Context: an optimization exercise on an open-source flow, tuned for small area and a short achievable clock period. The choices shown serve that exercise and are no tape-out recipe.
RTL that was checked went through simulation tests only; none was proved equivalent to the original.
Not every run is shown, and edits may drop behaviour that the tests do not exercise.
No functional check of the RTL was part of runs 2 to 5.
With no activity given, the tool overestimates toggling in this design, so its power and IR-drop figures are unreliable.

==> design.v <==
module mac # (
    parameter  int DATA_W = 16,                             
    parameter  int K = 4,                                   
    localparam int ACC_W = 2*DATA_W + $clog2(K) + 1     
)(
    input  logic clk,
    input  logic rst,                                
    input  logic signed [DATA_W-1:0] a_in,           
    input  logic signed [DATA_W-1:0] b_in,           
    input  logic acc_clear,                          
    output logic acc_out_valid,                      
    output logic signed [ACC_W-1:0]  acc_out         
); 
localparam int KCNT_W  = (K <= 1) ? 1 : $clog2(K+1);         
logic signed [ACC_W-1: 0] mult_reg;   
logic [KCNT_W:0] k_sum;                   
always_ff @(posedge clk) begin
    if (rst) begin
        mult_reg <= '0;  
        acc_out  <= '0;  
        acc_out_valid <= 0;
        k_sum <= '0;
    end
    else if (acc_clear) begin
        acc_out <= mult_reg;         
        mult_reg <= a_in * b_in;
        k_sum <= {{(KCNT_W-1){1'b0}}, 1'b1};         
        acc_out_valid <= (K == 1);
    end
    else begin
        mult_reg <= a_in * b_in;     
        if (!acc_out_valid) begin
            acc_out <= mult_reg + acc_out;
            k_sum <= k_sum + {{(KCNT_W-1){1'b0}}, 1'b1};  
            if (k_sum + {{(KCNT_W-1){1'b0}}, 1'b1} == K[KCNT_W-1:0]) begin
                acc_out_valid <= 1;
            end
            else begin
                acc_out_valid <= 0;
            end
        end
        else begin
            acc_out_valid <= 1;
        end
    end
end
endmodule
==> run.sh <==
#!/bin/bash
# synth_recipe.tcl (not shown) runs the flow's synth.tcl, then flattens the netlist and writes it again
# the make line also repeats each setting of config.mk as NAME=value (left out here)
make -C /OpenROAD-flow-scripts/flow DESIGN_CONFIG=/design/flow/config.mk WORK_HOME=/design/flow/orfs CLKGATE_MAP_FILE= SYNTH_SCRIPT=/design/flow/synth_recipe.tcl finish
==> config.mk <==
export PLATFORM = sky130hd
export DESIGN_NAME = mac
export DESIGN_NICKNAME = mac
export VERILOG_FILES = /design/flow/design.v
export SDC_FILE = /design/flow/constraint.sdc
export NUM_CORES = 4
export LEC_CHECK = 0
export CAP_MARGIN = 20
export CORE_MARGIN = 2
export CORE_UTILIZATION = 40
export SLEW_MARGIN = 20
==> constraint.sdc <==
create_clock -name core_clock -period 7.5 [get_ports {clk}]
set_input_delay 1.5000 -clock core_clock [delete_from_list [all_inputs] [get_ports {clk}]]
set_output_delay 1.5000 -clock core_clock [all_outputs]
set_load 0.01 [all_outputs]
**Run 1: the metal 4 layer**

The bar under the picture is 50 um long.
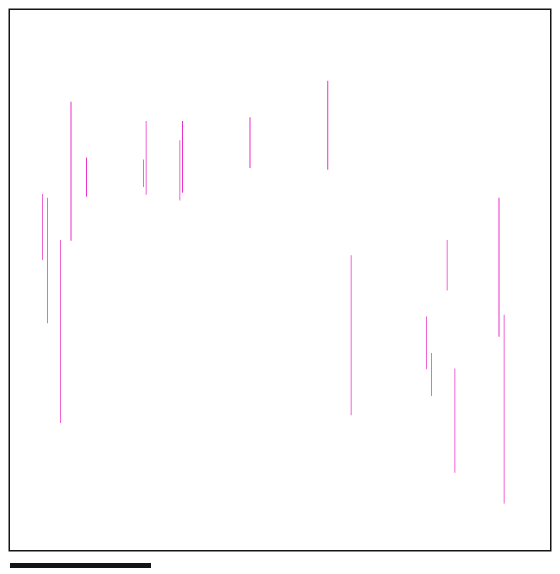
The longest straight run is 66.6 um. The wires run mostly vertical. The layer holds 1.8% of the routed length. The layer carries 585 um of wire.
total routed wirelength: 32900 um
DR vias: 10733

**Run 1: routed clock nets over the placement**

The bar under the picture is 50 um long.
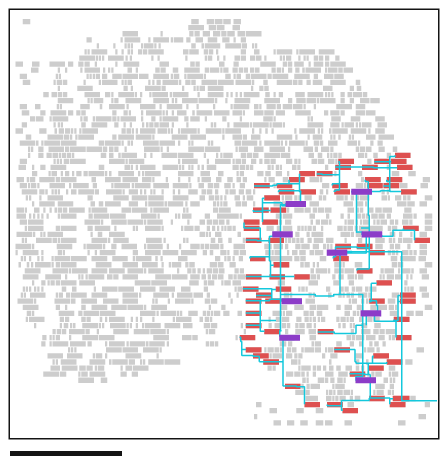
Key: red = flip-flops [count 72]; purple = clock drivers [count 9]; cyan = clock wires [length 1050 um]
There are 10 routed clock nets.
Worst-Skew Late Latency: 0.34 ns
clock skew: 0.00282 ns

==> results.yml, run 1 <==
status:
  status: "complete, no violations"
critical_path:
  critPathBufInv: 6
  reg2reg_depth: 12
  crit_family: "adder cells"
  crit_chain: "clkdlybuf4s50_1, buf_4, buf_4, nand2_1, fa_1, inv_1, fa_1, fa_1, fa_1, fa_1, inv_1, fa_1, inv_1, ha_1, a21o_1, a21o_1, a2111oi_4, o21ai_2, a31oi_2, a2bb2oi_2, nor4b_1, a211o_1"
  r2r_slack_ns: 4.37
  cp.arrival_ns: 7.48
  worst_ep_required_time_ns: 7.73
logic_synthesis:
  ys_warn_count: 1
  ys.flop_type: "dfxtp_1"
  syn-num-nets: 1984
  synth_edf_count: 0
  synth_common_cells: "inv_1 (299), fa_1 (263), nand2_1 (162)"
  synth.top_cell.area_share_pct: 37.4
  syn_area_um2: 14100
  ys_seq_elements: 72
  yosysUniqueCellTypes: 71
timing:
  maxSlewViolCount: 0
  period_minus_slack_ns: 7.25
  fmax_ghz: 0.138
  setup_ws_ns: 0.246
  whs_ns: 0.481
placement:
  numPortBuffers: 70
  place_inst: 2133
  routabilityCongestion: 0.839
detailed_routing:
  drtPass1Iterations: 5
worst_hold_path:
  hold_path_end: "acc_out[27]$_SDFFE_PP0P_"
  hp-start: "mult_reg[27]$_SDFF_PP0_"
finish:
  final_cells: 2149
floorplanning:
  dieArea_um2: 36700
  die_h_um: 192
grt:
  gr-total-overflow: 0
  grt_pass1_vias: 11213
  use_met1_pct: 26.6
clock_network:
  clk_pin_slew_ns: 0.06
  clkSinkCount: 72
**Run 1: met3 routing**

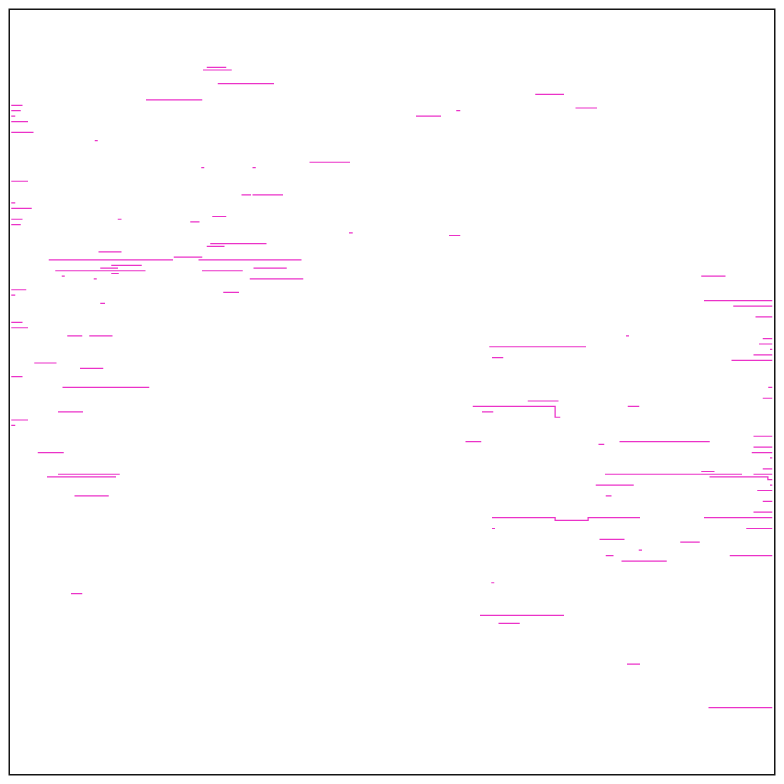
87 nets have wire on it. The longest straight run is 34.0 um. The layer holds 2.3% of the routed length. The layer carries 770 um of wire. The wires run mostly horizontal.
met3 Usage GRT: 1.05%

[run 1: layout make-up]
cell class	instances	area share [%]
clock buffer	9	1.39
clock inverter	7	0.589
inverter	300	6.97
multi-input combinational	1143	69.8
sequential	72	8.93
tap	455	3.52
timing repair buffer	163	8.80
[run 1: logic make-up after synthesis]
family | share of synthesized area [%]
AO/OA/AOI/OAI | 11.7
XOR/XNOR | 3.55
adder cells (fa/ha/maj) | 47.8
buffers and inverters | 9.66
flip-flops | 10.2
multiplexers | 0.730
AND/OR/NAND/NOR | 16.3
[run 1: routing by layer]
layer  routed length [um]  vias up
li1                     -     5175
met1                15900     5363
met2                15700      153
met3                  770       42
met4                  584        0
met5                    0        -
==> run 2: a larger rewrite; changed files in full <==
==> design.v <==
module mac (
    input  logic clk,
    input  logic rst,
    input  logic signed [15:0] a_in,
    input  logic signed [15:0] b_in,
    input  logic acc_clear,
    output logic acc_out_valid,
    output logic signed [34:0] acc_out
);
logic [15:0] a_r;
logic [7:0] one_r, two_r, neg_r;
wire  [16:0] bx = {b_in, 1'b0};
integer k;
always_ff @(posedge clk) begin
    for (k = 0; k < 8; k = k + 1) begin
        one_r[k] <= bx[2*k+1] ^ bx[2*k];
        two_r[k] <= (bx[2*k+2] & ~bx[2*k+1] & ~bx[2*k]) | (~bx[2*k+2] & bx[2*k+1] & bx[2*k]);
        neg_r[k] <= bx[2*k+2];
    end
    a_r <= rst ? 16'd0 : a_in;
end
wire [17:0] ax = {a_r[15], a_r, 1'b0};
wire [16:0] pp0;
wire [16:0] pp1;
wire [16:0] pp2;
wire [16:0] pp3;
wire [16:0] pp4;
wire [16:0] pp5;
wire [16:0] pp6;
wire [16:0] pp7;
genvar gi, gj;
generate for (gj = 0; gj < 8; gj = gj + 1) begin : g_pp
    for (gi = 0; gi < 17; gi = gi + 1) begin : g_bit
        wire v = (one_r[gj] & ax[gi+1]) | (two_r[gj] & ax[gi]);
        if (gj == 0) assign pp0[gi] = v ^ neg_r[0];
        if (gj == 1) assign pp1[gi] = v ^ neg_r[1];
        if (gj == 2) assign pp2[gi] = v ^ neg_r[2];
        if (gj == 3) assign pp3[gi] = v ^ neg_r[3];
        if (gj == 4) assign pp4[gi] = v ^ neg_r[4];
        if (gj == 5) assign pp5[gi] = v ^ neg_r[5];
        if (gj == 6) assign pp6[gi] = v ^ neg_r[6];
        if (gj == 7) assign pp7[gi] = v ^ neg_r[7];
    end
end endgenerate
logic [1:0] t;
wire hold = acc_out_valid & ~acc_clear;
wire [34:0] acc_in = acc_clear ? 35'd0 : acc_out;
wire s0, c0, s1, c1, s2, c2, s3, c3, s4, c4, s5, c5, s6, c6, s7, c7, s8, c8, s9, c9, s10, c10, s11, c11, s12, c12, s13, c13, s14, c14, s15, c15, s16, c16, s17, c17, s18, c18, s19, c19, s20, c20, s21, c21, s22, c22, s23, c23, s24, c24, s25, c25, s26, c26, s27, c27, s28, c28, s29, c29, s30, c30, s31, c31, s32, c32, s33, c33, s34, c34, s35, c35, s36, c36, s37, c37, s38, c38, s39, c39, s40, c40, s41, c41, s42, c42, s43, c43, s44, c44, s45, c45, s46, c46, s47, c47, s48, c48, s49, c49, s50, c50, s51, c51, s52, c52, s53, c53, s54, c54, s55, c55, s56, c56, s57, c57, s58, c58, s59, c59, s60, c60, s61, c61, s62, c62, s63, c63, s64, c64, s65, c65, s66, c66, s67, c67, s68, c68, s69, c69, s70, c70, s71, c71, s72, c72, s73, c73, s74, c74, s75, c75, s76, c76, s77, c77, s78, c78, s79, c79, s80, c80, s81, c81, s82, c82, s83, c83, s84, c84, s85, c85, s86, c86, s87, c87, s88, c88, s89, c89, s90, c90, s91, c91, s92, c92, s93, c93, s94, c94, s95, c95, s96, c96, s97, c97, s98, c98, s99, c99, s100, c100, s101, c101, s102, c102, s103, c103, s104, c104, s105, c105, s106, c106, s107, c107, s108, c108, s109, c109, s110, c110, s111, c111, s112, c112, s113, c113, s114, c114, s115, c115, s116, c116, s117, c117, s118, c118, s119, c119, s120, c120, s121, c121, s122, c122, s123, c123, s124, c124, s125, c125, s126, c126, s127, c127, s128, c128, s129, c129, s130, c130, s131, c131, s132, c132, s133, c133, s134, c134, s135, c135, s136, c136, s137, c137, s138, c138, s139, c139, s140, c140, s141, c141, s142, c142, s143, c143, s144, c144, s145, c145, s146, c146, s147, c147;
assign s0 = neg_r[0] ^ pp0[0];
assign c0 = neg_r[0] & pp0[0];
assign s1 = pp0[1] ^ c0;
assign c1 = pp0[1] & c0;
assign s2 = neg_r[1] ^ pp0[2] ^ pp1[0];
assign c2 = (neg_r[1] & pp0[2]) | (pp1[0] & (neg_r[1] ^ pp0[2]));
assign s3 = s2 ^ c1;
assign c3 = s2 & c1;
assign s4 = pp0[3] ^ pp1[1] ^ c2;
assign c4 = (pp0[3] & pp1[1]) | (c2 & (pp0[3] ^ pp1[1]));
assign s5 = c3 ^ s4;
assign c5 = c3 & s4;
assign s6 = neg_r[2] ^ pp0[4] ^ pp1[2];
assign c6 = (neg_r[2] & pp0[4]) | (pp1[2] & (neg_r[2] ^ pp0[4]));
assign s7 = pp2[0] ^ s6 ^ c4;
assign c7 = (pp2[0] & s6) | (c4 & (pp2[0] ^ s6));
assign s8 = acc_in[4] ^ c5;
assign c8 = acc_in[4] & c5;
assign s9 = pp0[5] ^ pp1[3] ^ pp2[1];
assign c9 = (pp0[5] & pp1[3]) | (pp2[1] & (pp0[5] ^ pp1[3]));
assign s10 = c6 ^ s9 ^ acc_in[5];
assign c10 = (c6 & s9) | (acc_in[5] & (c6 ^ s9));
assign s11 = c7 ^ c8;
assign c11 = c7 & c8;
assign s12 = neg_r[3] ^ pp0[6] ^ pp1[4];
assign c12 = (neg_r[3] & pp0[6]) | (pp1[4] & (neg_r[3] ^ pp0[6]));
assign s13 = pp2[2] ^ pp3[0] ^ c9;
assign c13 = (pp2[2] & pp3[0]) | (c9 & (pp2[2] ^ pp3[0]));
assign s14 = s12 ^ s13 ^ acc_in[6];
assign c14 = (s12 & s13) | (acc_in[6] & (s12 ^ s13));
assign s15 = c10 ^ s14;
assign c15 = c10 & s14;
assign s16 = pp0[7] ^ pp1[5] ^ pp2[3];
assign c16 = (pp0[7] & pp1[5]) | (pp2[3] & (pp0[7] ^ pp1[5]));
assign s17 = pp3[1] ^ c12 ^ s16;
assign c17 = (pp3[1] & c12) | (s16 & (pp3[1] ^ c12));
assign s18 = c13 ^ s17 ^ acc_in[7];
assign c18 = (c13 & s17) | (acc_in[7] & (c13 ^ s17));
assign s19 = c14 ^ s18;
assign c19 = c14 & s18;
assign s20 = neg_r[4] ^ pp0[8] ^ pp1[6];
assign c20 = (neg_r[4] & pp0[8]) | (pp1[6] & (neg_r[4] ^ pp0[8]));
assign s21 = pp2[4] ^ pp3[2] ^ pp4[0];
assign c21 = (pp2[4] & pp3[2]) | (pp4[0] & (pp2[4] ^ pp3[2]));
assign s22 = c16 ^ s20 ^ s21;
assign c22 = (c16 & s20) | (s21 & (c16 ^ s20));
assign s23 = c17 ^ s22 ^ acc_in[8];
assign c23 = (c17 & s22) | (acc_in[8] & (c17 ^ s22));
assign s24 = c18 ^ s23;
assign c24 = c18 & s23;
assign s25 = pp0[9] ^ pp1[7] ^ pp2[5];
assign c25 = (pp0[9] & pp1[7]) | (pp2[5] & (pp0[9] ^ pp1[7]));
assign s26 = pp3[3] ^ pp4[1] ^ c20;
assign c26 = (pp3[3] & pp4[1]) | (c20 & (pp3[3] ^ pp4[1]));
assign s27 = c21 ^ s25 ^ s26;
assign c27 = (c21 & s25) | (s26 & (c21 ^ s25));
assign s28 = c22 ^ acc_in[9] ^ s27;
assign c28 = (c22 & acc_in[9]) | (s27 & (c22 ^ acc_in[9]));
assign s29 = c23 ^ c24;
assign c29 = c23 & c24;
assign s30 = neg_r[5] ^ pp0[10] ^ pp1[8];
assign c30 = (neg_r[5] & pp0[10]) | (pp1[8] & (neg_r[5] ^ pp0[10]));
assign s31 = pp2[6] ^ pp3[4] ^ pp4[2];
assign c31 = (pp2[6] & pp3[4]) | (pp4[2] & (pp2[6] ^ pp3[4]));
assign s32 = pp5[0] ^ c25 ^ s30;
assign c32 = (pp5[0] & c25) | (s30 & (pp5[0] ^ c25));
assign s33 = s31 ^ c26 ^ s32;
assign c33 = (s31 & c26) | (s32 & (s31 ^ c26));
assign s34 = acc_in[10] ^ c27 ^ s33;
assign c34 = (acc_in[10] & c27) | (s33 & (acc_in[10] ^ c27));
assign s35 = c28 ^ s34;
assign c35 = c28 & s34;
assign s36 = pp0[11] ^ pp1[9] ^ pp2[7];
assign c36 = (pp0[11] & pp1[9]) | (pp2[7] & (pp0[11] ^ pp1[9]));
assign s37 = pp3[5] ^ pp4[3] ^ pp5[1];
assign c37 = (pp3[5] & pp4[3]) | (pp5[1] & (pp3[5] ^ pp4[3]));
assign s38 = c30 ^ c31 ^ s36;
assign c38 = (c30 & c31) | (s36 & (c30 ^ c31));
assign s39 = s37 ^ c32 ^ s38;
assign c39 = (s37 & c32) | (s38 & (s37 ^ c32));
assign s40 = acc_in[11] ^ c33 ^ s39;
assign c40 = (acc_in[11] & c33) | (s39 & (acc_in[11] ^ c33));
assign s41 = c34 ^ s40;
assign c41 = c34 & s40;
assign s42 = neg_r[6] ^ pp0[12] ^ pp1[10];
assign c42 = (neg_r[6] & pp0[12]) | (pp1[10] & (neg_r[6] ^ pp0[12]));
assign s43 = pp2[8] ^ pp3[6] ^ pp4[4];
assign c43 = (pp2[8] & pp3[6]) | (pp4[4] & (pp2[8] ^ pp3[6]));
assign s44 = pp5[2] ^ pp6[0] ^ c36;
assign c44 = (pp5[2] & pp6[0]) | (c36 & (pp5[2] ^ pp6[0]));
assign s45 = c37 ^ s42 ^ s43;
assign c45 = (c37 & s42) | (s43 & (c37 ^ s42));
assign s46 = s44 ^ c38 ^ s45;
assign c46 = (s44 & c38) | (s45 & (s44 ^ c38));
assign s47 = acc_in[12] ^ c39 ^ s46;
assign c47 = (acc_in[12] & c39) | (s46 & (acc_in[12] ^ c39));
assign s48 = c40 ^ s47;
assign c48 = c40 & s47;
assign s49 = pp0[13] ^ pp1[11] ^ pp2[9];
assign c49 = (pp0[13] & pp1[11]) | (pp2[9] & (pp0[13] ^ pp1[11]));
assign s50 = pp3[7] ^ pp4[5] ^ pp5[3];
assign c50 = (pp3[7] & pp4[5]) | (pp5[3] & (pp3[7] ^ pp4[5]));
assign s51 = pp6[1] ^ c42 ^ c43;
assign c51 = (pp6[1] & c42) | (c43 & (pp6[1] ^ c42));
assign s52 = s49 ^ s50 ^ c44;
assign c52 = (s49 & s50) | (c44 & (s49 ^ s50));
assign s53 = s51 ^ c45 ^ acc_in[13];
assign c53 = (s51 & c45) | (acc_in[13] & (s51 ^ c45));
assign s54 = s52 ^ c46 ^ s53;
assign c54 = (s52 & c46) | (s53 & (s52 ^ c46));
assign s55 = c47 ^ s54;
assign c55 = c47 & s54;
assign s56 = neg_r[7] ^ pp0[14] ^ pp1[12];
assign c56 = (neg_r[7] & pp0[14]) | (pp1[12] & (neg_r[7] ^ pp0[14]));
assign s57 = pp2[10] ^ pp3[8] ^ pp4[6];
assign c57 = (pp2[10] & pp3[8]) | (pp4[6] & (pp2[10] ^ pp3[8]));
assign s58 = pp5[4] ^ pp6[2] ^ pp7[0];
assign c58 = (pp5[4] & pp6[2]) | (pp7[0] & (pp5[4] ^ pp6[2]));
assign s59 = c49 ^ c50 ^ s56;
assign c59 = (c49 & c50) | (s56 & (c49 ^ c50));
assign s60 = s57 ^ s58 ^ c51;
assign c60 = (s57 & s58) | (c51 & (s57 ^ s58));
assign s61 = s59 ^ acc_in[14] ^ c52;
assign c61 = (s59 & acc_in[14]) | (c52 & (s59 ^ acc_in[14]));
assign s62 = s60 ^ c53 ^ s61;
assign c62 = (s60 & c53) | (s61 & (s60 ^ c53));
assign s63 = c54 ^ s62;
assign c63 = c54 & s62;
assign s64 = pp0[15] ^ pp1[13] ^ pp2[11];
assign c64 = (pp0[15] & pp1[13]) | (pp2[11] & (pp0[15] ^ pp1[13]));
assign s65 = pp3[9] ^ pp4[7] ^ pp5[5];
assign c65 = (pp3[9] & pp4[7]) | (pp5[5] & (pp3[9] ^ pp4[7]));
assign s66 = pp6[3] ^ pp7[1] ^ c56;
assign c66 = (pp6[3] & pp7[1]) | (c56 & (pp6[3] ^ pp7[1]));
assign s67 = c57 ^ c58 ^ s64;
assign c67 = (c57 & c58) | (s64 & (c57 ^ c58));
assign s68 = s65 ^ s66 ^ c59;
assign c68 = (s65 & s66) | (c59 & (s65 ^ s66));
assign s69 = s67 ^ acc_in[15] ^ c60;
assign c69 = (s67 & acc_in[15]) | (c60 & (s67 ^ acc_in[15]));
assign s70 = s68 ^ c61 ^ s69;
assign c70 = (s68 & c61) | (s69 & (s68 ^ c61));
assign s71 = c62 ^ s70;
assign c71 = c62 & s70;
assign s72 = pp0[16] ^ pp1[14] ^ pp2[12];
assign c72 = (pp0[16] & pp1[14]) | (pp2[12] & (pp0[16] ^ pp1[14]));
assign s73 = pp3[10] ^ pp4[8] ^ pp5[6];
assign c73 = (pp3[10] & pp4[8]) | (pp5[6] & (pp3[10] ^ pp4[8]));
assign s74 = pp6[4] ^ pp7[2] ^ c64;
assign c74 = (pp6[4] & pp7[2]) | (c64 & (pp6[4] ^ pp7[2]));
assign s75 = c65 ^ s72 ^ s73;
assign c75 = (c65 & s72) | (s73 & (c65 ^ s72));
assign s76 = c66 ^ s74 ^ c67;
assign c76 = (c66 & s74) | (c67 & (c66 ^ s74));
assign s77 = s75 ^ acc_in[16] ^ c68;
assign c77 = (s75 & acc_in[16]) | (c68 & (s75 ^ acc_in[16]));
assign s78 = s76 ^ c69 ^ s77;
assign c78 = (s76 & c69) | (s77 & (s76 ^ c69));
assign s79 = c70 ^ s78;
assign c79 = c70 & s78;
assign s80 = pp0[16] ^ pp1[15] ^ pp2[13];
assign c80 = (pp0[16] & pp1[15]) | (pp2[13] & (pp0[16] ^ pp1[15]));
assign s81 = pp3[11] ^ pp4[9] ^ pp5[7];
assign c81 = (pp3[11] & pp4[9]) | (pp5[7] & (pp3[11] ^ pp4[9]));
assign s82 = pp6[5] ^ pp7[3] ^ c72;
assign c82 = (pp6[5] & pp7[3]) | (c72 & (pp6[5] ^ pp7[3]));
assign s83 = c73 ^ s80 ^ s81;
assign c83 = (c73 & s80) | (s81 & (c73 ^ s80));
assign s84 = c74 ^ s82 ^ c75;
assign c84 = (c74 & s82) | (c75 & (c74 ^ s82));
assign s85 = s83 ^ acc_in[17] ^ c76;
assign c85 = (s83 & acc_in[17]) | (c76 & (s83 ^ acc_in[17]));
assign s86 = s84 ^ c77 ^ s85;
assign c86 = (s84 & c77) | (s85 & (s84 ^ c77));
assign s87 = c78 ^ s86;
assign c87 = c78 & s86;
assign s88 = ~pp0[16] ^ ~pp1[16] ^ pp2[14];
assign c88 = (~pp0[16] & ~pp1[16]) | (pp2[14] & (~pp0[16] ^ ~pp1[16]));
assign s89 = pp3[12] ^ pp4[10] ^ pp5[8];
assign c89 = (pp3[12] & pp4[10]) | (pp5[8] & (pp3[12] ^ pp4[10]));
assign s90 = pp6[6] ^ pp7[4] ^ c80;
assign c90 = (pp6[6] & pp7[4]) | (c80 & (pp6[6] ^ pp7[4]));
assign s91 = c81 ^ s88 ^ s89;
assign c91 = (c81 & s88) | (s89 & (c81 ^ s88));
assign s92 = c82 ^ s90 ^ c83;
assign c92 = (c82 & s90) | (c83 & (c82 ^ s90));
assign s93 = s91 ^ acc_in[18] ^ c84;
assign c93 = (s91 & acc_in[18]) | (c84 & (s91 ^ acc_in[18]));
assign s94 = s92 ^ c85 ^ s93;
assign c94 = (s92 & c85) | (s93 & (s92 ^ c85));
assign s95 = c86 ^ s94;
assign c95 = c86 & s94;
assign s96 = 1'b1 ^ pp2[15] ^ pp3[13];
assign c96 = (1'b1 & pp2[15]) | (pp3[13] & (1'b1 ^ pp2[15]));
assign s97 = pp4[11] ^ pp5[9] ^ pp6[7];
assign c97 = (pp4[11] & pp5[9]) | (pp6[7] & (pp4[11] ^ pp5[9]));
assign s98 = pp7[5] ^ c88 ^ c89;
assign c98 = (pp7[5] & c88) | (c89 & (pp7[5] ^ c88));
assign s99 = s96 ^ s97 ^ c90;
assign c99 = (s96 & s97) | (c90 & (s96 ^ s97));
assign s100 = s98 ^ c91 ^ acc_in[19];
assign c100 = (s98 & c91) | (acc_in[19] & (s98 ^ c91));
assign s101 = c92 ^ s99 ^ s100;
assign c101 = (c92 & s99) | (s100 & (c92 ^ s99));
assign s102 = c93 ^ s101 ^ c94;
assign c102 = (c93 & s101) | (c94 & (c93 ^ s101));
assign s103 = ~pp2[16] ^ pp3[14] ^ pp4[12];
assign c103 = (~pp2[16] & pp3[14]) | (pp4[12] & (~pp2[16] ^ pp3[14]));
assign s104 = pp5[10] ^ pp6[8] ^ pp7[6];
assign c104 = (pp5[10] & pp6[8]) | (pp7[6] & (pp5[10] ^ pp6[8]));
assign s105 = c96 ^ c97 ^ s103;
assign c105 = (c96 & c97) | (s103 & (c96 ^ c97));
assign s106 = s104 ^ c98 ^ s105;
assign c106 = (s104 & c98) | (s105 & (s104 ^ c98));
assign s107 = acc_in[20] ^ c99 ^ s106;
assign c107 = (acc_in[20] & c99) | (s106 & (acc_in[20] ^ c99));
assign s108 = c100 ^ s107 ^ c101;
assign c108 = (c100 & s107) | (c101 & (c100 ^ s107));
assign s109 = 1'b1 ^ pp3[15] ^ pp4[13];
assign c109 = (1'b1 & pp3[15]) | (pp4[13] & (1'b1 ^ pp3[15]));
assign s110 = pp5[11] ^ pp6[9] ^ pp7[7];
assign c110 = (pp5[11] & pp6[9]) | (pp7[7] & (pp5[11] ^ pp6[9]));
assign s111 = c103 ^ c104 ^ s109;
assign c111 = (c103 & c104) | (s109 & (c103 ^ c104));
assign s112 = s110 ^ c105 ^ s111;
assign c112 = (s110 & c105) | (s111 & (s110 ^ c105));
assign s113 = acc_in[21] ^ c106 ^ s112;
assign c113 = (acc_in[21] & c106) | (s112 & (acc_in[21] ^ c106));
assign s114 = c107 ^ s113;
assign c114 = c107 & s113;
assign s115 = ~pp3[16] ^ pp4[14] ^ pp5[12];
assign c115 = (~pp3[16] & pp4[14]) | (pp5[12] & (~pp3[16] ^ pp4[14]));
assign s116 = pp6[10] ^ pp7[8] ^ c109;
assign c116 = (pp6[10] & pp7[8]) | (c109 & (pp6[10] ^ pp7[8]));
assign s117 = c110 ^ s115 ^ s116;
assign c117 = (c110 & s115) | (s116 & (c110 ^ s115));
assign s118 = c111 ^ acc_in[22] ^ c112;
assign c118 = (c111 & acc_in[22]) | (c112 & (c111 ^ acc_in[22]));
assign s119 = s117 ^ c113 ^ s118;
assign c119 = (s117 & c113) | (s118 & (s117 ^ c113));
assign s120 = 1'b1 ^ pp4[15] ^ pp5[13];
assign c120 = (1'b1 & pp4[15]) | (pp5[13] & (1'b1 ^ pp4[15]));
assign s121 = pp6[11] ^ pp7[9] ^ c115;
assign c121 = (pp6[11] & pp7[9]) | (c115 & (pp6[11] ^ pp7[9]));
assign s122 = s120 ^ c116 ^ s121;
assign c122 = (s120 & c116) | (s121 & (s120 ^ c116));
assign s123 = acc_in[23] ^ c117 ^ s122;
assign c123 = (acc_in[23] & c117) | (s122 & (acc_in[23] ^ c117));
assign s124 = c118 ^ s123;
assign c124 = c118 & s123;
assign s125 = ~pp4[16] ^ pp5[14] ^ pp6[12];
assign c125 = (~pp4[16] & pp5[14]) | (pp6[12] & (~pp4[16] ^ pp5[14]));
assign s126 = pp7[10] ^ c120 ^ s125;
assign c126 = (pp7[10] & c120) | (s125 & (pp7[10] ^ c120));
assign s127 = c121 ^ s126 ^ acc_in[24];
assign c127 = (c121 & s126) | (acc_in[24] & (c121 ^ s126));
assign s128 = c122 ^ s127 ^ c123;
assign c128 = (c122 & s127) | (c123 & (c122 ^ s127));
assign s129 = 1'b1 ^ pp5[15] ^ pp6[13];
assign c129 = (1'b1 & pp5[15]) | (pp6[13] & (1'b1 ^ pp5[15]));
assign s130 = pp7[11] ^ c125 ^ s129;
assign c130 = (pp7[11] & c125) | (s129 & (pp7[11] ^ c125));
assign s131 = c126 ^ s130 ^ acc_in[25];
assign c131 = (c126 & s130) | (acc_in[25] & (c126 ^ s130));
assign s132 = c127 ^ s131;
assign c132 = c127 & s131;
assign s133 = ~pp5[16] ^ pp6[14] ^ pp7[12];
assign c133 = (~pp5[16] & pp6[14]) | (pp7[12] & (~pp5[16] ^ pp6[14]));
assign s134 = c129 ^ s133 ^ c130;
assign c134 = (c129 & s133) | (c130 & (c129 ^ s133));
assign s135 = acc_in[26] ^ s134 ^ c131;
assign c135 = (acc_in[26] & s134) | (c131 & (acc_in[26] ^ s134));
assign s136 = 1'b1 ^ pp6[15] ^ pp7[13];
assign c136 = (1'b1 & pp6[15]) | (pp7[13] & (1'b1 ^ pp6[15]));
assign s137 = c133 ^ s136 ^ acc_in[27];
assign c137 = (c133 & s136) | (acc_in[27] & (c133 ^ s136));
assign s138 = c134 ^ s137;
assign c138 = c134 & s137;
assign s139 = ~pp6[16] ^ pp7[14] ^ c136;
assign c139 = (~pp6[16] & pp7[14]) | (c136 & (~pp6[16] ^ pp7[14]));
assign s140 = s139 ^ acc_in[28] ^ c137;
assign c140 = (s139 & acc_in[28]) | (c137 & (s139 ^ acc_in[28]));
assign s141 = 1'b1 ^ pp7[15] ^ c139;
assign c141 = (1'b1 & pp7[15]) | (c139 & (1'b1 ^ pp7[15]));
assign s142 = acc_in[29] ^ s141;
assign c142 = acc_in[29] & s141;
assign s143 = ~pp7[16] ^ acc_in[30] ^ c141;
assign c143 = (~pp7[16] & acc_in[30]) | (c141 & (~pp7[16] ^ acc_in[30]));
assign s144 = 1'b1 ^ acc_in[31];
assign c144 = 1'b1 & acc_in[31];
assign s145 = 1'b1 ^ acc_in[32];
assign c145 = 1'b1 & acc_in[32];
assign s146 = 1'b1 ^ acc_in[33];
assign c146 = 1'b1 & acc_in[33];
assign s147 = 1'b1 ^ acc_in[34] ^ c146;
assign c147 = (1'b1 & acc_in[34]) | (c146 & (1'b1 ^ acc_in[34]));
wire [34:0] rx = {s147, s146, s145, s144, c142, s142, c138, s138, c132, s132, c124, s124, c114, s114, c102, c95, s95, s87, s79, s71, s63, s55, s48, s41, s35, s29, s24, s19, s15, s11, s8, s5, s3, s1, s0};
wire [34:0] ry = {1'b0, c145, c144, c143, s143, c140, s140, c135, s135, c128, s128, c119, s119, c108, s108, s102, c87, c79, c71, c63, c55, c48, c41, c35, c29, s28, c19, c15, c11, s10, s7, acc_in[3], acc_in[2], acc_in[1], acc_in[0]};
wire [34:0] sum = rx + ry;
always_ff @(posedge clk) begin
    if (rst) begin
        acc_out <= '0; acc_out_valid <= 1'b0; t <= 2'd0;
    end else if (acc_clear) begin
        acc_out <= sum; t <= 2'd1; acc_out_valid <= 1'b0;
    end else if (!acc_out_valid) begin
        acc_out <= sum; t <= t + 2'd1; acc_out_valid <= (t == 2'd3);
    end
end
endmodule
**Run 2: IR drop map**

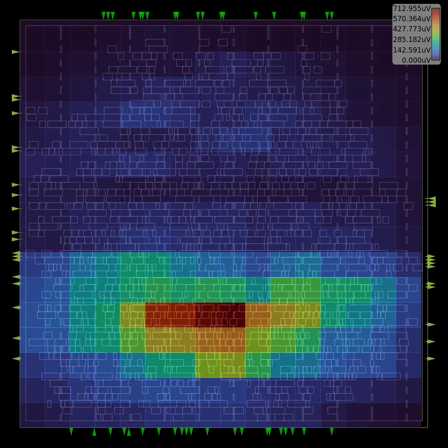

**Run 2: pin map**

Pins as bars across the die edge, other pins in gray.
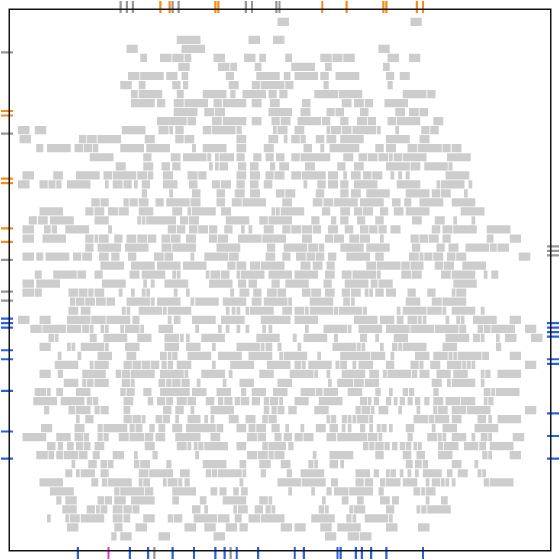
Key: blue = acc_out [pins 35, direction output, edge 18 south, 9 east, 8 west]; magenta = rst [pins 1, direction input, edge south]; orange = b_in [pins 16, direction input, edge 10 north, 6 west]
All pins by edge: 21 south, 19 north, 19 west, 12 east.
IO buf count: 70
chip width: 163 um
Die H: 163 um

**Run 2: routed clock nets over the placement**

The bar under the picture is 50 um long.
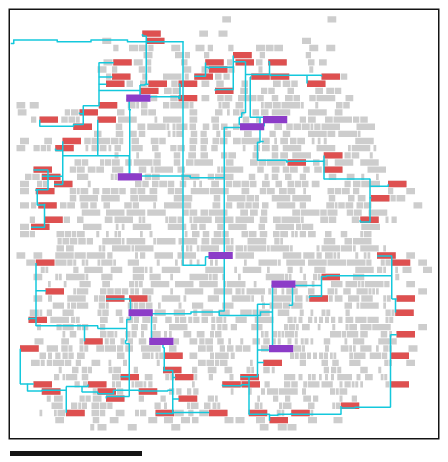
Key: purple = clock drivers [count 9]; red = flip-flops [count 78]; cyan = clock wires [length 1470 um]
Position of the flops: all over the die.

==> results.yml, run 2 <==
clock_network:
  hold_buffers: 0
  clk_latency_ns: 0.36
  clk_pin_slew_ns: 0.07
logic_synthesis:
  synth.top_cell.area_share_pct: 22.7
  syn_area_um2: 10100
  synth_top_family_by_area: "adder cells"
  synth.area.mux_share_pct: 0.410
  synth-xor-area-share_pct: 14.6
  syn-num-nets: 1362
  synth-async-reset-ratio_pct: 0
  ys_warn_count: 1
  synth_simple_gate_area_share_pct: 11.1
  yosysUniqueCellTypes: 62
  synth_compound_area_share_pct: 19.0
  ys_seq_elements: 78
  synth_edf_count: 0
  synth_common_cells: "inv_1 (131), a22oi_1 (120), fa_1 (114)"
  synth_adder_area_share_pct: 30.6
  ys.flop_type: "dfxtp_1"
placement:
  place_inst: 1472
  routabilityCongestion: 0.887
status:
  status: "complete, no violations"
critical_path:
  r2r_slack_ns: 1.22
  worst_ep_required_time_ns: 7.74
  crit_family: "adder cells"
  crit_chain: "clkinv_1, xnor2_1, fa_1, inv_1, fa_1, fa_1, fa_1, fa_1, fa_1, ha_1, and2_1, a221oi_1, nand3_1, a211o_1, nand2_1, o21ai_1, a41o_1, a32oi_1, nand3_1"
  reg2reg_depth: 19
  cp.arrival_ns: 6.52
  r2r-end: "acc_out[34]$_SDFFE_PP0P_"
  critPathBufInv: 2
timing:
  period_minus_slack_ns: 6.28
  skew_ns: 0.00821
  whs_ns: 0.467
  maxSlewViolCount: 0
  tightest_slew_ns: 0.751
  setup_ws_ns: 1.22
finish:
  n_all_buffers: 91
  buffer_area_share_pct: 7.60
  multi_input_area_share_pct: 67.9
  clk_share_pct: 2.44
  final_cells: 1487
  nMultiInputCombCells: 840
  largest_class: "multi-input combinational cells"
  n_clock_buffer: 10
  nNonClkInverters: 133
  seq_share_pct: 13.9
  seq_cells: 78
grt:
  gr-total-overflow: 0
  grt_first_pass_wirelength_um: 42700
  grt_pass1_vias: 8041
detailed_routing:
  drtPass1Iterations: 6
  vias: 8135
  wirelength_um: 26300
floorplanning:
  nWellTaps: 330
  dieArea_um2: 26500
  initial_utilization_pct: 40.3
-- run 2: worst min path at each step --
| stage | startpoint | to | slack (ns) | depth (start not counted) |
|---|---|---|---|---|
| after floorplan | acc_out[0]$_SDFFE_PP0P_ | acc_out[0]$_SDFFE_PP0P_ | 0.48 | 2 |
| after global placement | acc_out[1]$_SDFFE_PP0P_ | acc_out[1]$_SDFFE_PP0P_ | 0.46 | 2 |
| after detailed placement | acc_out[1]$_SDFFE_PP0P_ | acc_out[1]$_SDFFE_PP0P_ | 0.46 | 2 |
| after CTS | acc_out[1]$_SDFFE_PP0P_ | acc_out[1]$_SDFFE_PP0P_ | 0.47 | 2 |
| after global routing | acc_out[9]$_SDFFE_PP0P_ | acc_out[9]$_SDFFE_PP0P_ | 0.49 | 2 |
| final | acc_out[1]$_SDFFE_PP0P_ | acc_out[1]$_SDFFE_PP0P_ | 0.47 | 2 |
-- run 2: per-layer routing --
metal	vias to the layer above	part of all wire, %	wire length [um]	track usage (%)
met4	0	3.6	937	8.57
met1	4002	42	11100	26.7
met3	55	4.7	1220	2.75
li1	3839	-	-	-
met5	-	0	0	0
met2	239	49	13000	34.3
==> run 2 -> run 3 <==
--- a/design.v
+++ b/design.v
@@ -344,7 +344,214 @@
 assign c147 = (1'b1 & acc_in[34]) | (c146 & (1'b1 ^ acc_in[34]));
 wire [34:0] rx = {s147, s146, s145, s144, c142, s142, c138, s138, c132, s132, c124, s124, c114, s114, c102, c95, s95, s87, s79, s71, s63, s55, s48, s41, s35, s29, s24, s19, s15, s11, s8, s5, s3, s1, s0};
 wire [34:0] ry = {1'b0, c145, c144, c143, s143, c140, s140, c135, s135, c128, s128, c119, s119, c108, s108, s102, c87, c79, c71, c63, c55, c48, c41, c35, c29, s28, c19, c15, c11, s10, s7, acc_in[3], acc_in[2], acc_in[1], acc_in[0]};
-wire [34:0] sum = rx + ry;
+wire [34:0] g0 = rx & ry;
+wire [34:0] p0 = rx ^ ry;
+wire gg0 = g0[1] | (p0[1] & g0[0]);
+wire pq0 = p0[1] & p0[0];
+wire gg1 = g0[3] | (p0[3] & g0[2]);
+wire pq1 = p0[3] & p0[2];
+wire gg2 = g0[5] | (p0[5] & g0[4]);
+wire pq2 = p0[5] & p0[4];
+wire gg3 = g0[7] | (p0[7] & g0[6]);
+wire pq3 = p0[7] & p0[6];
+wire gg4 = g0[9] | (p0[9] & g0[8]);
+wire pq4 = p0[9] & p0[8];
+wire gg5 = g0[11] | (p0[11] & g0[10]);
+wire pq5 = p0[11] & p0[10];
+wire gg6 = g0[13] | (p0[13] & g0[12]);
+wire pq6 = p0[13] & p0[12];
+wire gg7 = g0[15] | (p0[15] & g0[14]);
+wire pq7 = p0[15] & p0[14];
+wire gg8 = g0[17] | (p0[17] & g0[16]);
+wire pq8 = p0[17] & p0[16];
+wire gg9 = g0[19] | (p0[19] & g0[18]);
+wire pq9 = p0[19] & p0[18];
+wire gg10 = g0[21] | (p0[21] & g0[20]);
+wire pq10 = p0[21] & p0[20];
+wire gg11 = g0[23] | (p0[23] & g0[22]);
+wire pq11 = p0[23] & p0[22];
+wire gg12 = g0[25] | (p0[25] & g0[24]);
+wire pq12 = p0[25] & p0[24];
+wire gg13 = g0[27] | (p0[27] & g0[26]);
+wire pq13 = p0[27] & p0[26];
+wire gg14 = g0[29] | (p0[29] & g0[28]);
+wire pq14 = p0[29] & p0[28];
+wire gg15 = g0[31] | (p0[31] & g0[30]);
+wire pq15 = p0[31] & p0[30];
+wire gg16 = g0[33] | (p0[33] & g0[32]);
+wire pq16 = p0[33] & p0[32];
+wire gg17 = g0[2] | (p0[2] & gg0);
+wire pq17 = p0[2] & pq0;
+wire gg18 = gg1 | (pq1 & gg0);
+wire pq18 = pq1 & pq0;
+wire gg19 = g0[6] | (p0[6] & gg2);
+wire pq19 = p0[6] & pq2;
+wire gg20 = gg3 | (pq3 & gg2);
+wire pq20 = pq3 & pq2;
+wire gg21 = g0[10] | (p0[10] & gg4);
+wire pq21 = p0[10] & pq4;
+wire gg22 = gg5 | (pq5 & gg4);
+wire pq22 = pq5 & pq4;
+wire gg23 = g0[14] | (p0[14] & gg6);
+wire pq23 = p0[14] & pq6;
+wire gg24 = gg7 | (pq7 & gg6);
+wire pq24 = pq7 & pq6;
+wire gg25 = g0[18] | (p0[18] & gg8);
+wire pq25 = p0[18] & pq8;
+wire gg26 = gg9 | (pq9 & gg8);
+wire pq26 = pq9 & pq8;
+wire gg27 = g0[22] | (p0[22] & gg10);
+wire pq27 = p0[22] & pq10;
+wire gg28 = gg11 | (pq11 & gg10);
+wire pq28 = pq11 & pq10;
+wire gg29 = g0[26] | (p0[26] & gg12);
+wire pq29 = p0[26] & pq12;
+wire gg30 = gg13 | (pq13 & gg12);
+wire pq30 = pq13 & pq12;
+wire gg31 = g0[30] | (p0[30] & gg14);
+wire pq31 = p0[30] & pq14;
+wire gg32 = gg15 | (pq15 & gg14);
+wire pq32 = pq15 & pq14;
+wire gg33 = g0[34] | (p0[34] & gg16);
+wire pq33 = p0[34] & pq16;
+wire gg34 = g0[4] | (p0[4] & gg18);
+wire pq34 = p0[4] & pq18;
+wire gg35 = gg2 | (pq2 & gg18);
+wire pq35 = pq2 & pq18;
+wire gg36 = gg19 | (pq19 & gg18);
+wire pq36 = pq19 & pq18;
+wire gg37 = gg20 | (pq20 & gg18);
+wire pq37 = pq20 & pq18;
+wire gg38 = g0[12] | (p0[12] & gg22);
+wire pq38 = p0[12] & pq22;
+wire gg39 = gg6 | (pq6 & gg22);
+wire pq39 = pq6 & pq22;
+wire gg40 = gg23 | (pq23 & gg22);
+wire pq40 = pq23 & pq22;
+wire gg41 = gg24 | (pq24 & gg22);
+wire pq41 = pq24 & pq22;
+wire gg42 = g0[20] | (p0[20] & gg26);
+wire pq42 = p0[20] & pq26;
+wire gg43 = gg10 | (pq10 & gg26);
+wire pq43 = pq10 & pq26;
+wire gg44 = gg27 | (pq27 & gg26);
+wire pq44 = pq27 & pq26;
+wire gg45 = gg28 | (pq28 & gg26);
+wire pq45 = pq28 & pq26;
+wire gg46 = g0[28] | (p0[28] & gg30);
+wire pq46 = p0[28] & pq30;
+wire gg47 = gg14 | (pq14 & gg30);
+wire pq47 = pq14 & pq30;
+wire gg48 = gg31 | (pq31 & gg30);
+wire pq48 = pq31 & pq30;
+wire gg49 = gg32 | (pq32 & gg30);
+wire pq49 = pq32 & pq30;
+wire gg50 = g0[8] | (p0[8] & gg37);
+wire pq50 = p0[8] & pq37;
+wire gg51 = gg4 | (pq4 & gg37);
+wire pq51 = pq4 & pq37;
+wire gg52 = gg21 | (pq21 & gg37);
+wire pq52 = pq21 & pq37;
+wire gg53 = gg22 | (pq22 & gg37);
+wire pq53 = pq22 & pq37;
+wire gg54 = gg38 | (pq38 & gg37);
+wire pq54 = pq38 & pq37;
+wire gg55 = gg39 | (pq39 & gg37);
+wire pq55 = pq39 & pq37;
+wire gg56 = gg40 | (pq40 & gg37);
+wire pq56 = pq40 & pq37;
+wire gg57 = gg41 | (pq41 & gg37);
+wire pq57 = pq41 & pq37;
+wire gg58 = g0[24] | (p0[24] & gg45);
+wire pq58 = p0[24] & pq45;
+wire gg59 = gg12 | (pq12 & gg45);
+wire pq59 = pq12 & pq45;
+wire gg60 = gg29 | (pq29 & gg45);
+wire pq60 = pq29 & pq45;
+wire gg61 = gg30 | (pq30 & gg45);
+wire pq61 = pq30 & pq45;
+wire gg62 = gg46 | (pq46 & gg45);
+wire pq62 = pq46 & pq45;
+wire gg63 = gg47 | (pq47 & gg45);
+wire pq63 = pq47 & pq45;
+wire gg64 = gg48 | (pq48 & gg45);
+wire pq64 = pq48 & pq45;
+wire gg65 = gg49 | (pq49 & gg45);
+wire pq65 = pq49 & pq45;
+wire gg66 = g0[16] | (p0[16] & gg57);
+wire pq66 = p0[16] & pq57;
+wire gg67 = gg8 | (pq8 & gg57);
+wire pq67 = pq8 & pq57;
+wire gg68 = gg25 | (pq25 & gg57);
+wire pq68 = pq25 & pq57;
+wire gg69 = gg26 | (pq26 & gg57);
+wire pq69 = pq26 & pq57;
+wire gg70 = gg42 | (pq42 & gg57);
+wire pq70 = pq42 & pq57;
+wire gg71 = gg43 | (pq43 & gg57);
+wire pq71 = pq43 & pq57;
+wire gg72 = gg44 | (pq44 & gg57);
+wire pq72 = pq44 & pq57;
+wire gg73 = gg45 | (pq45 & gg57);
+wire pq73 = pq45 & pq57;
+wire gg74 = gg58 | (pq58 & gg57);
+wire pq74 = pq58 & pq57;
+wire gg75 = gg59 | (pq59 & gg57);
+wire pq75 = pq59 & pq57;
+wire gg76 = gg60 | (pq60 & gg57);
+wire pq76 = pq60 & pq57;
+wire gg77 = gg61 | (pq61 & gg57);
+wire pq77 = pq61 & pq57;
+wire gg78 = gg62 | (pq62 & gg57);
+wire pq78 = pq62 & pq57;
+wire gg79 = gg63 | (pq63 & gg57);
+wire pq79 = pq63 & pq57;
+wire gg80 = gg64 | (pq64 & gg57);
+wire pq80 = pq64 & pq57;
+wire gg81 = gg65 | (pq65 & gg57);
+wire pq81 = pq65 & pq57;
+wire gg82 = g0[32] | (p0[32] & gg81);
+wire pq82 = p0[32] & pq81;
+wire gg83 = gg16 | (pq16 & gg81);
+wire pq83 = pq16 & pq81;
+wire gg84 = gg33 | (pq33 & gg81);
+wire pq84 = pq33 & pq81;
+wire [34:0] sum;
+assign sum[0] = p0[0];
+assign sum[1] = p0[1] ^ g0[0];
+assign sum[2] = p0[2] ^ gg0;
+assign sum[3] = p0[3] ^ gg17;
+assign sum[4] = p0[4] ^ gg18;
+assign sum[5] = p0[5] ^ gg34;
+assign sum[6] = p0[6] ^ gg35;
+assign sum[7] = p0[7] ^ gg36;
+assign sum[8] = p0[8] ^ gg37;
+assign sum[9] = p0[9] ^ gg50;
+assign sum[10] = p0[10] ^ gg51;
+assign sum[11] = p0[11] ^ gg52;
+assign sum[12] = p0[12] ^ gg53;
+assign sum[13] = p0[13] ^ gg54;
+assign sum[14] = p0[14] ^ gg55;
+assign sum[15] = p0[15] ^ gg56;
+assign sum[16] = p0[16] ^ gg57;
+assign sum[17] = p0[17] ^ gg66;
+assign sum[18] = p0[18] ^ gg67;
+assign sum[19] = p0[19] ^ gg68;
+assign sum[20] = p0[20] ^ gg69;
+assign sum[21] = p0[21] ^ gg70;
+assign sum[22] = p0[22] ^ gg71;
+assign sum[23] = p0[23] ^ gg72;
+assign sum[24] = p0[24] ^ gg73;
+assign sum[25] = p0[25] ^ gg74;
+assign sum[26] = p0[26] ^ gg75;
+assign sum[27] = p0[27] ^ gg76;
+assign sum[28] = p0[28] ^ gg77;
+assign sum[29] = p0[29] ^ gg78;
+assign sum[30] = p0[30] ^ gg79;
+assign sum[31] = p0[31] ^ gg80;
+assign sum[32] = p0[32] ^ gg81;
+assign sum[33] = p0[33] ^ gg82;
+assign sum[34] = p0[34] ^ gg83;
 always_ff @(posedge clk) begin
     if (rst) begin
         acc_out <= '0; acc_out_valid <= 1'b0; t <= 2'd0;
**Run 3: met3 routing**

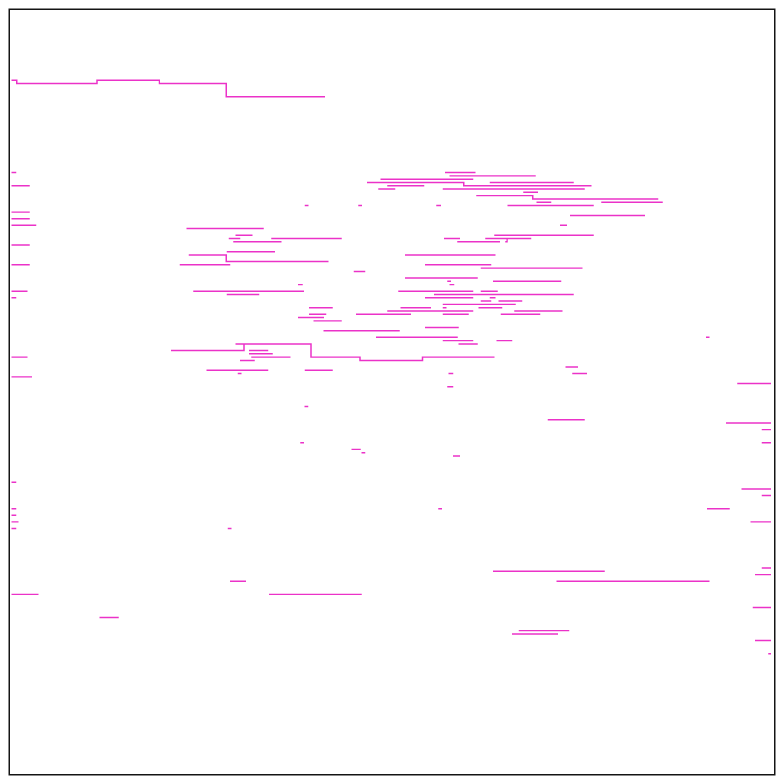
86 nets have wire on it. The wires run mostly horizontal. The layer holds 4.6% of the routed length. The layer carries 1080 um of wire.
total routed wirelength: 23700 um
DR vias: 7224
met3 Usage GRT: 3.12%

**Run 3: the metal 4 layer**

The bar under the picture is 50 um long.
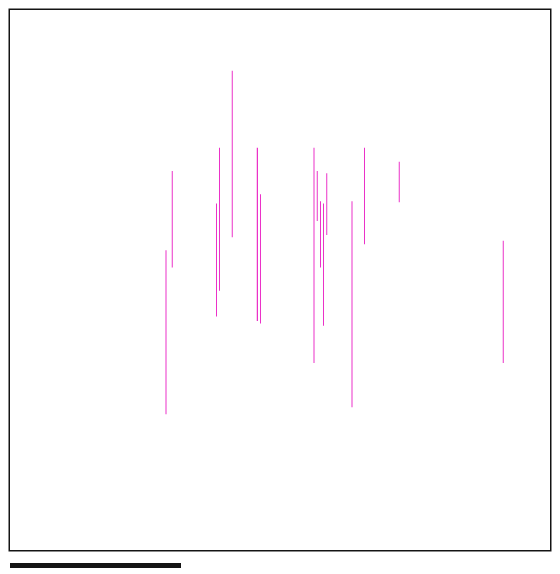
The layer holds 2.4% of the routed length. The longest straight run is 62.6 um. The wires run mostly vertical.

**Run 3: routed clock nets over the placement**

The bar under the picture is 50 um long.
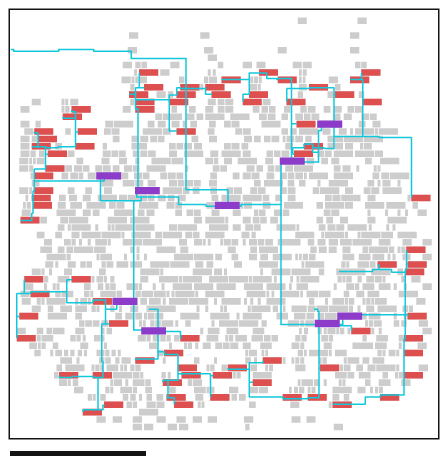
Key: red = flip-flops [count 78]; purple = clock drivers [count 9]; cyan = clock wires [length 1330 um]
Position of the flops: all over the die.
clock skew: 0.0114 ns

==> results.yml, run 3 <==
logic_synthesis:
  synth-xor-area-share_pct: 14.8
  ys_warn_count: 1
  synth_common_cells: "a22oi_1 (121), xor2_1 (120), fa_1 (119)"
  synth.area.mux_share_pct: 0.318
  synth_adder_area_share_pct: 33.6
  syn-num-nets: 1253
  synth_top_family_by_area: "adder cells"
  yosysUniqueCellTypes: 51
  syn_area_um2: 9440
clock_network:
  hold_buffers: 0
  clk_pin_slew_ns: 0.07
  clk_latency_ns: 0.36
finish:
  clk_share_pct: 3.00
  multi_input_area_share_pct: 67.2
  largest_class: "multi-input combinational cells"
  seq_share_pct: 14.6
  n_clock_buffer: 9
  nNonClkInverters: 101
  seq_cells: 78
  nMultiInputCombCells: 768
timing:
  period_minus_slack_ns: 6.13
floorplanning:
  die_h_um: 158
  dieArea_um2: 24900
  initial_utilization_pct: 40.5
placement:
  routabilityCongestion: 0.855
  numPortBuffers: 70
status:
  status: "complete, no violations"
critical_path:
  r2r-end: "acc_out[33]$_SDFFE_PP0P_"
  cp.arrival_ns: 6.41
  critPathBufInv: 3
  worst_ep_required_time_ns: 7.79
  crit_chain: "a22oi_1, xor2_1, fa_1, fa_1, inv_1, fa_1, inv_1, fa_1, inv_1, ha_1, ha_1, and3_1, and4_4, nand3_2, a21oi_2, o21ai_2, o21ai_0, nor2_1, fa_1, xnor2_1, nand2_1, a21oi_1"
  r2r_slack_ns: 1.37
worst_hold_path:
  hp-start: "acc_out[7]$_SDFFE_PP0P_"
run 3: changes by cell type after synthesis, sizes merged, moves of 7 or more:
cell | before | now
nand3 | 17 | 4
xor2 | 55 | 120
nand2b | 25 | 16
a21o | 23 | 9
buf | 13 | 2
o21ai | 34 | 26
xnor2 | 113 | 40
nand4 | 8 | 1
inv | 132 | 101
nand2 | 59 | 74
run 3: logic make-up after synthesis:
kind of cell	after synthesis
flip-flops	78
buffers and inverters	190
AO/OA/AOI/OAI	228
adder cells (fa/ha/maj)	182
multiplexers	3
XOR/XNOR	160
AND/OR/NAND/NOR	195
run 3: per-stage QoR:
stage / cells / instance area (um^2) / worst slack [ns]
after global routing: 1370 / 10700 / 0.994
after floorplan: 1036 / 9440 / 1.66
after CTS: 1370 / 10700 / 1.40
final: 1370 / 10700 / 1.37
after detailed placement: 1354 / 10400 / 1.40
after global placement: 1354 / 10400 / 1.49
run 3: routing by layer:
metal	track usage [%]	up-vias	share of wire, %
li1	-	3439	-
met1	24.7	3535	41
met2	35.6	216	52
met3	3.12	34	4.6
met4	6.84	0	2.4
met5	0	-	0
==> run 3 -> run 4 <==
--- a/config.mk
+++ b/config.mk
@@ -8,4 +8,5 @@
 export CAP_MARGIN = 20
 export CORE_MARGIN = 2
 export CORE_UTILIZATION = 40
+export SETUP_SLACK_MARGIN = 2.5
 export SLEW_MARGIN = 20
**Run 4: met3 routing**

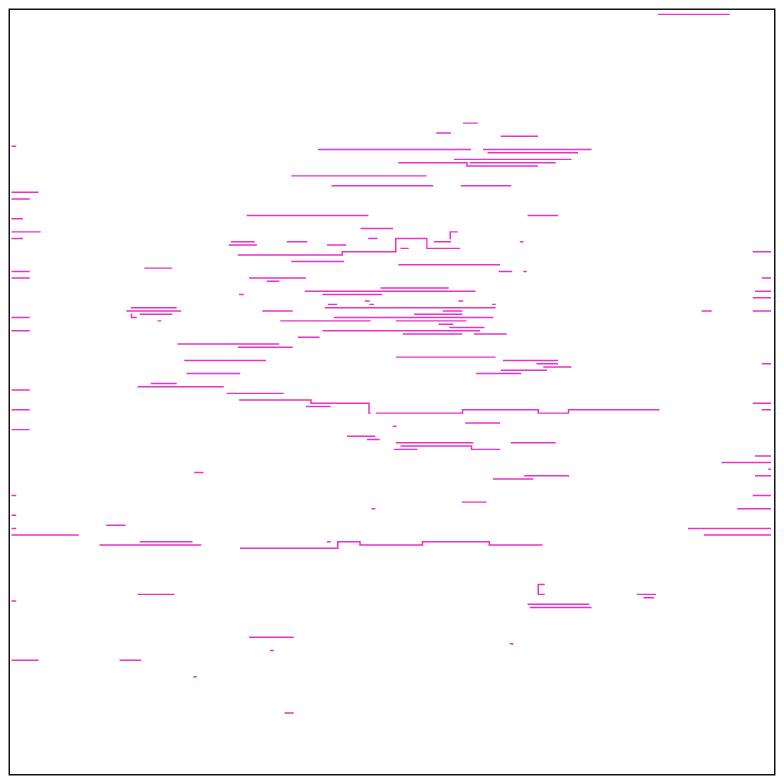
DR vias: 7611
total routed wirelength: 25300 um
met3 Usage GRT: 3.45%

**Run 4: routed clock nets over the placement**

The bar under the picture is 50 um long.
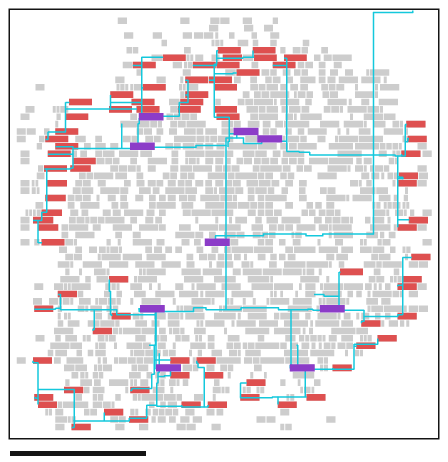
Key: purple = clock drivers [count 9]; cyan = clock wires [length 1320 um]; red = flip-flops [count 78]
There are 10 routed clock nets.
clock skew: 0.0103 ns
Worst-Skew Late Latency: 0.35 ns

**Run 4: pin map**

Pins as bars across the die edge, other pins in gray.
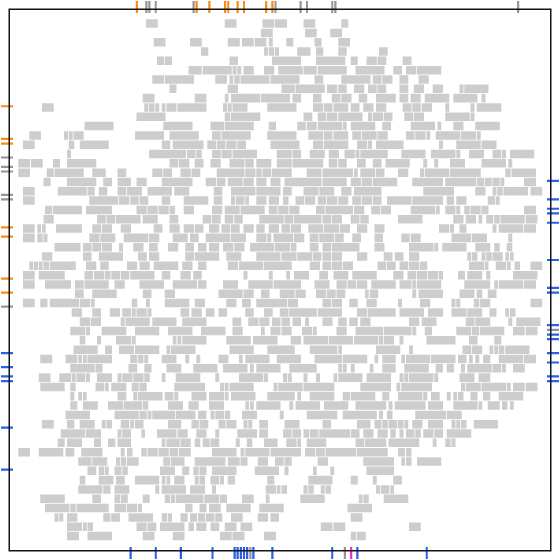
Key: blue = acc_out [pins 35, direction output, edge 15 east, 14 south, 6 west]; magenta = rst [pins 1, direction input, edge south]; orange = b_in [pins 16, direction input, edge 9 north, 7 west]
chip width: 158 um
Die H: 158 um

==> results.yml, run 4 <==
floorplanning:
  initial_utilization_pct: 40.5
  dieArea_um2: 24900
finish:
  largest_class: "multi-input combinational cells"
  nMultiInputCombCells: 768
  stdcell_area_um2: 12000
  multi_input_area_share_pct: 64.8
  n_clock_buffer: 9
  final_cells: 1437
  nNonClkInverters: 101
  clk_share_pct: 2.73
placement:
  routabilityCongestion: 0.844
  place_area_um2: 10500
  pre_cts_slack_ns: 1.53
  place_inst: 1349
worst_hold_path:
  hp-start: "acc_out[1]$_SDFFE_PP0P_"
critical_path:
  worst_ep_required_time_ns: 7.77
  r2r_slack_ns: 2.22
  r2r-end: "acc_out[29]$_SDFFE_PP0P_"
logic_synthesis:
  synth.area.mux_share_pct: 0.318
  synth_common_cells: "a22oi_1 (121), xor2_1 (120), fa_1 (119)"
  synth_adder_area_share_pct: 33.6
  synth_top_family_by_area: "adder cells"
  synth-xor-area-share_pct: 14.8
  syn_area_um2: 9440
  ys_warn_count: 1
  syn-num-nets: 1253
clock_network:
  clk_pin_slew_ns: 0.07
timing:
  setup_ws_ns: 2.22
  period_minus_slack_ns: 5.28
status:
  status: "complete, no violations"
[run 4: layer usage]
metal / global-route usage, % / share of wire [%] / up-vias
li1: - / - / 3577
met1: 27.0 / 42 / 3757
met2: 36.0 / 51 / 240
met3: 3.45 / 5.2 / 37
met4: 7.84 / 2.4 / 0
met5: 0 / 0 / -
[run 4: worst max-delay path, cell delays in order (launching register included)]
cell and delay [ns]:
dfxtp_4 0.39, buf_6 0.15, a22oi_2 0.18, xor2_1 0.20
fa_2 0.48, fa_2 0.35, fa_2 0.34, inv_2 0.06
fa_1 0.42, fa_1 0.48, ha_4 0.30, ha_4 0.20
a21o_1 0.17, a21o_1 0.17, a21o_1 0.23, o21ai_4 0.23
buf_6 0.13, a21oi_4 0.05, buf_6 0.12, o31a_4 0.36
o311ai_4 0.21
[run 4: timing repair]
action	CTS	global route
resized for setup	130	38
setup endpoints to repair	24	21
setup buffers	68	4
pin swaps	25	17
gates cloned	0	0
==> run 4 -> run 5 <==
--- a/config.mk
+++ b/config.mk
@@ -8,5 +8,5 @@
 export CAP_MARGIN = 20
 export CORE_MARGIN = 2
 export CORE_UTILIZATION = 40
-export SETUP_SLACK_MARGIN = 2.5
+export SETUP_SLACK_MARGIN = 4
 export SLEW_MARGIN = 20
**Run 5: met3 routing**

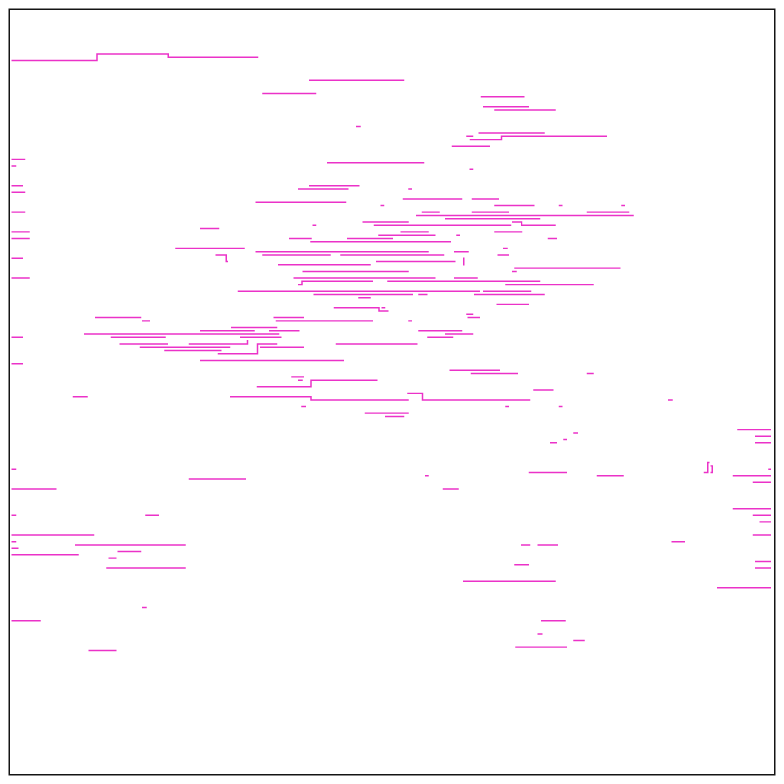
total routed wirelength: 27200 um
met3 Usage GRT: 3.18%
DR vias: 7932

**Run 5: routed clock nets over the placement**

The bar under the picture is 50 um long.
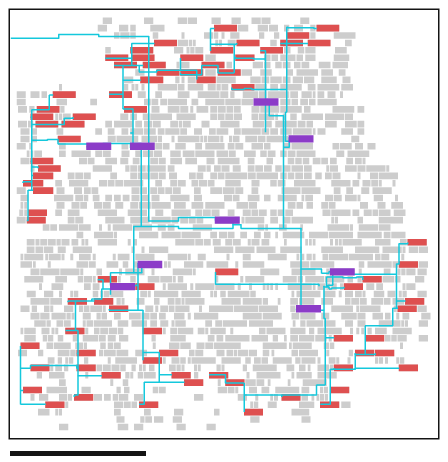
Key: red = flip-flops [count 78]; cyan = clock wires [length 1410 um]; purple = clock drivers [count 9]
There are 10 routed clock nets.
Worst-Skew Late Latency: 0.36 ns
clock skew: 0.0116 ns

**Run 5: pin map**

Pins as bars across the die edge, other pins in gray.
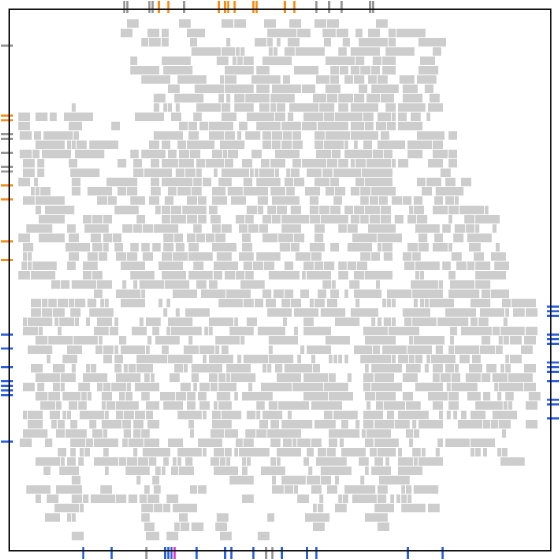
Key: magenta = rst [pins 1, direction input, edge south]; blue = acc_out [pins 35, direction output, edge 14 south, 13 east, 8 west]; orange = b_in [pins 16, direction input, edge 10 north, 6 west]

==> results.yml, run 5 <==
detailed_routing:
  wl_met2_um: 14100
  wl_met3_um: 1510
  route.layer.met1.wl_um: 10600
  wire_per_inst_um: 18.5
  highest_layer: "met4"
  drtPass1Iterations: 6
grt:
  grt_first_pass_wirelength_um: 43400
  gr-total-overflow: 0
  busiest_layer: "met2"
  use_met1_pct: 27.9
  grt_use_met2_pct: 39.6
critical_path:
  worst_ep_required_time_ns: 7.79
  crit_chain: "buf_12, buf_8, a22oi_2, xnor2_2, fa_1, inv_2, fa_1, inv_1, fa_1, fa_1, ha_4, ha_4, and4_4, nand3_4, a21oi_4, o21ai_4, o21ai_2, nor2_2, fa_2, xnor2_1, nand2_1, a21oi_2"
  critPathBufInv: 4
  cp_slowest_cell: "fa_1"
  max_stage_delay_ns: 0.59
  cp_common_cell: "fa_1"
  crit_family: "adder cells"
logic_synthesis:
  synth-xor-area-share_pct: 14.8
  ys_warn_count: 1
  syn_area_um2: 9440
  synth_common_cells: "a22oi_1 (121), xor2_1 (120), fa_1 (119)"
  synth.area.mux_share_pct: 0.318
  synth_top_family_by_area: "adder cells"
  synth_adder_area_share_pct: 33.6
  syn-num-nets: 1253
  ys.flop_type: "dfxtp_1"
finish:
  final_cells: 1468
  post-route-util_pct: 54.1
  num_antenna_cells: 0
  stdcell_area_um2: 12600
  layout.nets: 1361
  fillCellCount: 2038
  layout_commonest_cell: "xor2_1"
  syn2layout_area_growth_pct: 33.6
clock_network:
  cts_htree_levels: 3
  numCtsBuffers: 9
  clk_pin_slew_ns: 0.07
  cts_setup_buffers: 87
  cts_resized: 173
  hold_buffers: 0
placement:
  place_inst: 1347
  place_area_um2: 10600
  routabilityCongestion: 0.825
  pre_cts_slack_ns: 1.38
status:
  status: "complete, no violations"
timing:
  setup_ws_ns: 2.12
  period_minus_slack_ns: 5.38
floorplanning:
  die_h_um: 158
  die_w_um: 158
  dieArea_um2: 24900
  initial_utilization_pct: 40.5
run 5: worst paths after layout:
check | cells past startpoint | startpoint | to | slack (ns)
max | 22 | a_r[12]$_SDFF_PP0_ | acc_out[33]$_SDFFE_PP0P_ | 2.12
min reg2reg | 2 | acc_out[4]$_SDFFE_PP0P_ | acc_out[4]$_SDFFE_PP0P_ | 0.47
min | 2 | acc_out[4]$_SDFFE_PP0P_ | acc_out[4]$_SDFFE_PP0P_ | 0.47
max reg2reg | 22 | a_r[12]$_SDFF_PP0_ | acc_out[33]$_SDFFE_PP0P_ | 2.12
run 5: layout make-up:
class	count	share of cell area (%)
clock inverter	5	0.337
sequential	78	13.4
timing repair buffer	186	13.6
multi-input combinational	768	64.5
tap	319	3.16
inverter	101	3.01
clock buffer	11	2.00
==> run 6: a larger rewrite; changed files in full <==
==> design.v <==
module mac (
    input  logic clk,
    input  logic rst,
    input  logic signed [15:0] a_in,
    input  logic signed [15:0] b_in,
    input  logic acc_clear,
    output logic acc_out_valid,
    output logic signed [34:0] acc_out
);
logic [15:0] a_r;
logic [7:0] one_r, two_r, neg_r;
wire  [16:0] bx = {b_in, 1'b0};
integer k;
always_ff @(posedge clk) begin
    for (k = 0; k < 8; k = k + 1) begin
        one_r[k] <= bx[2*k+1] ^ bx[2*k];
        two_r[k] <= (bx[2*k+2] & ~bx[2*k+1] & ~bx[2*k]) | (~bx[2*k+2] & bx[2*k+1] & bx[2*k]);
        neg_r[k] <= bx[2*k+2];
    end
    a_r <= rst ? 16'd0 : a_in;
end
wire [17:0] ax = {a_r[15], a_r, 1'b0};
wire [16:0] pp0;
wire [16:0] pp1;
wire [16:0] pp2;
wire [16:0] pp3;
wire [16:0] pp4;
wire [16:0] pp5;
wire [16:0] pp6;
wire [16:0] pp7;
genvar gi, gj;
generate for (gj = 0; gj < 8; gj = gj + 1) begin : g_pp
    for (gi = 0; gi < 17; gi = gi + 1) begin : g_bit
        wire v = (one_r[gj] & ax[gi+1]) | (two_r[gj] & ax[gi]);
        if (gj == 0) assign pp0[gi] = v ^ neg_r[0];
        if (gj == 1) assign pp1[gi] = v ^ neg_r[1];
        if (gj == 2) assign pp2[gi] = v ^ neg_r[2];
        if (gj == 3) assign pp3[gi] = v ^ neg_r[3];
        if (gj == 4) assign pp4[gi] = v ^ neg_r[4];
        if (gj == 5) assign pp5[gi] = v ^ neg_r[5];
        if (gj == 6) assign pp6[gi] = v ^ neg_r[6];
        if (gj == 7) assign pp7[gi] = v ^ neg_r[7];
    end
end endgenerate
logic [34:0] acc_s;
logic [16:0] acc_cr;
wire  [34:0] acc_c;
logic [1:0] t;
wire hold = acc_out_valid & ~acc_clear;
wire [34:0] acc_in_s = acc_clear ? 35'd0 : acc_s;
wire [34:0] acc_in_c = acc_clear ? 35'd0 : acc_c;
assign acc_c = {acc_cr[16], 1'b0, acc_cr[15], 1'b0, acc_cr[14], 1'b0, acc_cr[13], 1'b0, acc_cr[12], 1'b0, acc_cr[11], 1'b0, acc_cr[10], 1'b0, acc_cr[9], 1'b0, acc_cr[8], 1'b0, acc_cr[7], 1'b0, acc_cr[6], 1'b0, acc_cr[5], 1'b0, acc_cr[4], 1'b0, acc_cr[3], 1'b0, acc_cr[2], 1'b0, acc_cr[1], 1'b0, acc_cr[0], 1'b0, 1'b0};
wire s0, c0, s1, c1, s2, c2, s3, c3, s4, c4, s5, c5, s6, c6, s7, c7, s8, c8, s9, c9, s10, c10, s11, c11, s12, c12, s13, c13, s14, c14, s15, c15, s16, c16, s17, c17, s18, c18, s19, c19, s20, c20, s21, c21, s22, c22, s23, c23, s24, c24, s25, c25, s26, c26, s27, c27, s28, c28, s29, c29, s30, c30, s31, c31, s32, c32, s33, c33, s34, c34, s35, c35, s36, c36, s37, c37, s38, c38, s39, c39, s40, c40, s41, c41, s42, c42, s43, c43, s44, c44, s45, c45, s46, c46, s47, c47, s48, c48, s49, c49, s50, c50, s51, c51, s52, c52, s53, c53, s54, c54, s55, c55, s56, c56, s57, c57, s58, c58, s59, c59, s60, c60, s61, c61, s62, c62, s63, c63, s64, c64, s65, c65, s66, c66, s67, c67, s68, c68, s69, c69, s70, c70, s71, c71, s72, c72, s73, c73, s74, c74, s75, c75, s76, c76, s77, c77, s78, c78, s79, c79, s80, c80, s81, c81, s82, c82, s83, c83, s84, c84, s85, c85, s86, c86, s87, c87, s88, c88, s89, c89, s90, c90, s91, c91, s92, c92, s93, c93, s94, c94, s95, c95, s96, c96, s97, c97, s98, c98, s99, c99, s100, c100, s101, c101, s102, c102, s103, c103, s104, c104, s105, c105, s106, c106, s107, c107, s108, c108, s109, c109, s110, c110, s111, c111, s112, c112, s113, c113, s114, c114, s115, c115, s116, c116, s117, c117, s118, c118, s119, c119, s120, c120, s121, c121, s122, c122, s123, c123, s124, c124, s125, c125, s126, c126, s127, c127, s128, c128, s129, c129, s130, c130, s131, c131, s132, c132, s133, c133, s134, c134, s135, c135, s136, c136, s137, c137, s138, c138, s139, c139, s140, c140, s141, c141, s142, c142, s143, c143, s144, c144, s145, c145, s146, c146, s147, c147, s148, c148, s149, c149, s150, c150, s151, c151, s152, c152, s153, c153;
mac_ha u_ha0 (.a(neg_r[0]), .b(pp0[0]), .s(s0), .co(c0));
mac_ha u_ha1 (.a(pp0[1]), .b(c0), .s(s1), .co(c1));
mac_fa u_fa2 (.a(neg_r[1]), .b(pp0[2]), .c(pp1[0]), .s(s2), .co(c2));
mac_fa u_fa3 (.a(s2), .b(c1), .c(acc_in_s[2]), .s(s3), .co(c3));
mac_fa u_fa4 (.a(pp0[3]), .b(pp1[1]), .c(c2), .s(s4), .co(c4));
mac_ha u_ha5 (.a(s4), .b(acc_in_s[3]), .s(s5), .co(c5));
mac_fa u_fa6 (.a(neg_r[2]), .b(pp0[4]), .c(pp1[2]), .s(s6), .co(c6));
mac_fa u_fa7 (.a(pp2[0]), .b(s6), .c(c4), .s(s7), .co(c7));
mac_fa u_fa8 (.a(acc_in_s[4]), .b(acc_in_c[4]), .c(c5), .s(s8), .co(c8));
mac_fa u_fa9 (.a(pp0[5]), .b(pp1[3]), .c(pp2[1]), .s(s9), .co(c9));
mac_fa u_fa10 (.a(c6), .b(s9), .c(acc_in_s[5]), .s(s10), .co(c10));
mac_ha u_ha11 (.a(c7), .b(s10), .s(s11), .co(c11));
mac_fa u_fa12 (.a(neg_r[3]), .b(pp0[6]), .c(pp1[4]), .s(s12), .co(c12));
mac_fa u_fa13 (.a(pp2[2]), .b(pp3[0]), .c(c9), .s(s13), .co(c13));
mac_fa u_fa14 (.a(s12), .b(s13), .c(acc_in_s[6]), .s(s14), .co(c14));
mac_fa u_fa15 (.a(acc_in_c[6]), .b(c10), .c(s14), .s(s15), .co(c15));
mac_fa u_fa16 (.a(pp0[7]), .b(pp1[5]), .c(pp2[3]), .s(s16), .co(c16));
mac_fa u_fa17 (.a(pp3[1]), .b(c12), .c(s16), .s(s17), .co(c17));
mac_fa u_fa18 (.a(c13), .b(acc_in_s[7]), .c(s17), .s(s18), .co(c18));
mac_ha u_ha19 (.a(c14), .b(s18), .s(s19), .co(c19));
mac_fa u_fa20 (.a(neg_r[4]), .b(pp0[8]), .c(pp1[6]), .s(s20), .co(c20));
mac_fa u_fa21 (.a(pp2[4]), .b(pp3[2]), .c(pp4[0]), .s(s21), .co(c21));
mac_fa u_fa22 (.a(c16), .b(s20), .c(s21), .s(s22), .co(c22));
mac_fa u_fa23 (.a(c17), .b(acc_in_s[8]), .c(acc_in_c[8]), .s(s23), .co(c23));
mac_fa u_fa24 (.a(s22), .b(c18), .c(s23), .s(s24), .co(c24));
mac_fa u_fa25 (.a(pp0[9]), .b(pp1[7]), .c(pp2[5]), .s(s25), .co(c25));
mac_fa u_fa26 (.a(pp3[3]), .b(pp4[1]), .c(c20), .s(s26), .co(c26));
mac_fa u_fa27 (.a(c21), .b(s25), .c(s26), .s(s27), .co(c27));
mac_fa u_fa28 (.a(c22), .b(acc_in_s[9]), .c(c23), .s(s28), .co(c28));
mac_ha u_ha29 (.a(s27), .b(c24), .s(s29), .co(c29));
mac_fa u_fa30 (.a(neg_r[5]), .b(pp0[10]), .c(pp1[8]), .s(s30), .co(c30));
mac_fa u_fa31 (.a(pp2[6]), .b(pp3[4]), .c(pp4[2]), .s(s31), .co(c31));
mac_fa u_fa32 (.a(pp5[0]), .b(c25), .c(s30), .s(s32), .co(c32));
mac_fa u_fa33 (.a(s31), .b(c26), .c(acc_in_s[10]), .s(s33), .co(c33));
mac_fa u_fa34 (.a(acc_in_c[10]), .b(s32), .c(c27), .s(s34), .co(c34));
mac_fa u_fa35 (.a(s33), .b(c28), .c(s34), .s(s35), .co(c35));
mac_fa u_fa36 (.a(pp0[11]), .b(pp1[9]), .c(pp2[7]), .s(s36), .co(c36));
mac_fa u_fa37 (.a(pp3[5]), .b(pp4[3]), .c(pp5[1]), .s(s37), .co(c37));
mac_fa u_fa38 (.a(c30), .b(c31), .c(s36), .s(s38), .co(c38));
mac_fa u_fa39 (.a(s37), .b(c32), .c(acc_in_s[11]), .s(s39), .co(c39));
mac_fa u_fa40 (.a(s38), .b(c33), .c(s39), .s(s40), .co(c40));
mac_ha u_ha41 (.a(c34), .b(s40), .s(s41), .co(c41));
mac_fa u_fa42 (.a(neg_r[6]), .b(pp0[12]), .c(pp1[10]), .s(s42), .co(c42));
mac_fa u_fa43 (.a(pp2[8]), .b(pp3[6]), .c(pp4[4]), .s(s43), .co(c43));
mac_fa u_fa44 (.a(pp5[2]), .b(pp6[0]), .c(c36), .s(s44), .co(c44));
mac_fa u_fa45 (.a(c37), .b(s42), .c(s43), .s(s45), .co(c45));
mac_fa u_fa46 (.a(s44), .b(c38), .c(acc_in_s[12]), .s(s46), .co(c46));
mac_fa u_fa47 (.a(acc_in_c[12]), .b(s45), .c(c39), .s(s47), .co(c47));
mac_fa u_fa48 (.a(s46), .b(c40), .c(s47), .s(s48), .co(c48));
mac_fa u_fa49 (.a(pp0[13]), .b(pp1[11]), .c(pp2[9]), .s(s49), .co(c49));
mac_fa u_fa50 (.a(pp3[7]), .b(pp4[5]), .c(pp5[3]), .s(s50), .co(c50));
mac_fa u_fa51 (.a(pp6[1]), .b(c42), .c(c43), .s(s51), .co(c51));
mac_fa u_fa52 (.a(s49), .b(s50), .c(c44), .s(s52), .co(c52));
mac_fa u_fa53 (.a(s51), .b(c45), .c(acc_in_s[13]), .s(s53), .co(c53));
mac_fa u_fa54 (.a(s52), .b(c46), .c(s53), .s(s54), .co(c54));
mac_ha u_ha55 (.a(c47), .b(s54), .s(s55), .co(c55));
mac_fa u_fa56 (.a(neg_r[7]), .b(pp0[14]), .c(pp1[12]), .s(s56), .co(c56));
mac_fa u_fa57 (.a(pp2[10]), .b(pp3[8]), .c(pp4[6]), .s(s57), .co(c57));
mac_fa u_fa58 (.a(pp5[4]), .b(pp6[2]), .c(pp7[0]), .s(s58), .co(c58));
mac_fa u_fa59 (.a(c49), .b(c50), .c(s56), .s(s59), .co(c59));
mac_fa u_fa60 (.a(s57), .b(s58), .c(c51), .s(s60), .co(c60));
mac_fa u_fa61 (.a(acc_in_s[14]), .b(acc_in_c[14]), .c(s59), .s(s61), .co(c61));
mac_fa u_fa62 (.a(c52), .b(s60), .c(c53), .s(s62), .co(c62));
mac_fa u_fa63 (.a(s61), .b(c54), .c(s62), .s(s63), .co(c63));
mac_fa u_fa64 (.a(pp0[15]), .b(pp1[13]), .c(pp2[11]), .s(s64), .co(c64));
mac_fa u_fa65 (.a(pp3[9]), .b(pp4[7]), .c(pp5[5]), .s(s65), .co(c65));
mac_fa u_fa66 (.a(pp6[3]), .b(pp7[1]), .c(c56), .s(s66), .co(c66));
mac_fa u_fa67 (.a(c57), .b(c58), .c(s64), .s(s67), .co(c67));
mac_fa u_fa68 (.a(s65), .b(s66), .c(c59), .s(s68), .co(c68));
mac_fa u_fa69 (.a(acc_in_s[15]), .b(s67), .c(c60), .s(s69), .co(c69));
mac_fa u_fa70 (.a(c61), .b(s68), .c(s69), .s(s70), .co(c70));
mac_ha u_ha71 (.a(c62), .b(s70), .s(s71), .co(c71));
mac_fa u_fa72 (.a(pp0[16]), .b(pp1[14]), .c(pp2[12]), .s(s72), .co(c72));
mac_fa u_fa73 (.a(pp3[10]), .b(pp4[8]), .c(pp5[6]), .s(s73), .co(c73));
mac_fa u_fa74 (.a(pp6[4]), .b(pp7[2]), .c(c64), .s(s74), .co(c74));
mac_fa u_fa75 (.a(c65), .b(s72), .c(s73), .s(s75), .co(c75));
mac_fa u_fa76 (.a(c66), .b(s74), .c(c67), .s(s76), .co(c76));
mac_fa u_fa77 (.a(acc_in_s[16]), .b(acc_in_c[16]), .c(s75), .s(s77), .co(c77));
mac_fa u_fa78 (.a(c68), .b(s76), .c(s77), .s(s78), .co(c78));
mac_fa u_fa79 (.a(c69), .b(s78), .c(c70), .s(s79), .co(c79));
mac_fa u_fa80 (.a(pp0[16]), .b(pp1[15]), .c(pp2[13]), .s(s80), .co(c80));
mac_fa u_fa81 (.a(pp3[11]), .b(pp4[9]), .c(pp5[7]), .s(s81), .co(c81));
mac_fa u_fa82 (.a(pp6[5]), .b(pp7[3]), .c(c72), .s(s82), .co(c82));
mac_fa u_fa83 (.a(c73), .b(s80), .c(s81), .s(s83), .co(c83));
mac_fa u_fa84 (.a(c74), .b(s82), .c(c75), .s(s84), .co(c84));
mac_fa u_fa85 (.a(acc_in_s[17]), .b(s83), .c(c76), .s(s85), .co(c85));
mac_fa u_fa86 (.a(c77), .b(s84), .c(s85), .s(s86), .co(c86));
mac_ha u_ha87 (.a(c78), .b(s86), .s(s87), .co(c87));
mac_fa u_fa88 (.a(~pp0[16]), .b(~pp1[16]), .c(pp2[14]), .s(s88), .co(c88));
mac_fa u_fa89 (.a(pp3[12]), .b(pp4[10]), .c(pp5[8]), .s(s89), .co(c89));
mac_fa u_fa90 (.a(pp6[6]), .b(pp7[4]), .c(c80), .s(s90), .co(c90));
mac_fa u_fa91 (.a(c81), .b(s88), .c(s89), .s(s91), .co(c91));
mac_fa u_fa92 (.a(c82), .b(s90), .c(c83), .s(s92), .co(c92));
mac_fa u_fa93 (.a(acc_in_s[18]), .b(acc_in_c[18]), .c(s91), .s(s93), .co(c93));
mac_fa u_fa94 (.a(c84), .b(s92), .c(s93), .s(s94), .co(c94));
mac_fa u_fa95 (.a(c85), .b(s94), .c(c86), .s(s95), .co(c95));
mac_fa u_fa96 (.a(~pp2[15]), .b(pp3[13]), .c(pp4[11]), .s(s96), .co(c96));
mac_fa u_fa97 (.a(pp5[9]), .b(pp6[7]), .c(pp7[5]), .s(s97), .co(c97));
mac_fa u_fa98 (.a(c88), .b(c89), .c(s96), .s(s98), .co(c98));
mac_fa u_fa99 (.a(s97), .b(c90), .c(c91), .s(s99), .co(c99));
mac_fa u_fa100 (.a(acc_in_s[19]), .b(s98), .c(c92), .s(s100), .co(c100));
mac_fa u_fa101 (.a(c93), .b(s99), .c(s100), .s(s101), .co(c101));
mac_ha u_ha102 (.a(c94), .b(s101), .s(s102), .co(c102));
mac_fa u_fa103 (.a(~pp2[16]), .b(pp3[14]), .c(pp4[12]), .s(s103), .co(c103));
mac_fa u_fa104 (.a(pp5[10]), .b(pp6[8]), .c(pp7[6]), .s(s104), .co(c104));
mac_fa u_fa105 (.a(pp2[15]), .b(c96), .c(c97), .s(s105), .co(c105));
mac_fa u_fa106 (.a(s103), .b(s104), .c(s105), .s(s106), .co(c106));
mac_fa u_fa107 (.a(c98), .b(acc_in_s[20]), .c(acc_in_c[20]), .s(s107), .co(c107));
mac_fa u_fa108 (.a(c99), .b(s106), .c(s107), .s(s108), .co(c108));
mac_fa u_fa109 (.a(c100), .b(s108), .c(c101), .s(s109), .co(c109));
mac_fa u_fa110 (.a(~pp3[15]), .b(pp4[13]), .c(pp5[11]), .s(s110), .co(c110));
mac_fa u_fa111 (.a(pp6[9]), .b(pp7[7]), .c(c103), .s(s111), .co(c111));
mac_fa u_fa112 (.a(c104), .b(s110), .c(c105), .s(s112), .co(c112));
mac_fa u_fa113 (.a(s111), .b(acc_in_s[21]), .c(c106), .s(s113), .co(c113));
mac_fa u_fa114 (.a(s112), .b(c107), .c(s113), .s(s114), .co(c114));
mac_ha u_ha115 (.a(c108), .b(s114), .s(s115), .co(c115));
mac_fa u_fa116 (.a(~pp3[16]), .b(pp4[14]), .c(pp5[12]), .s(s116), .co(c116));
mac_fa u_fa117 (.a(pp6[10]), .b(pp7[8]), .c(pp3[15]), .s(s117), .co(c117));
mac_fa u_fa118 (.a(c110), .b(s116), .c(s117), .s(s118), .co(c118));
mac_fa u_fa119 (.a(c111), .b(acc_in_s[22]), .c(acc_in_c[22]), .s(s119), .co(c119));
mac_fa u_fa120 (.a(s118), .b(c112), .c(s119), .s(s120), .co(c120));
mac_fa u_fa121 (.a(c113), .b(s120), .c(c114), .s(s121), .co(c121));
mac_fa u_fa122 (.a(~pp4[15]), .b(pp5[13]), .c(pp6[11]), .s(s122), .co(c122));
mac_fa u_fa123 (.a(pp7[9]), .b(c116), .c(c117), .s(s123), .co(c123));
mac_fa u_fa124 (.a(s122), .b(s123), .c(c118), .s(s124), .co(c124));
mac_fa u_fa125 (.a(acc_in_s[23]), .b(c119), .c(s124), .s(s125), .co(c125));
mac_ha u_ha126 (.a(c120), .b(s125), .s(s126), .co(c126));
mac_fa u_fa127 (.a(~pp4[16]), .b(pp5[14]), .c(pp6[12]), .s(s127), .co(c127));
mac_fa u_fa128 (.a(pp7[10]), .b(pp4[15]), .c(c122), .s(s128), .co(c128));
mac_fa u_fa129 (.a(s127), .b(c123), .c(s128), .s(s129), .co(c129));
mac_fa u_fa130 (.a(acc_in_s[24]), .b(acc_in_c[24]), .c(c124), .s(s130), .co(c130));
mac_fa u_fa131 (.a(s129), .b(c125), .c(s130), .s(s131), .co(c131));
mac_fa u_fa132 (.a(~pp5[15]), .b(pp6[13]), .c(pp7[11]), .s(s132), .co(c132));
mac_fa u_fa133 (.a(c127), .b(s132), .c(c128), .s(s133), .co(c133));
mac_fa u_fa134 (.a(acc_in_s[25]), .b(c129), .c(s133), .s(s134), .co(c134));
mac_ha u_ha135 (.a(c130), .b(s134), .s(s135), .co(c135));
mac_fa u_fa136 (.a(~pp5[16]), .b(pp6[14]), .c(pp7[12]), .s(s136), .co(c136));
mac_fa u_fa137 (.a(pp5[15]), .b(c132), .c(s136), .s(s137), .co(c137));
mac_fa u_fa138 (.a(acc_in_s[26]), .b(acc_in_c[26]), .c(s137), .s(s138), .co(c138));
mac_fa u_fa139 (.a(c133), .b(s138), .c(c134), .s(s139), .co(c139));
mac_fa u_fa140 (.a(~pp6[15]), .b(pp7[13]), .c(c136), .s(s140), .co(c140));
mac_fa u_fa141 (.a(s140), .b(c137), .c(acc_in_s[27]), .s(s141), .co(c141));
mac_ha u_ha142 (.a(c138), .b(s141), .s(s142), .co(c142));
mac_fa u_fa143 (.a(~pp6[16]), .b(pp7[14]), .c(pp6[15]), .s(s143), .co(c143));
mac_fa u_fa144 (.a(s143), .b(c140), .c(acc_in_s[28]), .s(s144), .co(c144));
mac_fa u_fa145 (.a(acc_in_c[28]), .b(c141), .c(s144), .s(s145), .co(c145));
mac_fa u_fa146 (.a(~pp7[15]), .b(c143), .c(acc_in_s[29]), .s(s146), .co(c146));
mac_ha u_ha147 (.a(c144), .b(s146), .s(s147), .co(c147));
mac_fa u_fa148 (.a(~pp7[16]), .b(pp7[15]), .c(acc_in_s[30]), .s(s148), .co(c148));
mac_fa u_fa149 (.a(acc_in_c[30]), .b(c146), .c(s148), .s(s149), .co(c149));
mac_ha u_ha150 (.a(~acc_in_s[31]), .b(c148), .s(s150), .co(c150));
mac_fa u_fa151 (.a(~acc_in_s[32]), .b(acc_in_c[32]), .c(acc_in_s[31]), .s(s151), .co(c151));
mac_ha u_ha152 (.a(~acc_in_s[33]), .b(acc_in_s[32]), .s(s152), .co(c152));
mac_fa u_fa153 (.a(~acc_in_s[34]), .b(acc_in_c[34]), .c(acc_in_s[33]), .s(s153), .co(c153));
wire [34:0] rx = {c152, s152, c150, s150, c147, s147, c142, s142, c135, s135, c126, s126, c115, s115, c102, s102, c87, s87, c71, s71, c55, s55, c41, s41, c29, s29, c19, s19, c11, s11, s7, s5, acc_in_c[2], s1, s0};
wire [34:0] ry = {s153, c151, s151, c149, s149, c145, s145, c139, s139, c131, s131, c121, s121, c109, s109, c95, s95, c79, s79, c63, s63, c48, s48, c35, s35, s28, s24, c15, s15, c8, s8, c3, s3, acc_in_s[1], acc_in_s[0]};
wire [34:0] nxt_s;
wire [34:0] nxt_c;
wire [2:0] blk0 = {1'b0, rx[1:0]} + {1'b0, ry[1:0]};
assign nxt_s[1:0] = blk0[1:0];
wire [2:0] blk2 = {1'b0, rx[3:2]} + {1'b0, ry[3:2]};
assign nxt_s[3:2] = blk2[1:0];
wire [2:0] blk4 = {1'b0, rx[5:4]} + {1'b0, ry[5:4]};
assign nxt_s[5:4] = blk4[1:0];
wire [2:0] blk6 = {1'b0, rx[7:6]} + {1'b0, ry[7:6]};
assign nxt_s[7:6] = blk6[1:0];
wire [2:0] blk8 = {1'b0, rx[9:8]} + {1'b0, ry[9:8]};
assign nxt_s[9:8] = blk8[1:0];
wire [2:0] blk10 = {1'b0, rx[11:10]} + {1'b0, ry[11:10]};
assign nxt_s[11:10] = blk10[1:0];
wire [2:0] blk12 = {1'b0, rx[13:12]} + {1'b0, ry[13:12]};
assign nxt_s[13:12] = blk12[1:0];
wire [2:0] blk14 = {1'b0, rx[15:14]} + {1'b0, ry[15:14]};
assign nxt_s[15:14] = blk14[1:0];
wire [2:0] blk16 = {1'b0, rx[17:16]} + {1'b0, ry[17:16]};
assign nxt_s[17:16] = blk16[1:0];
wire [2:0] blk18 = {1'b0, rx[19:18]} + {1'b0, ry[19:18]};
assign nxt_s[19:18] = blk18[1:0];
wire [2:0] blk20 = {1'b0, rx[21:20]} + {1'b0, ry[21:20]};
assign nxt_s[21:20] = blk20[1:0];
wire [2:0] blk22 = {1'b0, rx[23:22]} + {1'b0, ry[23:22]};
assign nxt_s[23:22] = blk22[1:0];
wire [2:0] blk24 = {1'b0, rx[25:24]} + {1'b0, ry[25:24]};
assign nxt_s[25:24] = blk24[1:0];
wire [2:0] blk26 = {1'b0, rx[27:26]} + {1'b0, ry[27:26]};
assign nxt_s[27:26] = blk26[1:0];
wire [2:0] blk28 = {1'b0, rx[29:28]} + {1'b0, ry[29:28]};
assign nxt_s[29:28] = blk28[1:0];
wire [2:0] blk30 = {1'b0, rx[31:30]} + {1'b0, ry[31:30]};
assign nxt_s[31:30] = blk30[1:0];
wire [2:0] blk32 = {1'b0, rx[33:32]} + {1'b0, ry[33:32]};
assign nxt_s[33:32] = blk32[1:0];
wire [1:0] blk34 = {1'b0, rx[34:34]} + {1'b0, ry[34:34]};
assign nxt_s[34:34] = blk34[0:0];
assign nxt_c[0] = 1'b0;
assign nxt_c[1] = 1'b0;
assign nxt_c[2] = blk0[2];
assign nxt_c[3] = 1'b0;
assign nxt_c[4] = blk2[2];
assign nxt_c[5] = 1'b0;
assign nxt_c[6] = blk4[2];
assign nxt_c[7] = 1'b0;
assign nxt_c[8] = blk6[2];
assign nxt_c[9] = 1'b0;
assign nxt_c[10] = blk8[2];
assign nxt_c[11] = 1'b0;
assign nxt_c[12] = blk10[2];
assign nxt_c[13] = 1'b0;
assign nxt_c[14] = blk12[2];
assign nxt_c[15] = 1'b0;
assign nxt_c[16] = blk14[2];
assign nxt_c[17] = 1'b0;
assign nxt_c[18] = blk16[2];
assign nxt_c[19] = 1'b0;
assign nxt_c[20] = blk18[2];
assign nxt_c[21] = 1'b0;
assign nxt_c[22] = blk20[2];
assign nxt_c[23] = 1'b0;
assign nxt_c[24] = blk22[2];
assign nxt_c[25] = 1'b0;
assign nxt_c[26] = blk24[2];
assign nxt_c[27] = 1'b0;
assign nxt_c[28] = blk26[2];
assign nxt_c[29] = 1'b0;
assign nxt_c[30] = blk28[2];
assign nxt_c[31] = 1'b0;
assign nxt_c[32] = blk30[2];
assign nxt_c[33] = 1'b0;
assign nxt_c[34] = blk32[2];
wire [16:0] nxt_cr = {nxt_c[34], nxt_c[32], nxt_c[30], nxt_c[28], nxt_c[26], nxt_c[24], nxt_c[22], nxt_c[20], nxt_c[18], nxt_c[16], nxt_c[14], nxt_c[12], nxt_c[10], nxt_c[8], nxt_c[6], nxt_c[4], nxt_c[2]};
always_ff @(posedge clk) begin
    if (rst) begin
        acc_s <= '0; acc_cr <= '0; acc_out_valid <= 1'b0; t <= 2'd0;
    end else if (acc_clear) begin
        acc_s <= nxt_s; acc_cr <= nxt_cr; t <= 2'd1; acc_out_valid <= 1'b0;
    end else if (!acc_out_valid) begin
        acc_s <= nxt_s; acc_cr <= nxt_cr; t <= t + 2'd1; acc_out_valid <= (t == 2'd3);
    end
end
assign acc_out = acc_s + acc_c;
endmodule
module mac_fa (input logic a, input logic b, input logic c, output logic s, output logic co);
    assign s = a ^ b ^ c;
    assign co = (a & b) | (c & (a ^ b));
endmodule
module mac_ha (input logic a, input logic b, output logic s, output logic co);
    assign s = a ^ b;
    assign co = a & b;
endmodule
==> config.mk <==
export PLATFORM = sky130hd
export DESIGN_NAME = mac
export DESIGN_NICKNAME = mac
export VERILOG_FILES = /design/flow/design.v
export SDC_FILE = /design/flow/constraint.sdc
export NUM_CORES = 4
export LEC_CHECK = 0
export CAP_MARGIN = 20
export CORE_MARGIN = 2
export CORE_UTILIZATION = 40
export SETUP_SLACK_MARGIN = 4.5
export SLEW_MARGIN = 20
export SYNTH_HIERARCHICAL = 1
export SYNTH_MINIMUM_KEEP_SIZE = 0
**Run 6: IR drop map**

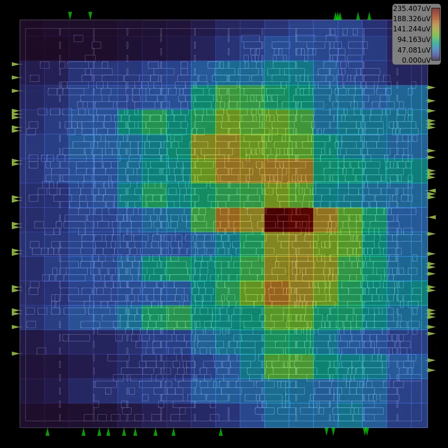

**Run 6: routed clock nets over the placement**

The bar under the picture is 50 um long.
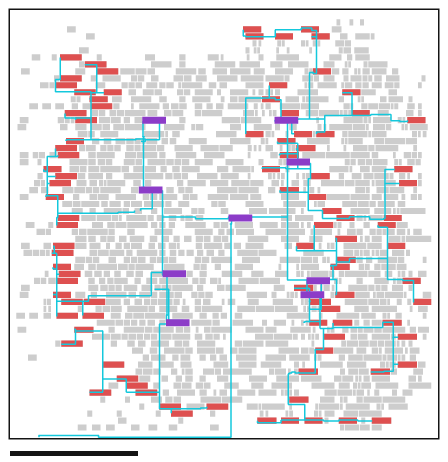
Worst-Skew Late Latency: 0.35 ns

**Run 6: pin map**

Pins as bars across the die edge, other pins in gray.
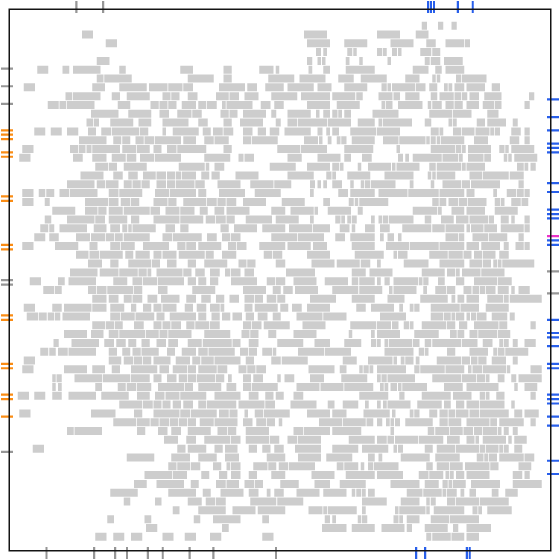
Die H: 167 um
chip width: 167 um

==> results.yml, run 6 <==
timing:
  setup_ws_ns: 3.22
  period_minus_slack_ns: 4.28
finish:
  stdcell_area_um2: 14600
  layout.nets: 1469
  num_antenna_cells: 0
  syn2layout_area_growth_pct: 38.2
  post-route-util_pct: 56.3
detailed_routing:
  wl_met2_um: 14000
  wl_met3_um: 1890
  drtPass1Iterations: 5
  vias: 8514
  wire_per_inst_um: 19.3
  wirelength_um: 30300
  highest_layer: "met4"
grt:
  grt_first_pass_wirelength_um: 48200
  grt_use_met2_pct: 33.6
  gr-total-overflow: 0
  use_met1_pct: 32.2
critical_path:
  cp-startpoint: "two_r[6]$_DFF_P_"
  max_stage_delay_ns: 0.51
  cp_common_cell: "fa_1"
  cp_slowest_cell: "dfxtp_4"
  worst_ep_required_time_ns: 7.78
  r2r_slack_ns: 3.22
  crit_path_end: "acc_s[19]$_SDFFE_PP0P_"
logic_synthesis:
  ys_warn_count: 7
  synth_top_family_by_area: "adder cells"
  synth.area.mux_share_pct: 0.0946
  syn-num-nets: 1333
  syn_area_um2: 10600
  synth_adder_area_share_pct: 35.2
placement:
  place_area_um2: 12100
  routabilityCongestion: 0.830
clock_network:
  clk_pin_slew_ns: 0.07
  hold_buffers: 0
  cts_htree_levels: 3
floorplanning:
  initial_utilization_pct: 40.7
  dieArea_um2: 27800
status:
  status: "complete, no violations"
## run 6: cell count changes after synthesis, moves of 8 or more
cell     previous run  this run
xnor2_1            40       151
xor2_1            120        24
inv_1             101        13
nand2_1            74       130
fa_1              119       153
nor2b_1            41        67
dfxtp_1            78        95
a21oi_1            41        56
buf_2               0        14
ha_1               63        53
nor2_1             27        17
a31oi_1             2        11
a21o_1              9         1
## run 6: critical path: cells and delay by family (launching register included)
family,cells,cell delay [ns]
AND/OR/NAND/NOR,1,0.07
flip-flops,1,0.51
adder cells (fa/ha/maj),8,3.19
AO/OA/AOI/OAI,2,0.28
XOR/XNOR,1,0.17
## run 6: layout make-up
cell class | instances | area (um^2)
well taps | 335 | 419
multi-input cells | 876 | 9710
flip-flops and latches | 95 | 2060
clock inverters | 5 | 33.8
repair buffers | 233 | 2120
fillers | 2219 | 11400
clock buffers | 11 | 233
inverters | 13 | 48.8
## run 6: per-module statistics from Yosys (local to each module, per instance)
module / area (um^2) / cells inside / times used / flip-flops and latches
mac: 7640 / 938 / 1 / 95
mac_fa: 20.0 / 1 / 136 / 0
mac_ha: 12.5 / 1 / 18 / 0
==> run 6 -> run 7 <==
--- a/config.mk
+++ b/config.mk
@@ -12,3 +12,4 @@
 export SLEW_MARGIN = 20
 export SYNTH_HIERARCHICAL = 1
 export SYNTH_MINIMUM_KEEP_SIZE = 0
+export TNS_END_PERCENT = 0
**Run 7: pin map**

Pins as bars across the die edge, other pins in gray.
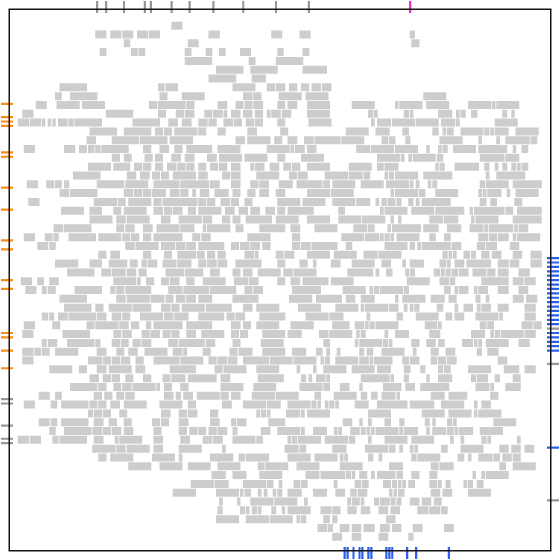
Key: blue = acc_out [pins 35, direction output, edge 22 east, 13 south]; magenta = rst [pins 1, direction input, edge north]; orange = b_in [pins 16, direction input, edge west]

**Run 7: met3 routing**

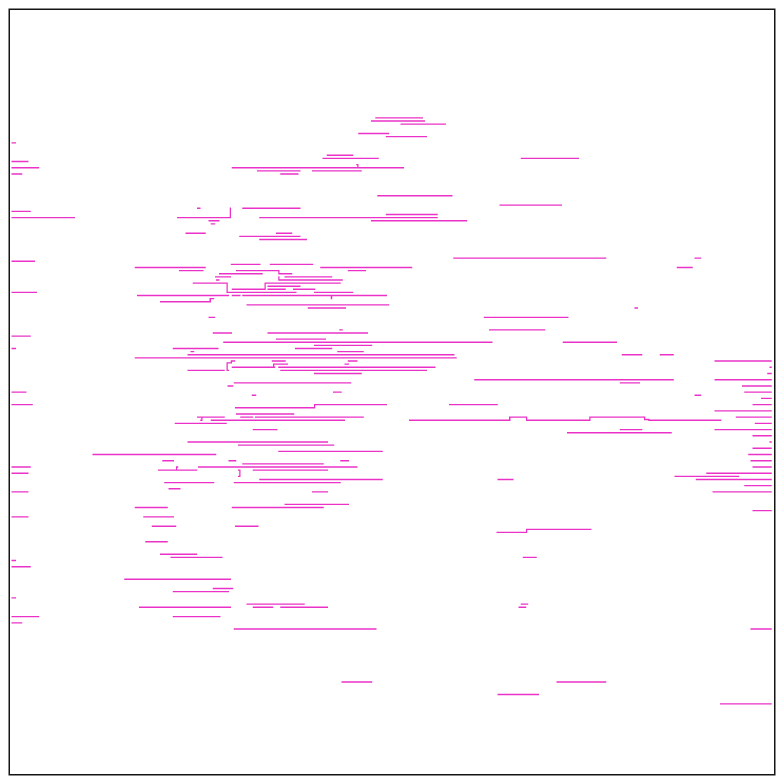
The layer holds 7.4% of the routed length. The layer carries 2120 um of wire.
total routed wirelength: 28600 um
met3 Usage GRT: 3.92%
DR vias: 8186

**Run 7: IR drop map**

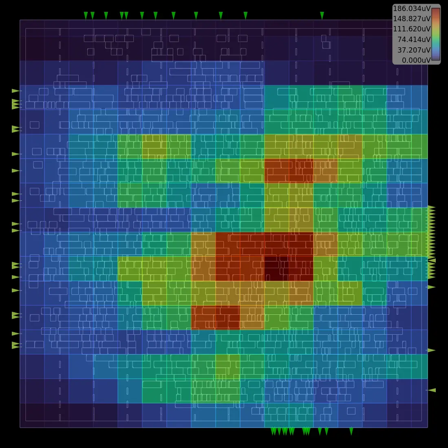

==> results.yml, run 7 <==
status:
  status: "complete, no violations"
clock_network:
  clk_pin_slew_ns: 0.07
  clk_latency_ns: 0.36
  cts_htree_levels: 3
critical_path:
  cp_common_cell: "fa_2"
  crit_family: "adder cells"
  critPathBufInv: 1
  cp_slowest_cell: "fa_2"
floorplanning:
  die_h_um: 167
  die_w_um: 167
  initial_utilization_pct: 40.7
  dieArea_um2: 27800
finish:
  multi_input_area_um2: 8620
  post-route-util_pct: 49.2
  stdcell_area_um2: 12800
  fillCellCount: 2401
  syn2layout_area_growth_pct: 20.8
logic_synthesis:
  syn_area_um2: 10600
  ys_warn_count: 7
  synth_adder_area_share_pct: 35.2
  syn-num-nets: 1333
grt:
  grt_first_pass_wirelength_um: 46700
  gr-total-overflow: 0
placement:
  routabilityCongestion: 0.866
timing:
  period_minus_slack_ns: 4.29
## run 7: per-module statistics from Yosys, one instance, submodules excluded
| module | cells inside | area, um^2 |
|---|---|---|
| mac_ha | 1 | 12.5 |
| mac | 938 | 7640 |
| mac_fa | 1 | 20.0 |
## run 7: area by class of cell
type                            count  share of cell area, %
Tap cell                          335                   3.28
Clock inverter                      5                  0.440
Sequential cell                    95                   15.9
Timing Repair Buffer              144                   10.6
Clock buffer                       11                   1.90
Inverter                           13                  0.382
Multi-Input combinational cell    876                   67.5
## run 7: layer usage
| metal | wire [um] | GRT usage, % |
|---|---|---|
| met3 | 2120 | 3.92 |
| met4 | 375 | 4.95 |
| met2 | 12700 | 31.2 |
| met5 | 0 | 0 |
| met1 | 13500 | 31.5 |
## run 7: path summary, 6_finish.rpt
path | start | cells past startpoint | to
max | a_r[15]$_SDFF_PP0_ | 13 | acc_s[19]$_SDFFE_PP0P_
min | acc_cr[14]$_SDFFE_PP0P_ | 2 | acc_cr[14]$_SDFFE_PP0P_
max reg2reg | a_r[15]$_SDFF_PP0_ | 13 | acc_s[19]$_SDFFE_PP0P_
min reg2reg | acc_cr[14]$_SDFFE_PP0P_ | 2 | acc_cr[14]$_SDFFE_PP0P_
==> run 7 -> run 8 <==
==> flow/run.sh (new file) <==
#!/bin/bash
# Standard ORFS layout (standard.sh, standard synthesis unchanged); the only
# difference is the cell used for the port buffers that buffer_ports inserts.
set -euo pipefail
export BUFFER_PORTS_ARGS="-buffer_cell sky130_fd_sc_hd__buf_2"
bash standard.sh > standard_flow.log 2>&1
==> standard.sh (new file) <==
#!/bin/bash
# synth_recipe.tcl (not shown) runs the flow's synth.tcl, then flattens the netlist and writes it again
# the make line also repeats each setting of config.mk as NAME=value (left out here)
make -C /OpenROAD-flow-scripts/flow DESIGN_CONFIG=/design/flow/config.mk WORK_HOME=/design/flow/orfs CLKGATE_MAP_FILE= SYNTH_SCRIPT=/design/flow/synth_recipe.tcl "${@:-finish}"
removed: run.sh
**Run 8: routed clock nets over the placement**

The bar under the picture is 50 um long.
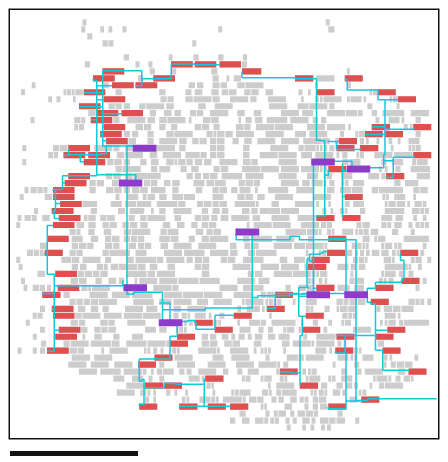
clock skew: 0.00884 ns
Worst-Skew Late Latency: 0.36 ns

**Run 8: the metal 4 layer**

The bar under the picture is 50 um long.
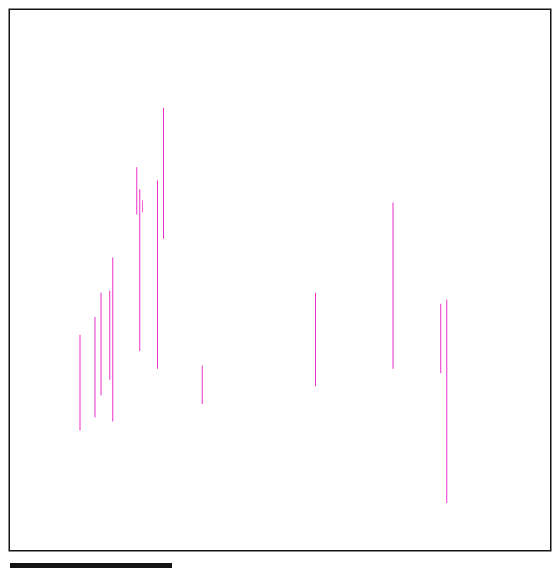
12 nets have wire on it. The layer carries 509 um of wire. The layer holds 1.8% of the routed length. The longest straight run is 62.6 um.
DR vias: 7966
total routed wirelength: 27800 um

**Run 8: pin map**

Pins as bars across the die edge, other pins in gray.
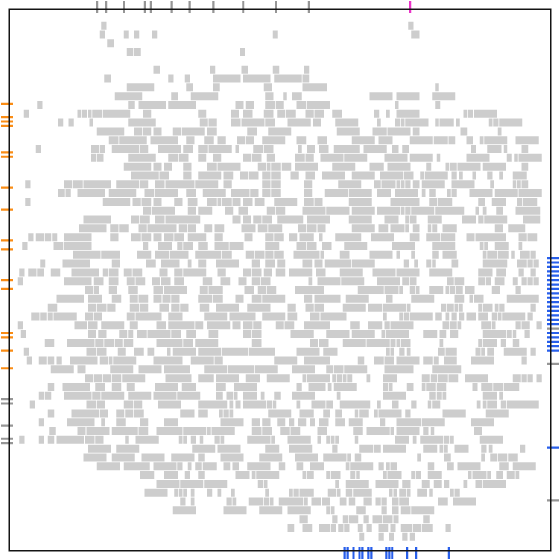
Key: orange = b_in [pins 16, direction input, edge west]; blue = acc_out [pins 35, direction output, edge 22 east, 13 south]; magenta = rst [pins 1, direction input, edge north]

==> results.yml, run 8 <==
critical_path:
  reg2reg_depth: 12
  r2r-end: "acc_s[19]$_SDFFE_PP0P_"
  r2r-start: "one_r[2]$_DFF_P_"
  r2r_slack_ns: 3.23
  cp-startpoint: "one_r[2]$_DFF_P_"
  crit_path_end: "acc_s[19]$_SDFFE_PP0P_"
  critPathBufInv: 1
  cp_slowest_cell: "fa_1"
  crit_family: "adder cells"
  path_depth: 12
  cp_common_cell: "fa_1"
floorplanning:
  initial_utilization_pct: 40.7
  coreArea_um2: 26000
  dieArea_um2: 27800
  die_w_um: 167
  rows: 59
  die_h_um: 167
logic_synthesis:
  ys_warn_count: 7
  syn_area_um2: 10600
  syn_inst: 1092
  synth.top_cell.area_share_pct: 28.9
  syn-num-nets: 1333
  synth_adder_area_share_pct: 35.2
detailed_routing:
  vias_per_cell: 5.50
  wire_per_inst_um: 19.2
worst_hold_path:
  whs_path_depth: 2
  hold_class: "flop to flop"
  hold_path_end: "acc_s[0]$_SDFFE_PP0P_"
  hp-start: "acc_s[0]$_SDFFE_PP0P_"
timing:
  maxSlewViolCount: 0
  period_minus_slack_ns: 4.27
  relSlewSlack_pct: 45.1
  setup_ws_ns: 3.23
grt:
  grt_first_pass_wirelength_um: 45100
  grt_pass1_vias: 7946
  gr-total-overflow: 0
  grt_usage_pct: 20.3
finish:
  layout_common_cells: "xnor2_1 (146), nand2_1 (130), fa_1 (130)"
  drive_above_1_share_pct: 21.5
  syn2layout_area_growth_pct: 13.4
  stdcell_area_um2: 12000
  num_antenna_cells: 0
  post-route-util_pct: 46.2
status:
  status: "complete, no violations"
placement:
  place_area_um2: 11100
  routabilityCongestion: 0.842
  pre_cts_slack_ns: 2.66
clock_network:
  clk_pin_slew_ns: 0.07
  cts_htree_levels: 3
  numCtsBuffers: 9
==> run 8: logic make-up (layout without fill, tap and decap cells) <==
| logic type | Yosys count | after routing |
|---|---|---|
| adders and majority gates | 206 | 206 |
| xor gates and xnor gates | 175 | 175 |
| DFF | 95 | 95 |
| and+or+nand+nor | 254 | 254 |
| AOI/OAI and AO/OA | 240 | 240 |
| buffers and inverters | 121 | 143 |
| muxes | 1 | 1 |
==> run 8: per-module statistics from Yosys (local to each module, per instance) <==
module | area [um^2] | flip-flops and latches
mac_fa | 20.0 | 0
mac_ha | 12.5 | 0
mac | 7640 | 95
==> run 8: repair_timing <==
item	4_1_cts	5_1_grt
pin swaps	20	3
buffers inserted	37	0
endpoints found under the setup margin	83	81
resized for setup	96	7
==> run 8: area by class of cell <==
cell class / count / area, um^2
Fill cell: 2513 / 14000
Multi-Input combinational cell: 876 / 8440
Sequential cell: 95 / 2040
Timing Repair Buffer: 114 / 752
Tap cell: 335 / 419
Clock buffer: 10 / 239
Clock inverter: 6 / 66.3
Inverter: 13 / 48.8
==> run 8: routing by layer <==
metal / global-route usage [%] / part of all wire (%)
met1: 30.2 / 48
met2: 30.8 / 44
met3: 3.42 / 6.2
met5: 0 / 0
met4: 4.54 / 1.8
==> run 8 -> run 9 <==
--- a/config.mk
+++ b/config.mk
@@ -12,4 +12,4 @@
 export SLEW_MARGIN = 20
 export SYNTH_HIERARCHICAL = 1
 export SYNTH_MINIMUM_KEEP_SIZE = 0
-export TNS_END_PERCENT = 0
+export TNS_END_PERCENT = 20
**Run 9: the metal 4 layer**

The bar under the picture is 50 um long.
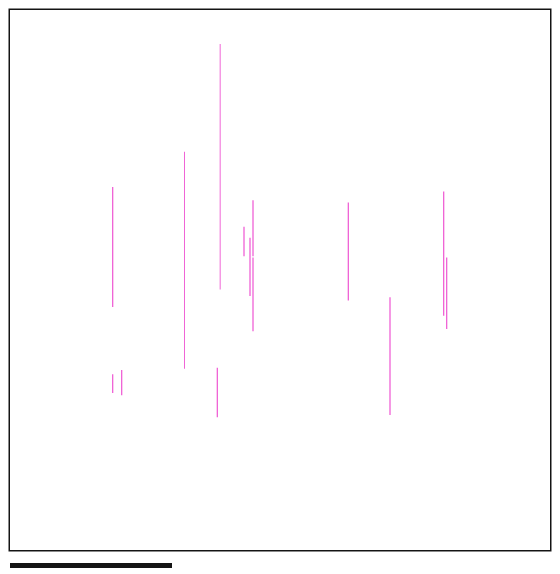
The layer carries 399 um of wire. 11 nets have wire on it. The longest straight run is 75.5 um.
total routed wirelength: 28200 um
DR vias: 8063

**Run 9: pin map**

Pins as bars across the die edge, other pins in gray.
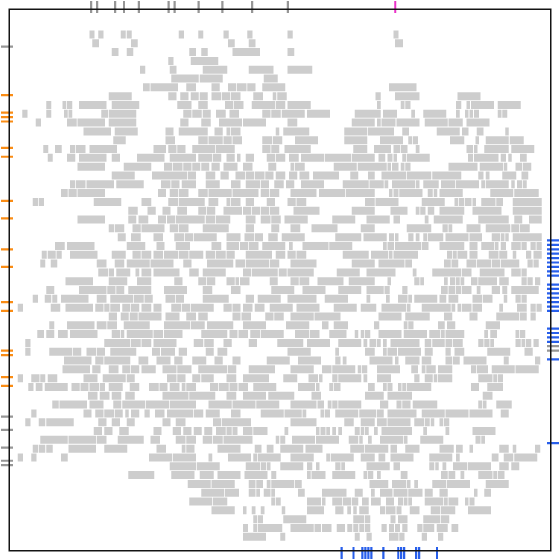

**Run 9: IR drop map**

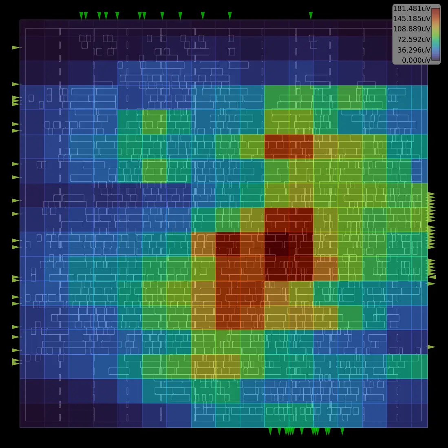

==> results.yml, run 9 <==
status:
  status: "complete, no violations"
clock_network:
  numCtsBuffers: 9
  clk_latency_ns: 0.36
  cts_htree_levels: 3
critical_path:
  critPathBufInv: 1
  crit_family: "adder cells"
  cp_common_cell: "fa_1"
finish:
  fillCellCount: 2415
  regArea_um2: 2060
  buffer_area_share_pct: 7.74
  nNonClkInverters: 13
  drive_above_1_share_pct: 31.5
  layout_common_cells: "xnor2_1 (146), nand2_1 (129), fa_1 (102)"
  n_clock_buffer: 11
  seq_share_pct: 16.1
  seq_cells: 95
  stdcell_area_um2: 12700
  multi_input_area_um2: 8910
timing:
  period_minus_slack_ns: 4.32
  relSlewSlack_pct: 43.5
grt:
  grt_pass1_vias: 7881
  gr-total-overflow: 0
  grt_usage_pct: 19.9
  use_met1_pct: 30.0
  grt_use_met2_pct: 29.6
  grt_first_pass_wirelength_um: 44300
  grt_use_met3_pct: 3.68
detailed_routing:
  wire_per_inst_um: 19.1
  highest_layer: "met4"
  route.layer.met1.wl_um: 13600
  wl_met3_um: 1730
placement:
  place_area_um2: 11200
  routabilityCongestion: 0.852
logic_synthesis:
  syn_inst: 1092
floorplanning:
  dieArea_um2: 27800
  die_w_um: 167
  coreArea_um2: 26000
  nWellTaps: 335
==> run 9: worst paths after layout <==
path	from	end	slack (ns)	cells after the start
min	acc_s[0]$_SDFFE_PP0P_	acc_s[0]$_SDFFE_PP0P_	0.48	2
max	a_r[15]$_SDFF_PP0_	acc_s[19]$_SDFFE_PP0P_	3.18	13
max reg2reg	a_r[15]$_SDFF_PP0_	acc_s[19]$_SDFFE_PP0P_	3.18	13
min reg2reg	acc_s[0]$_SDFFE_PP0P_	acc_s[0]$_SDFFE_PP0P_	0.48	2
==> run 9: repair_timing <==
action | 4_1_cts | 5_1_grt
endpoints found under the setup margin | 82 | 79
gates cloned | 0 | 0
pin swaps | 37 | 49
hold buffers | 0 | 0
setup buffers | 40 | 28
gates resized for setup | 111 | 78
==> run 9: cell families (layout without fill, tap and decap cells) <==
family	Yosys count	after routing	share of synthesized area, %
buffers and inverters	121	172	4.56
and+or+nand+nor	254	254	11.7
muxes	1	1	0.0946
AOI/OAI and AO/OA	240	240	16.0
xor gates and xnor gates	175	175	14.5
adders and majority gates	206	206	35.2
other	0	1	0
DFF	95	95	18.0

==> gallery <==
IR drop map.
(a)
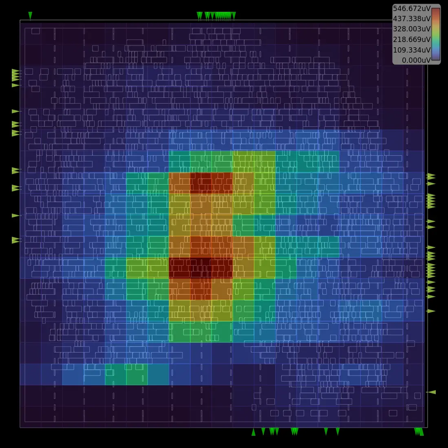
(b)
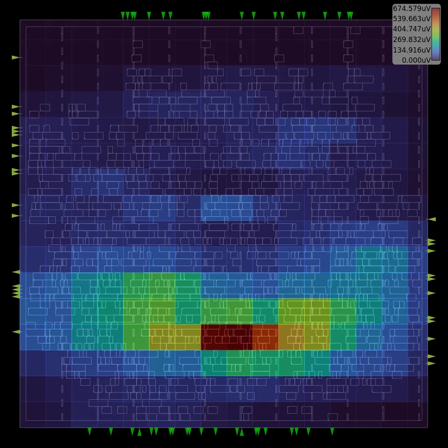
(c)
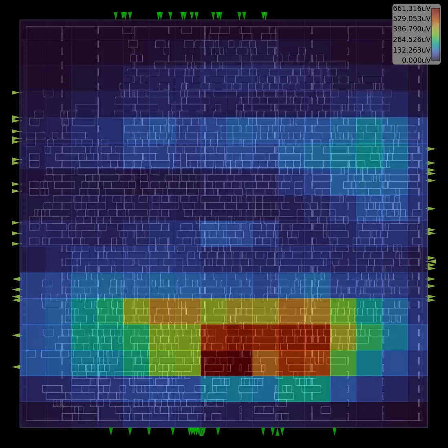
(d)
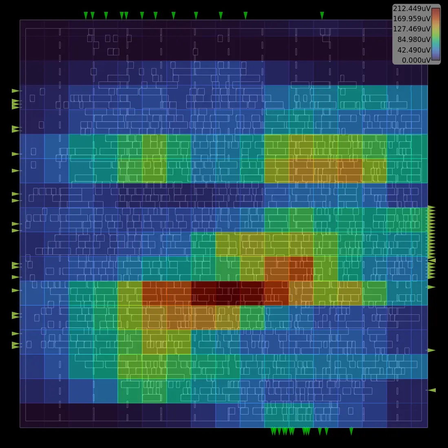
(e)
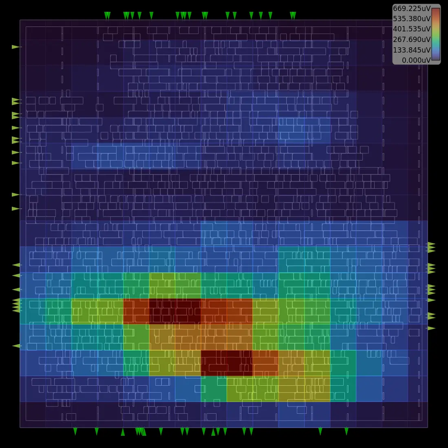
For run 8, see (d).
For run 5, see (e).
For run 3, see (b).
For run 4, see (c).
For run 1, see (a).


==> gallery <==
Met3 routing.
image #1
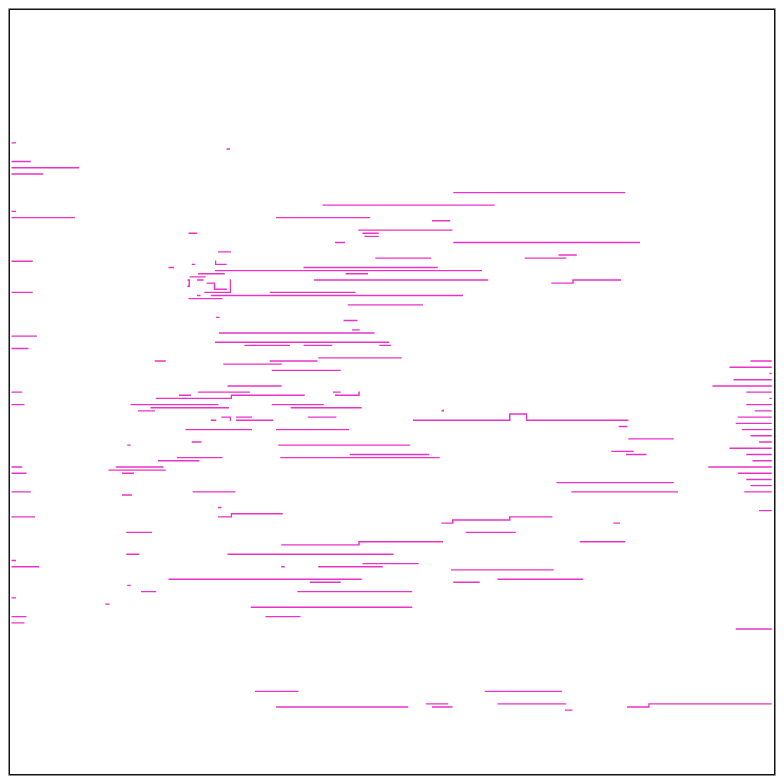
image #2
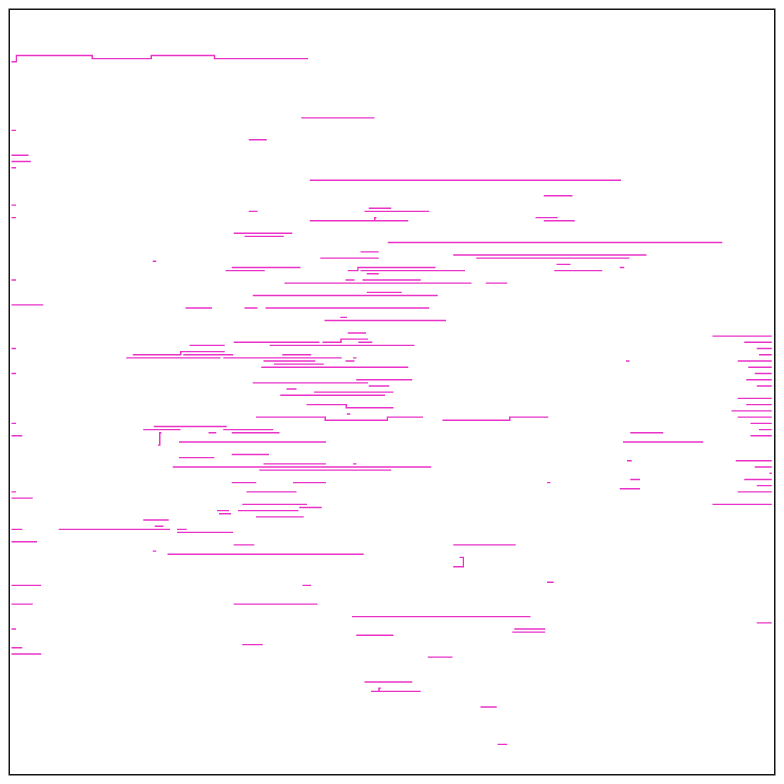
image #3
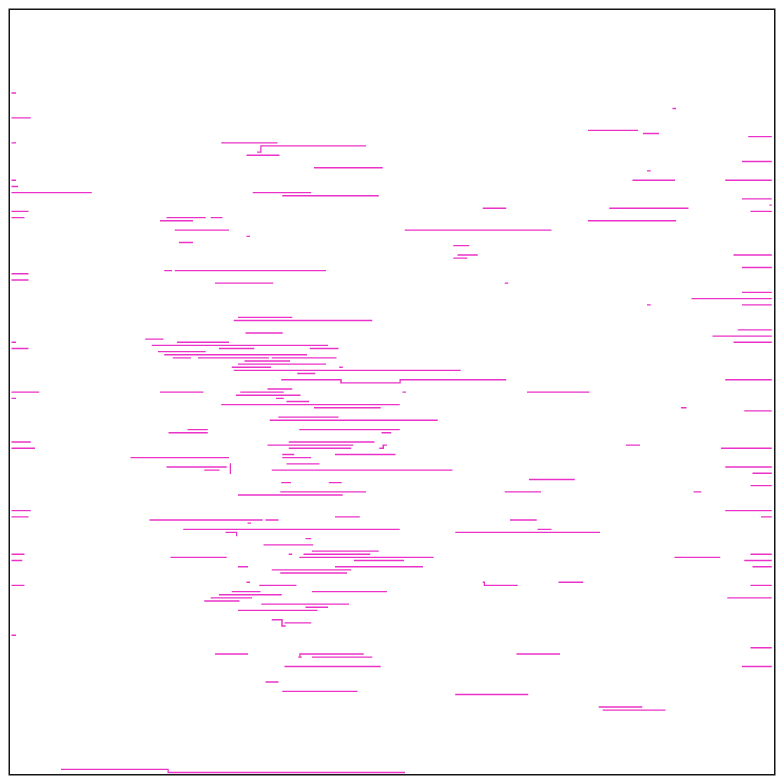
image #4
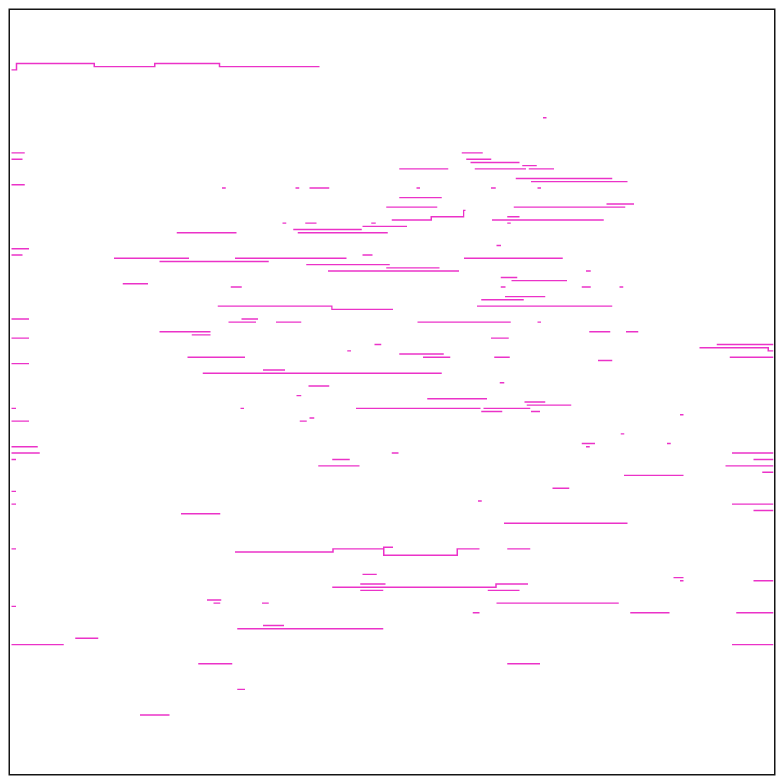
run 9 -> image #2
run 8 -> image #1
run 6 -> image #3
run 2 -> image #4

-- static timing again, ports no longer ideal --
The results above use ideal ports. As a check the final layouts listed here were re-extracted and re-timed, cells and wires unchanged.
Step 1 assumes that a clkbuf_16 drives the clock port and a buf_2 every other input.
Step 2 moves the port delays by t, midway between the first and last clock arrival at a register: inputs arrive t later, outputs are due t later. That takes back most of the time a late clock gives input paths.
a / b / c = ideal ports / drivers / drivers and shift; a / b = the first two.
| run | shift t [ns] | setup WS [ns] | worst hold slack (ns) | worst setup path at the end | worst slew at a driven data input, ns |
|---|---|---|---|---|---|
| run 1 | 0.379 | 0.246 / 0.257 / -0.122 | 0.481 / 0.481 / 0.481 | input to register | 0.03 |
| run 2 | 0.400 | 1.219 / 1.219 / 1.219 | 0.467 / 0.467 / 0.467 | register to register | 0.04 |
| run 3 | 0.396 | 1.374 / 1.374 / 1.374 | 0.468 / 0.468 / 0.468 | register to register | 0.04 |
| run 4 | 0.398 | 2.218 / 2.218 / 1.919 | 0.473 / 0.473 / 0.473 | input to register | 0.04 |
| run 5 | 0.401 | 2.123 / 2.123 / 2.123 | 0.471 / 0.471 / 0.471 | register to register | 0.04 |
| run 6 | 0.394 | 3.219 / 3.219 / 3.064 | 0.477 / 0.477 / 0.477 | input to register | 0.09 |
| run 7 | 0.401 | 3.213 / 3.210 / 3.084 | 0.469 / 0.469 / 0.469 | input to register | 0.03 |
| run 8 | 0.404 | 3.232 / 3.232 / 3.077 | 0.471 / 0.471 / 0.471 | input to register | 0.03 |
| run 9 | 0.405 | 3.183 / 3.183 / 3.055 | 0.477 / 0.477 / 0.477 | input to register | 0.03 |
Met with ideal ports but missed after step 2: setup timing in run 1. The setup slack of run 1, which loses most, moves by +0.011 ns with the drivers and by -0.368 ns with both steps.
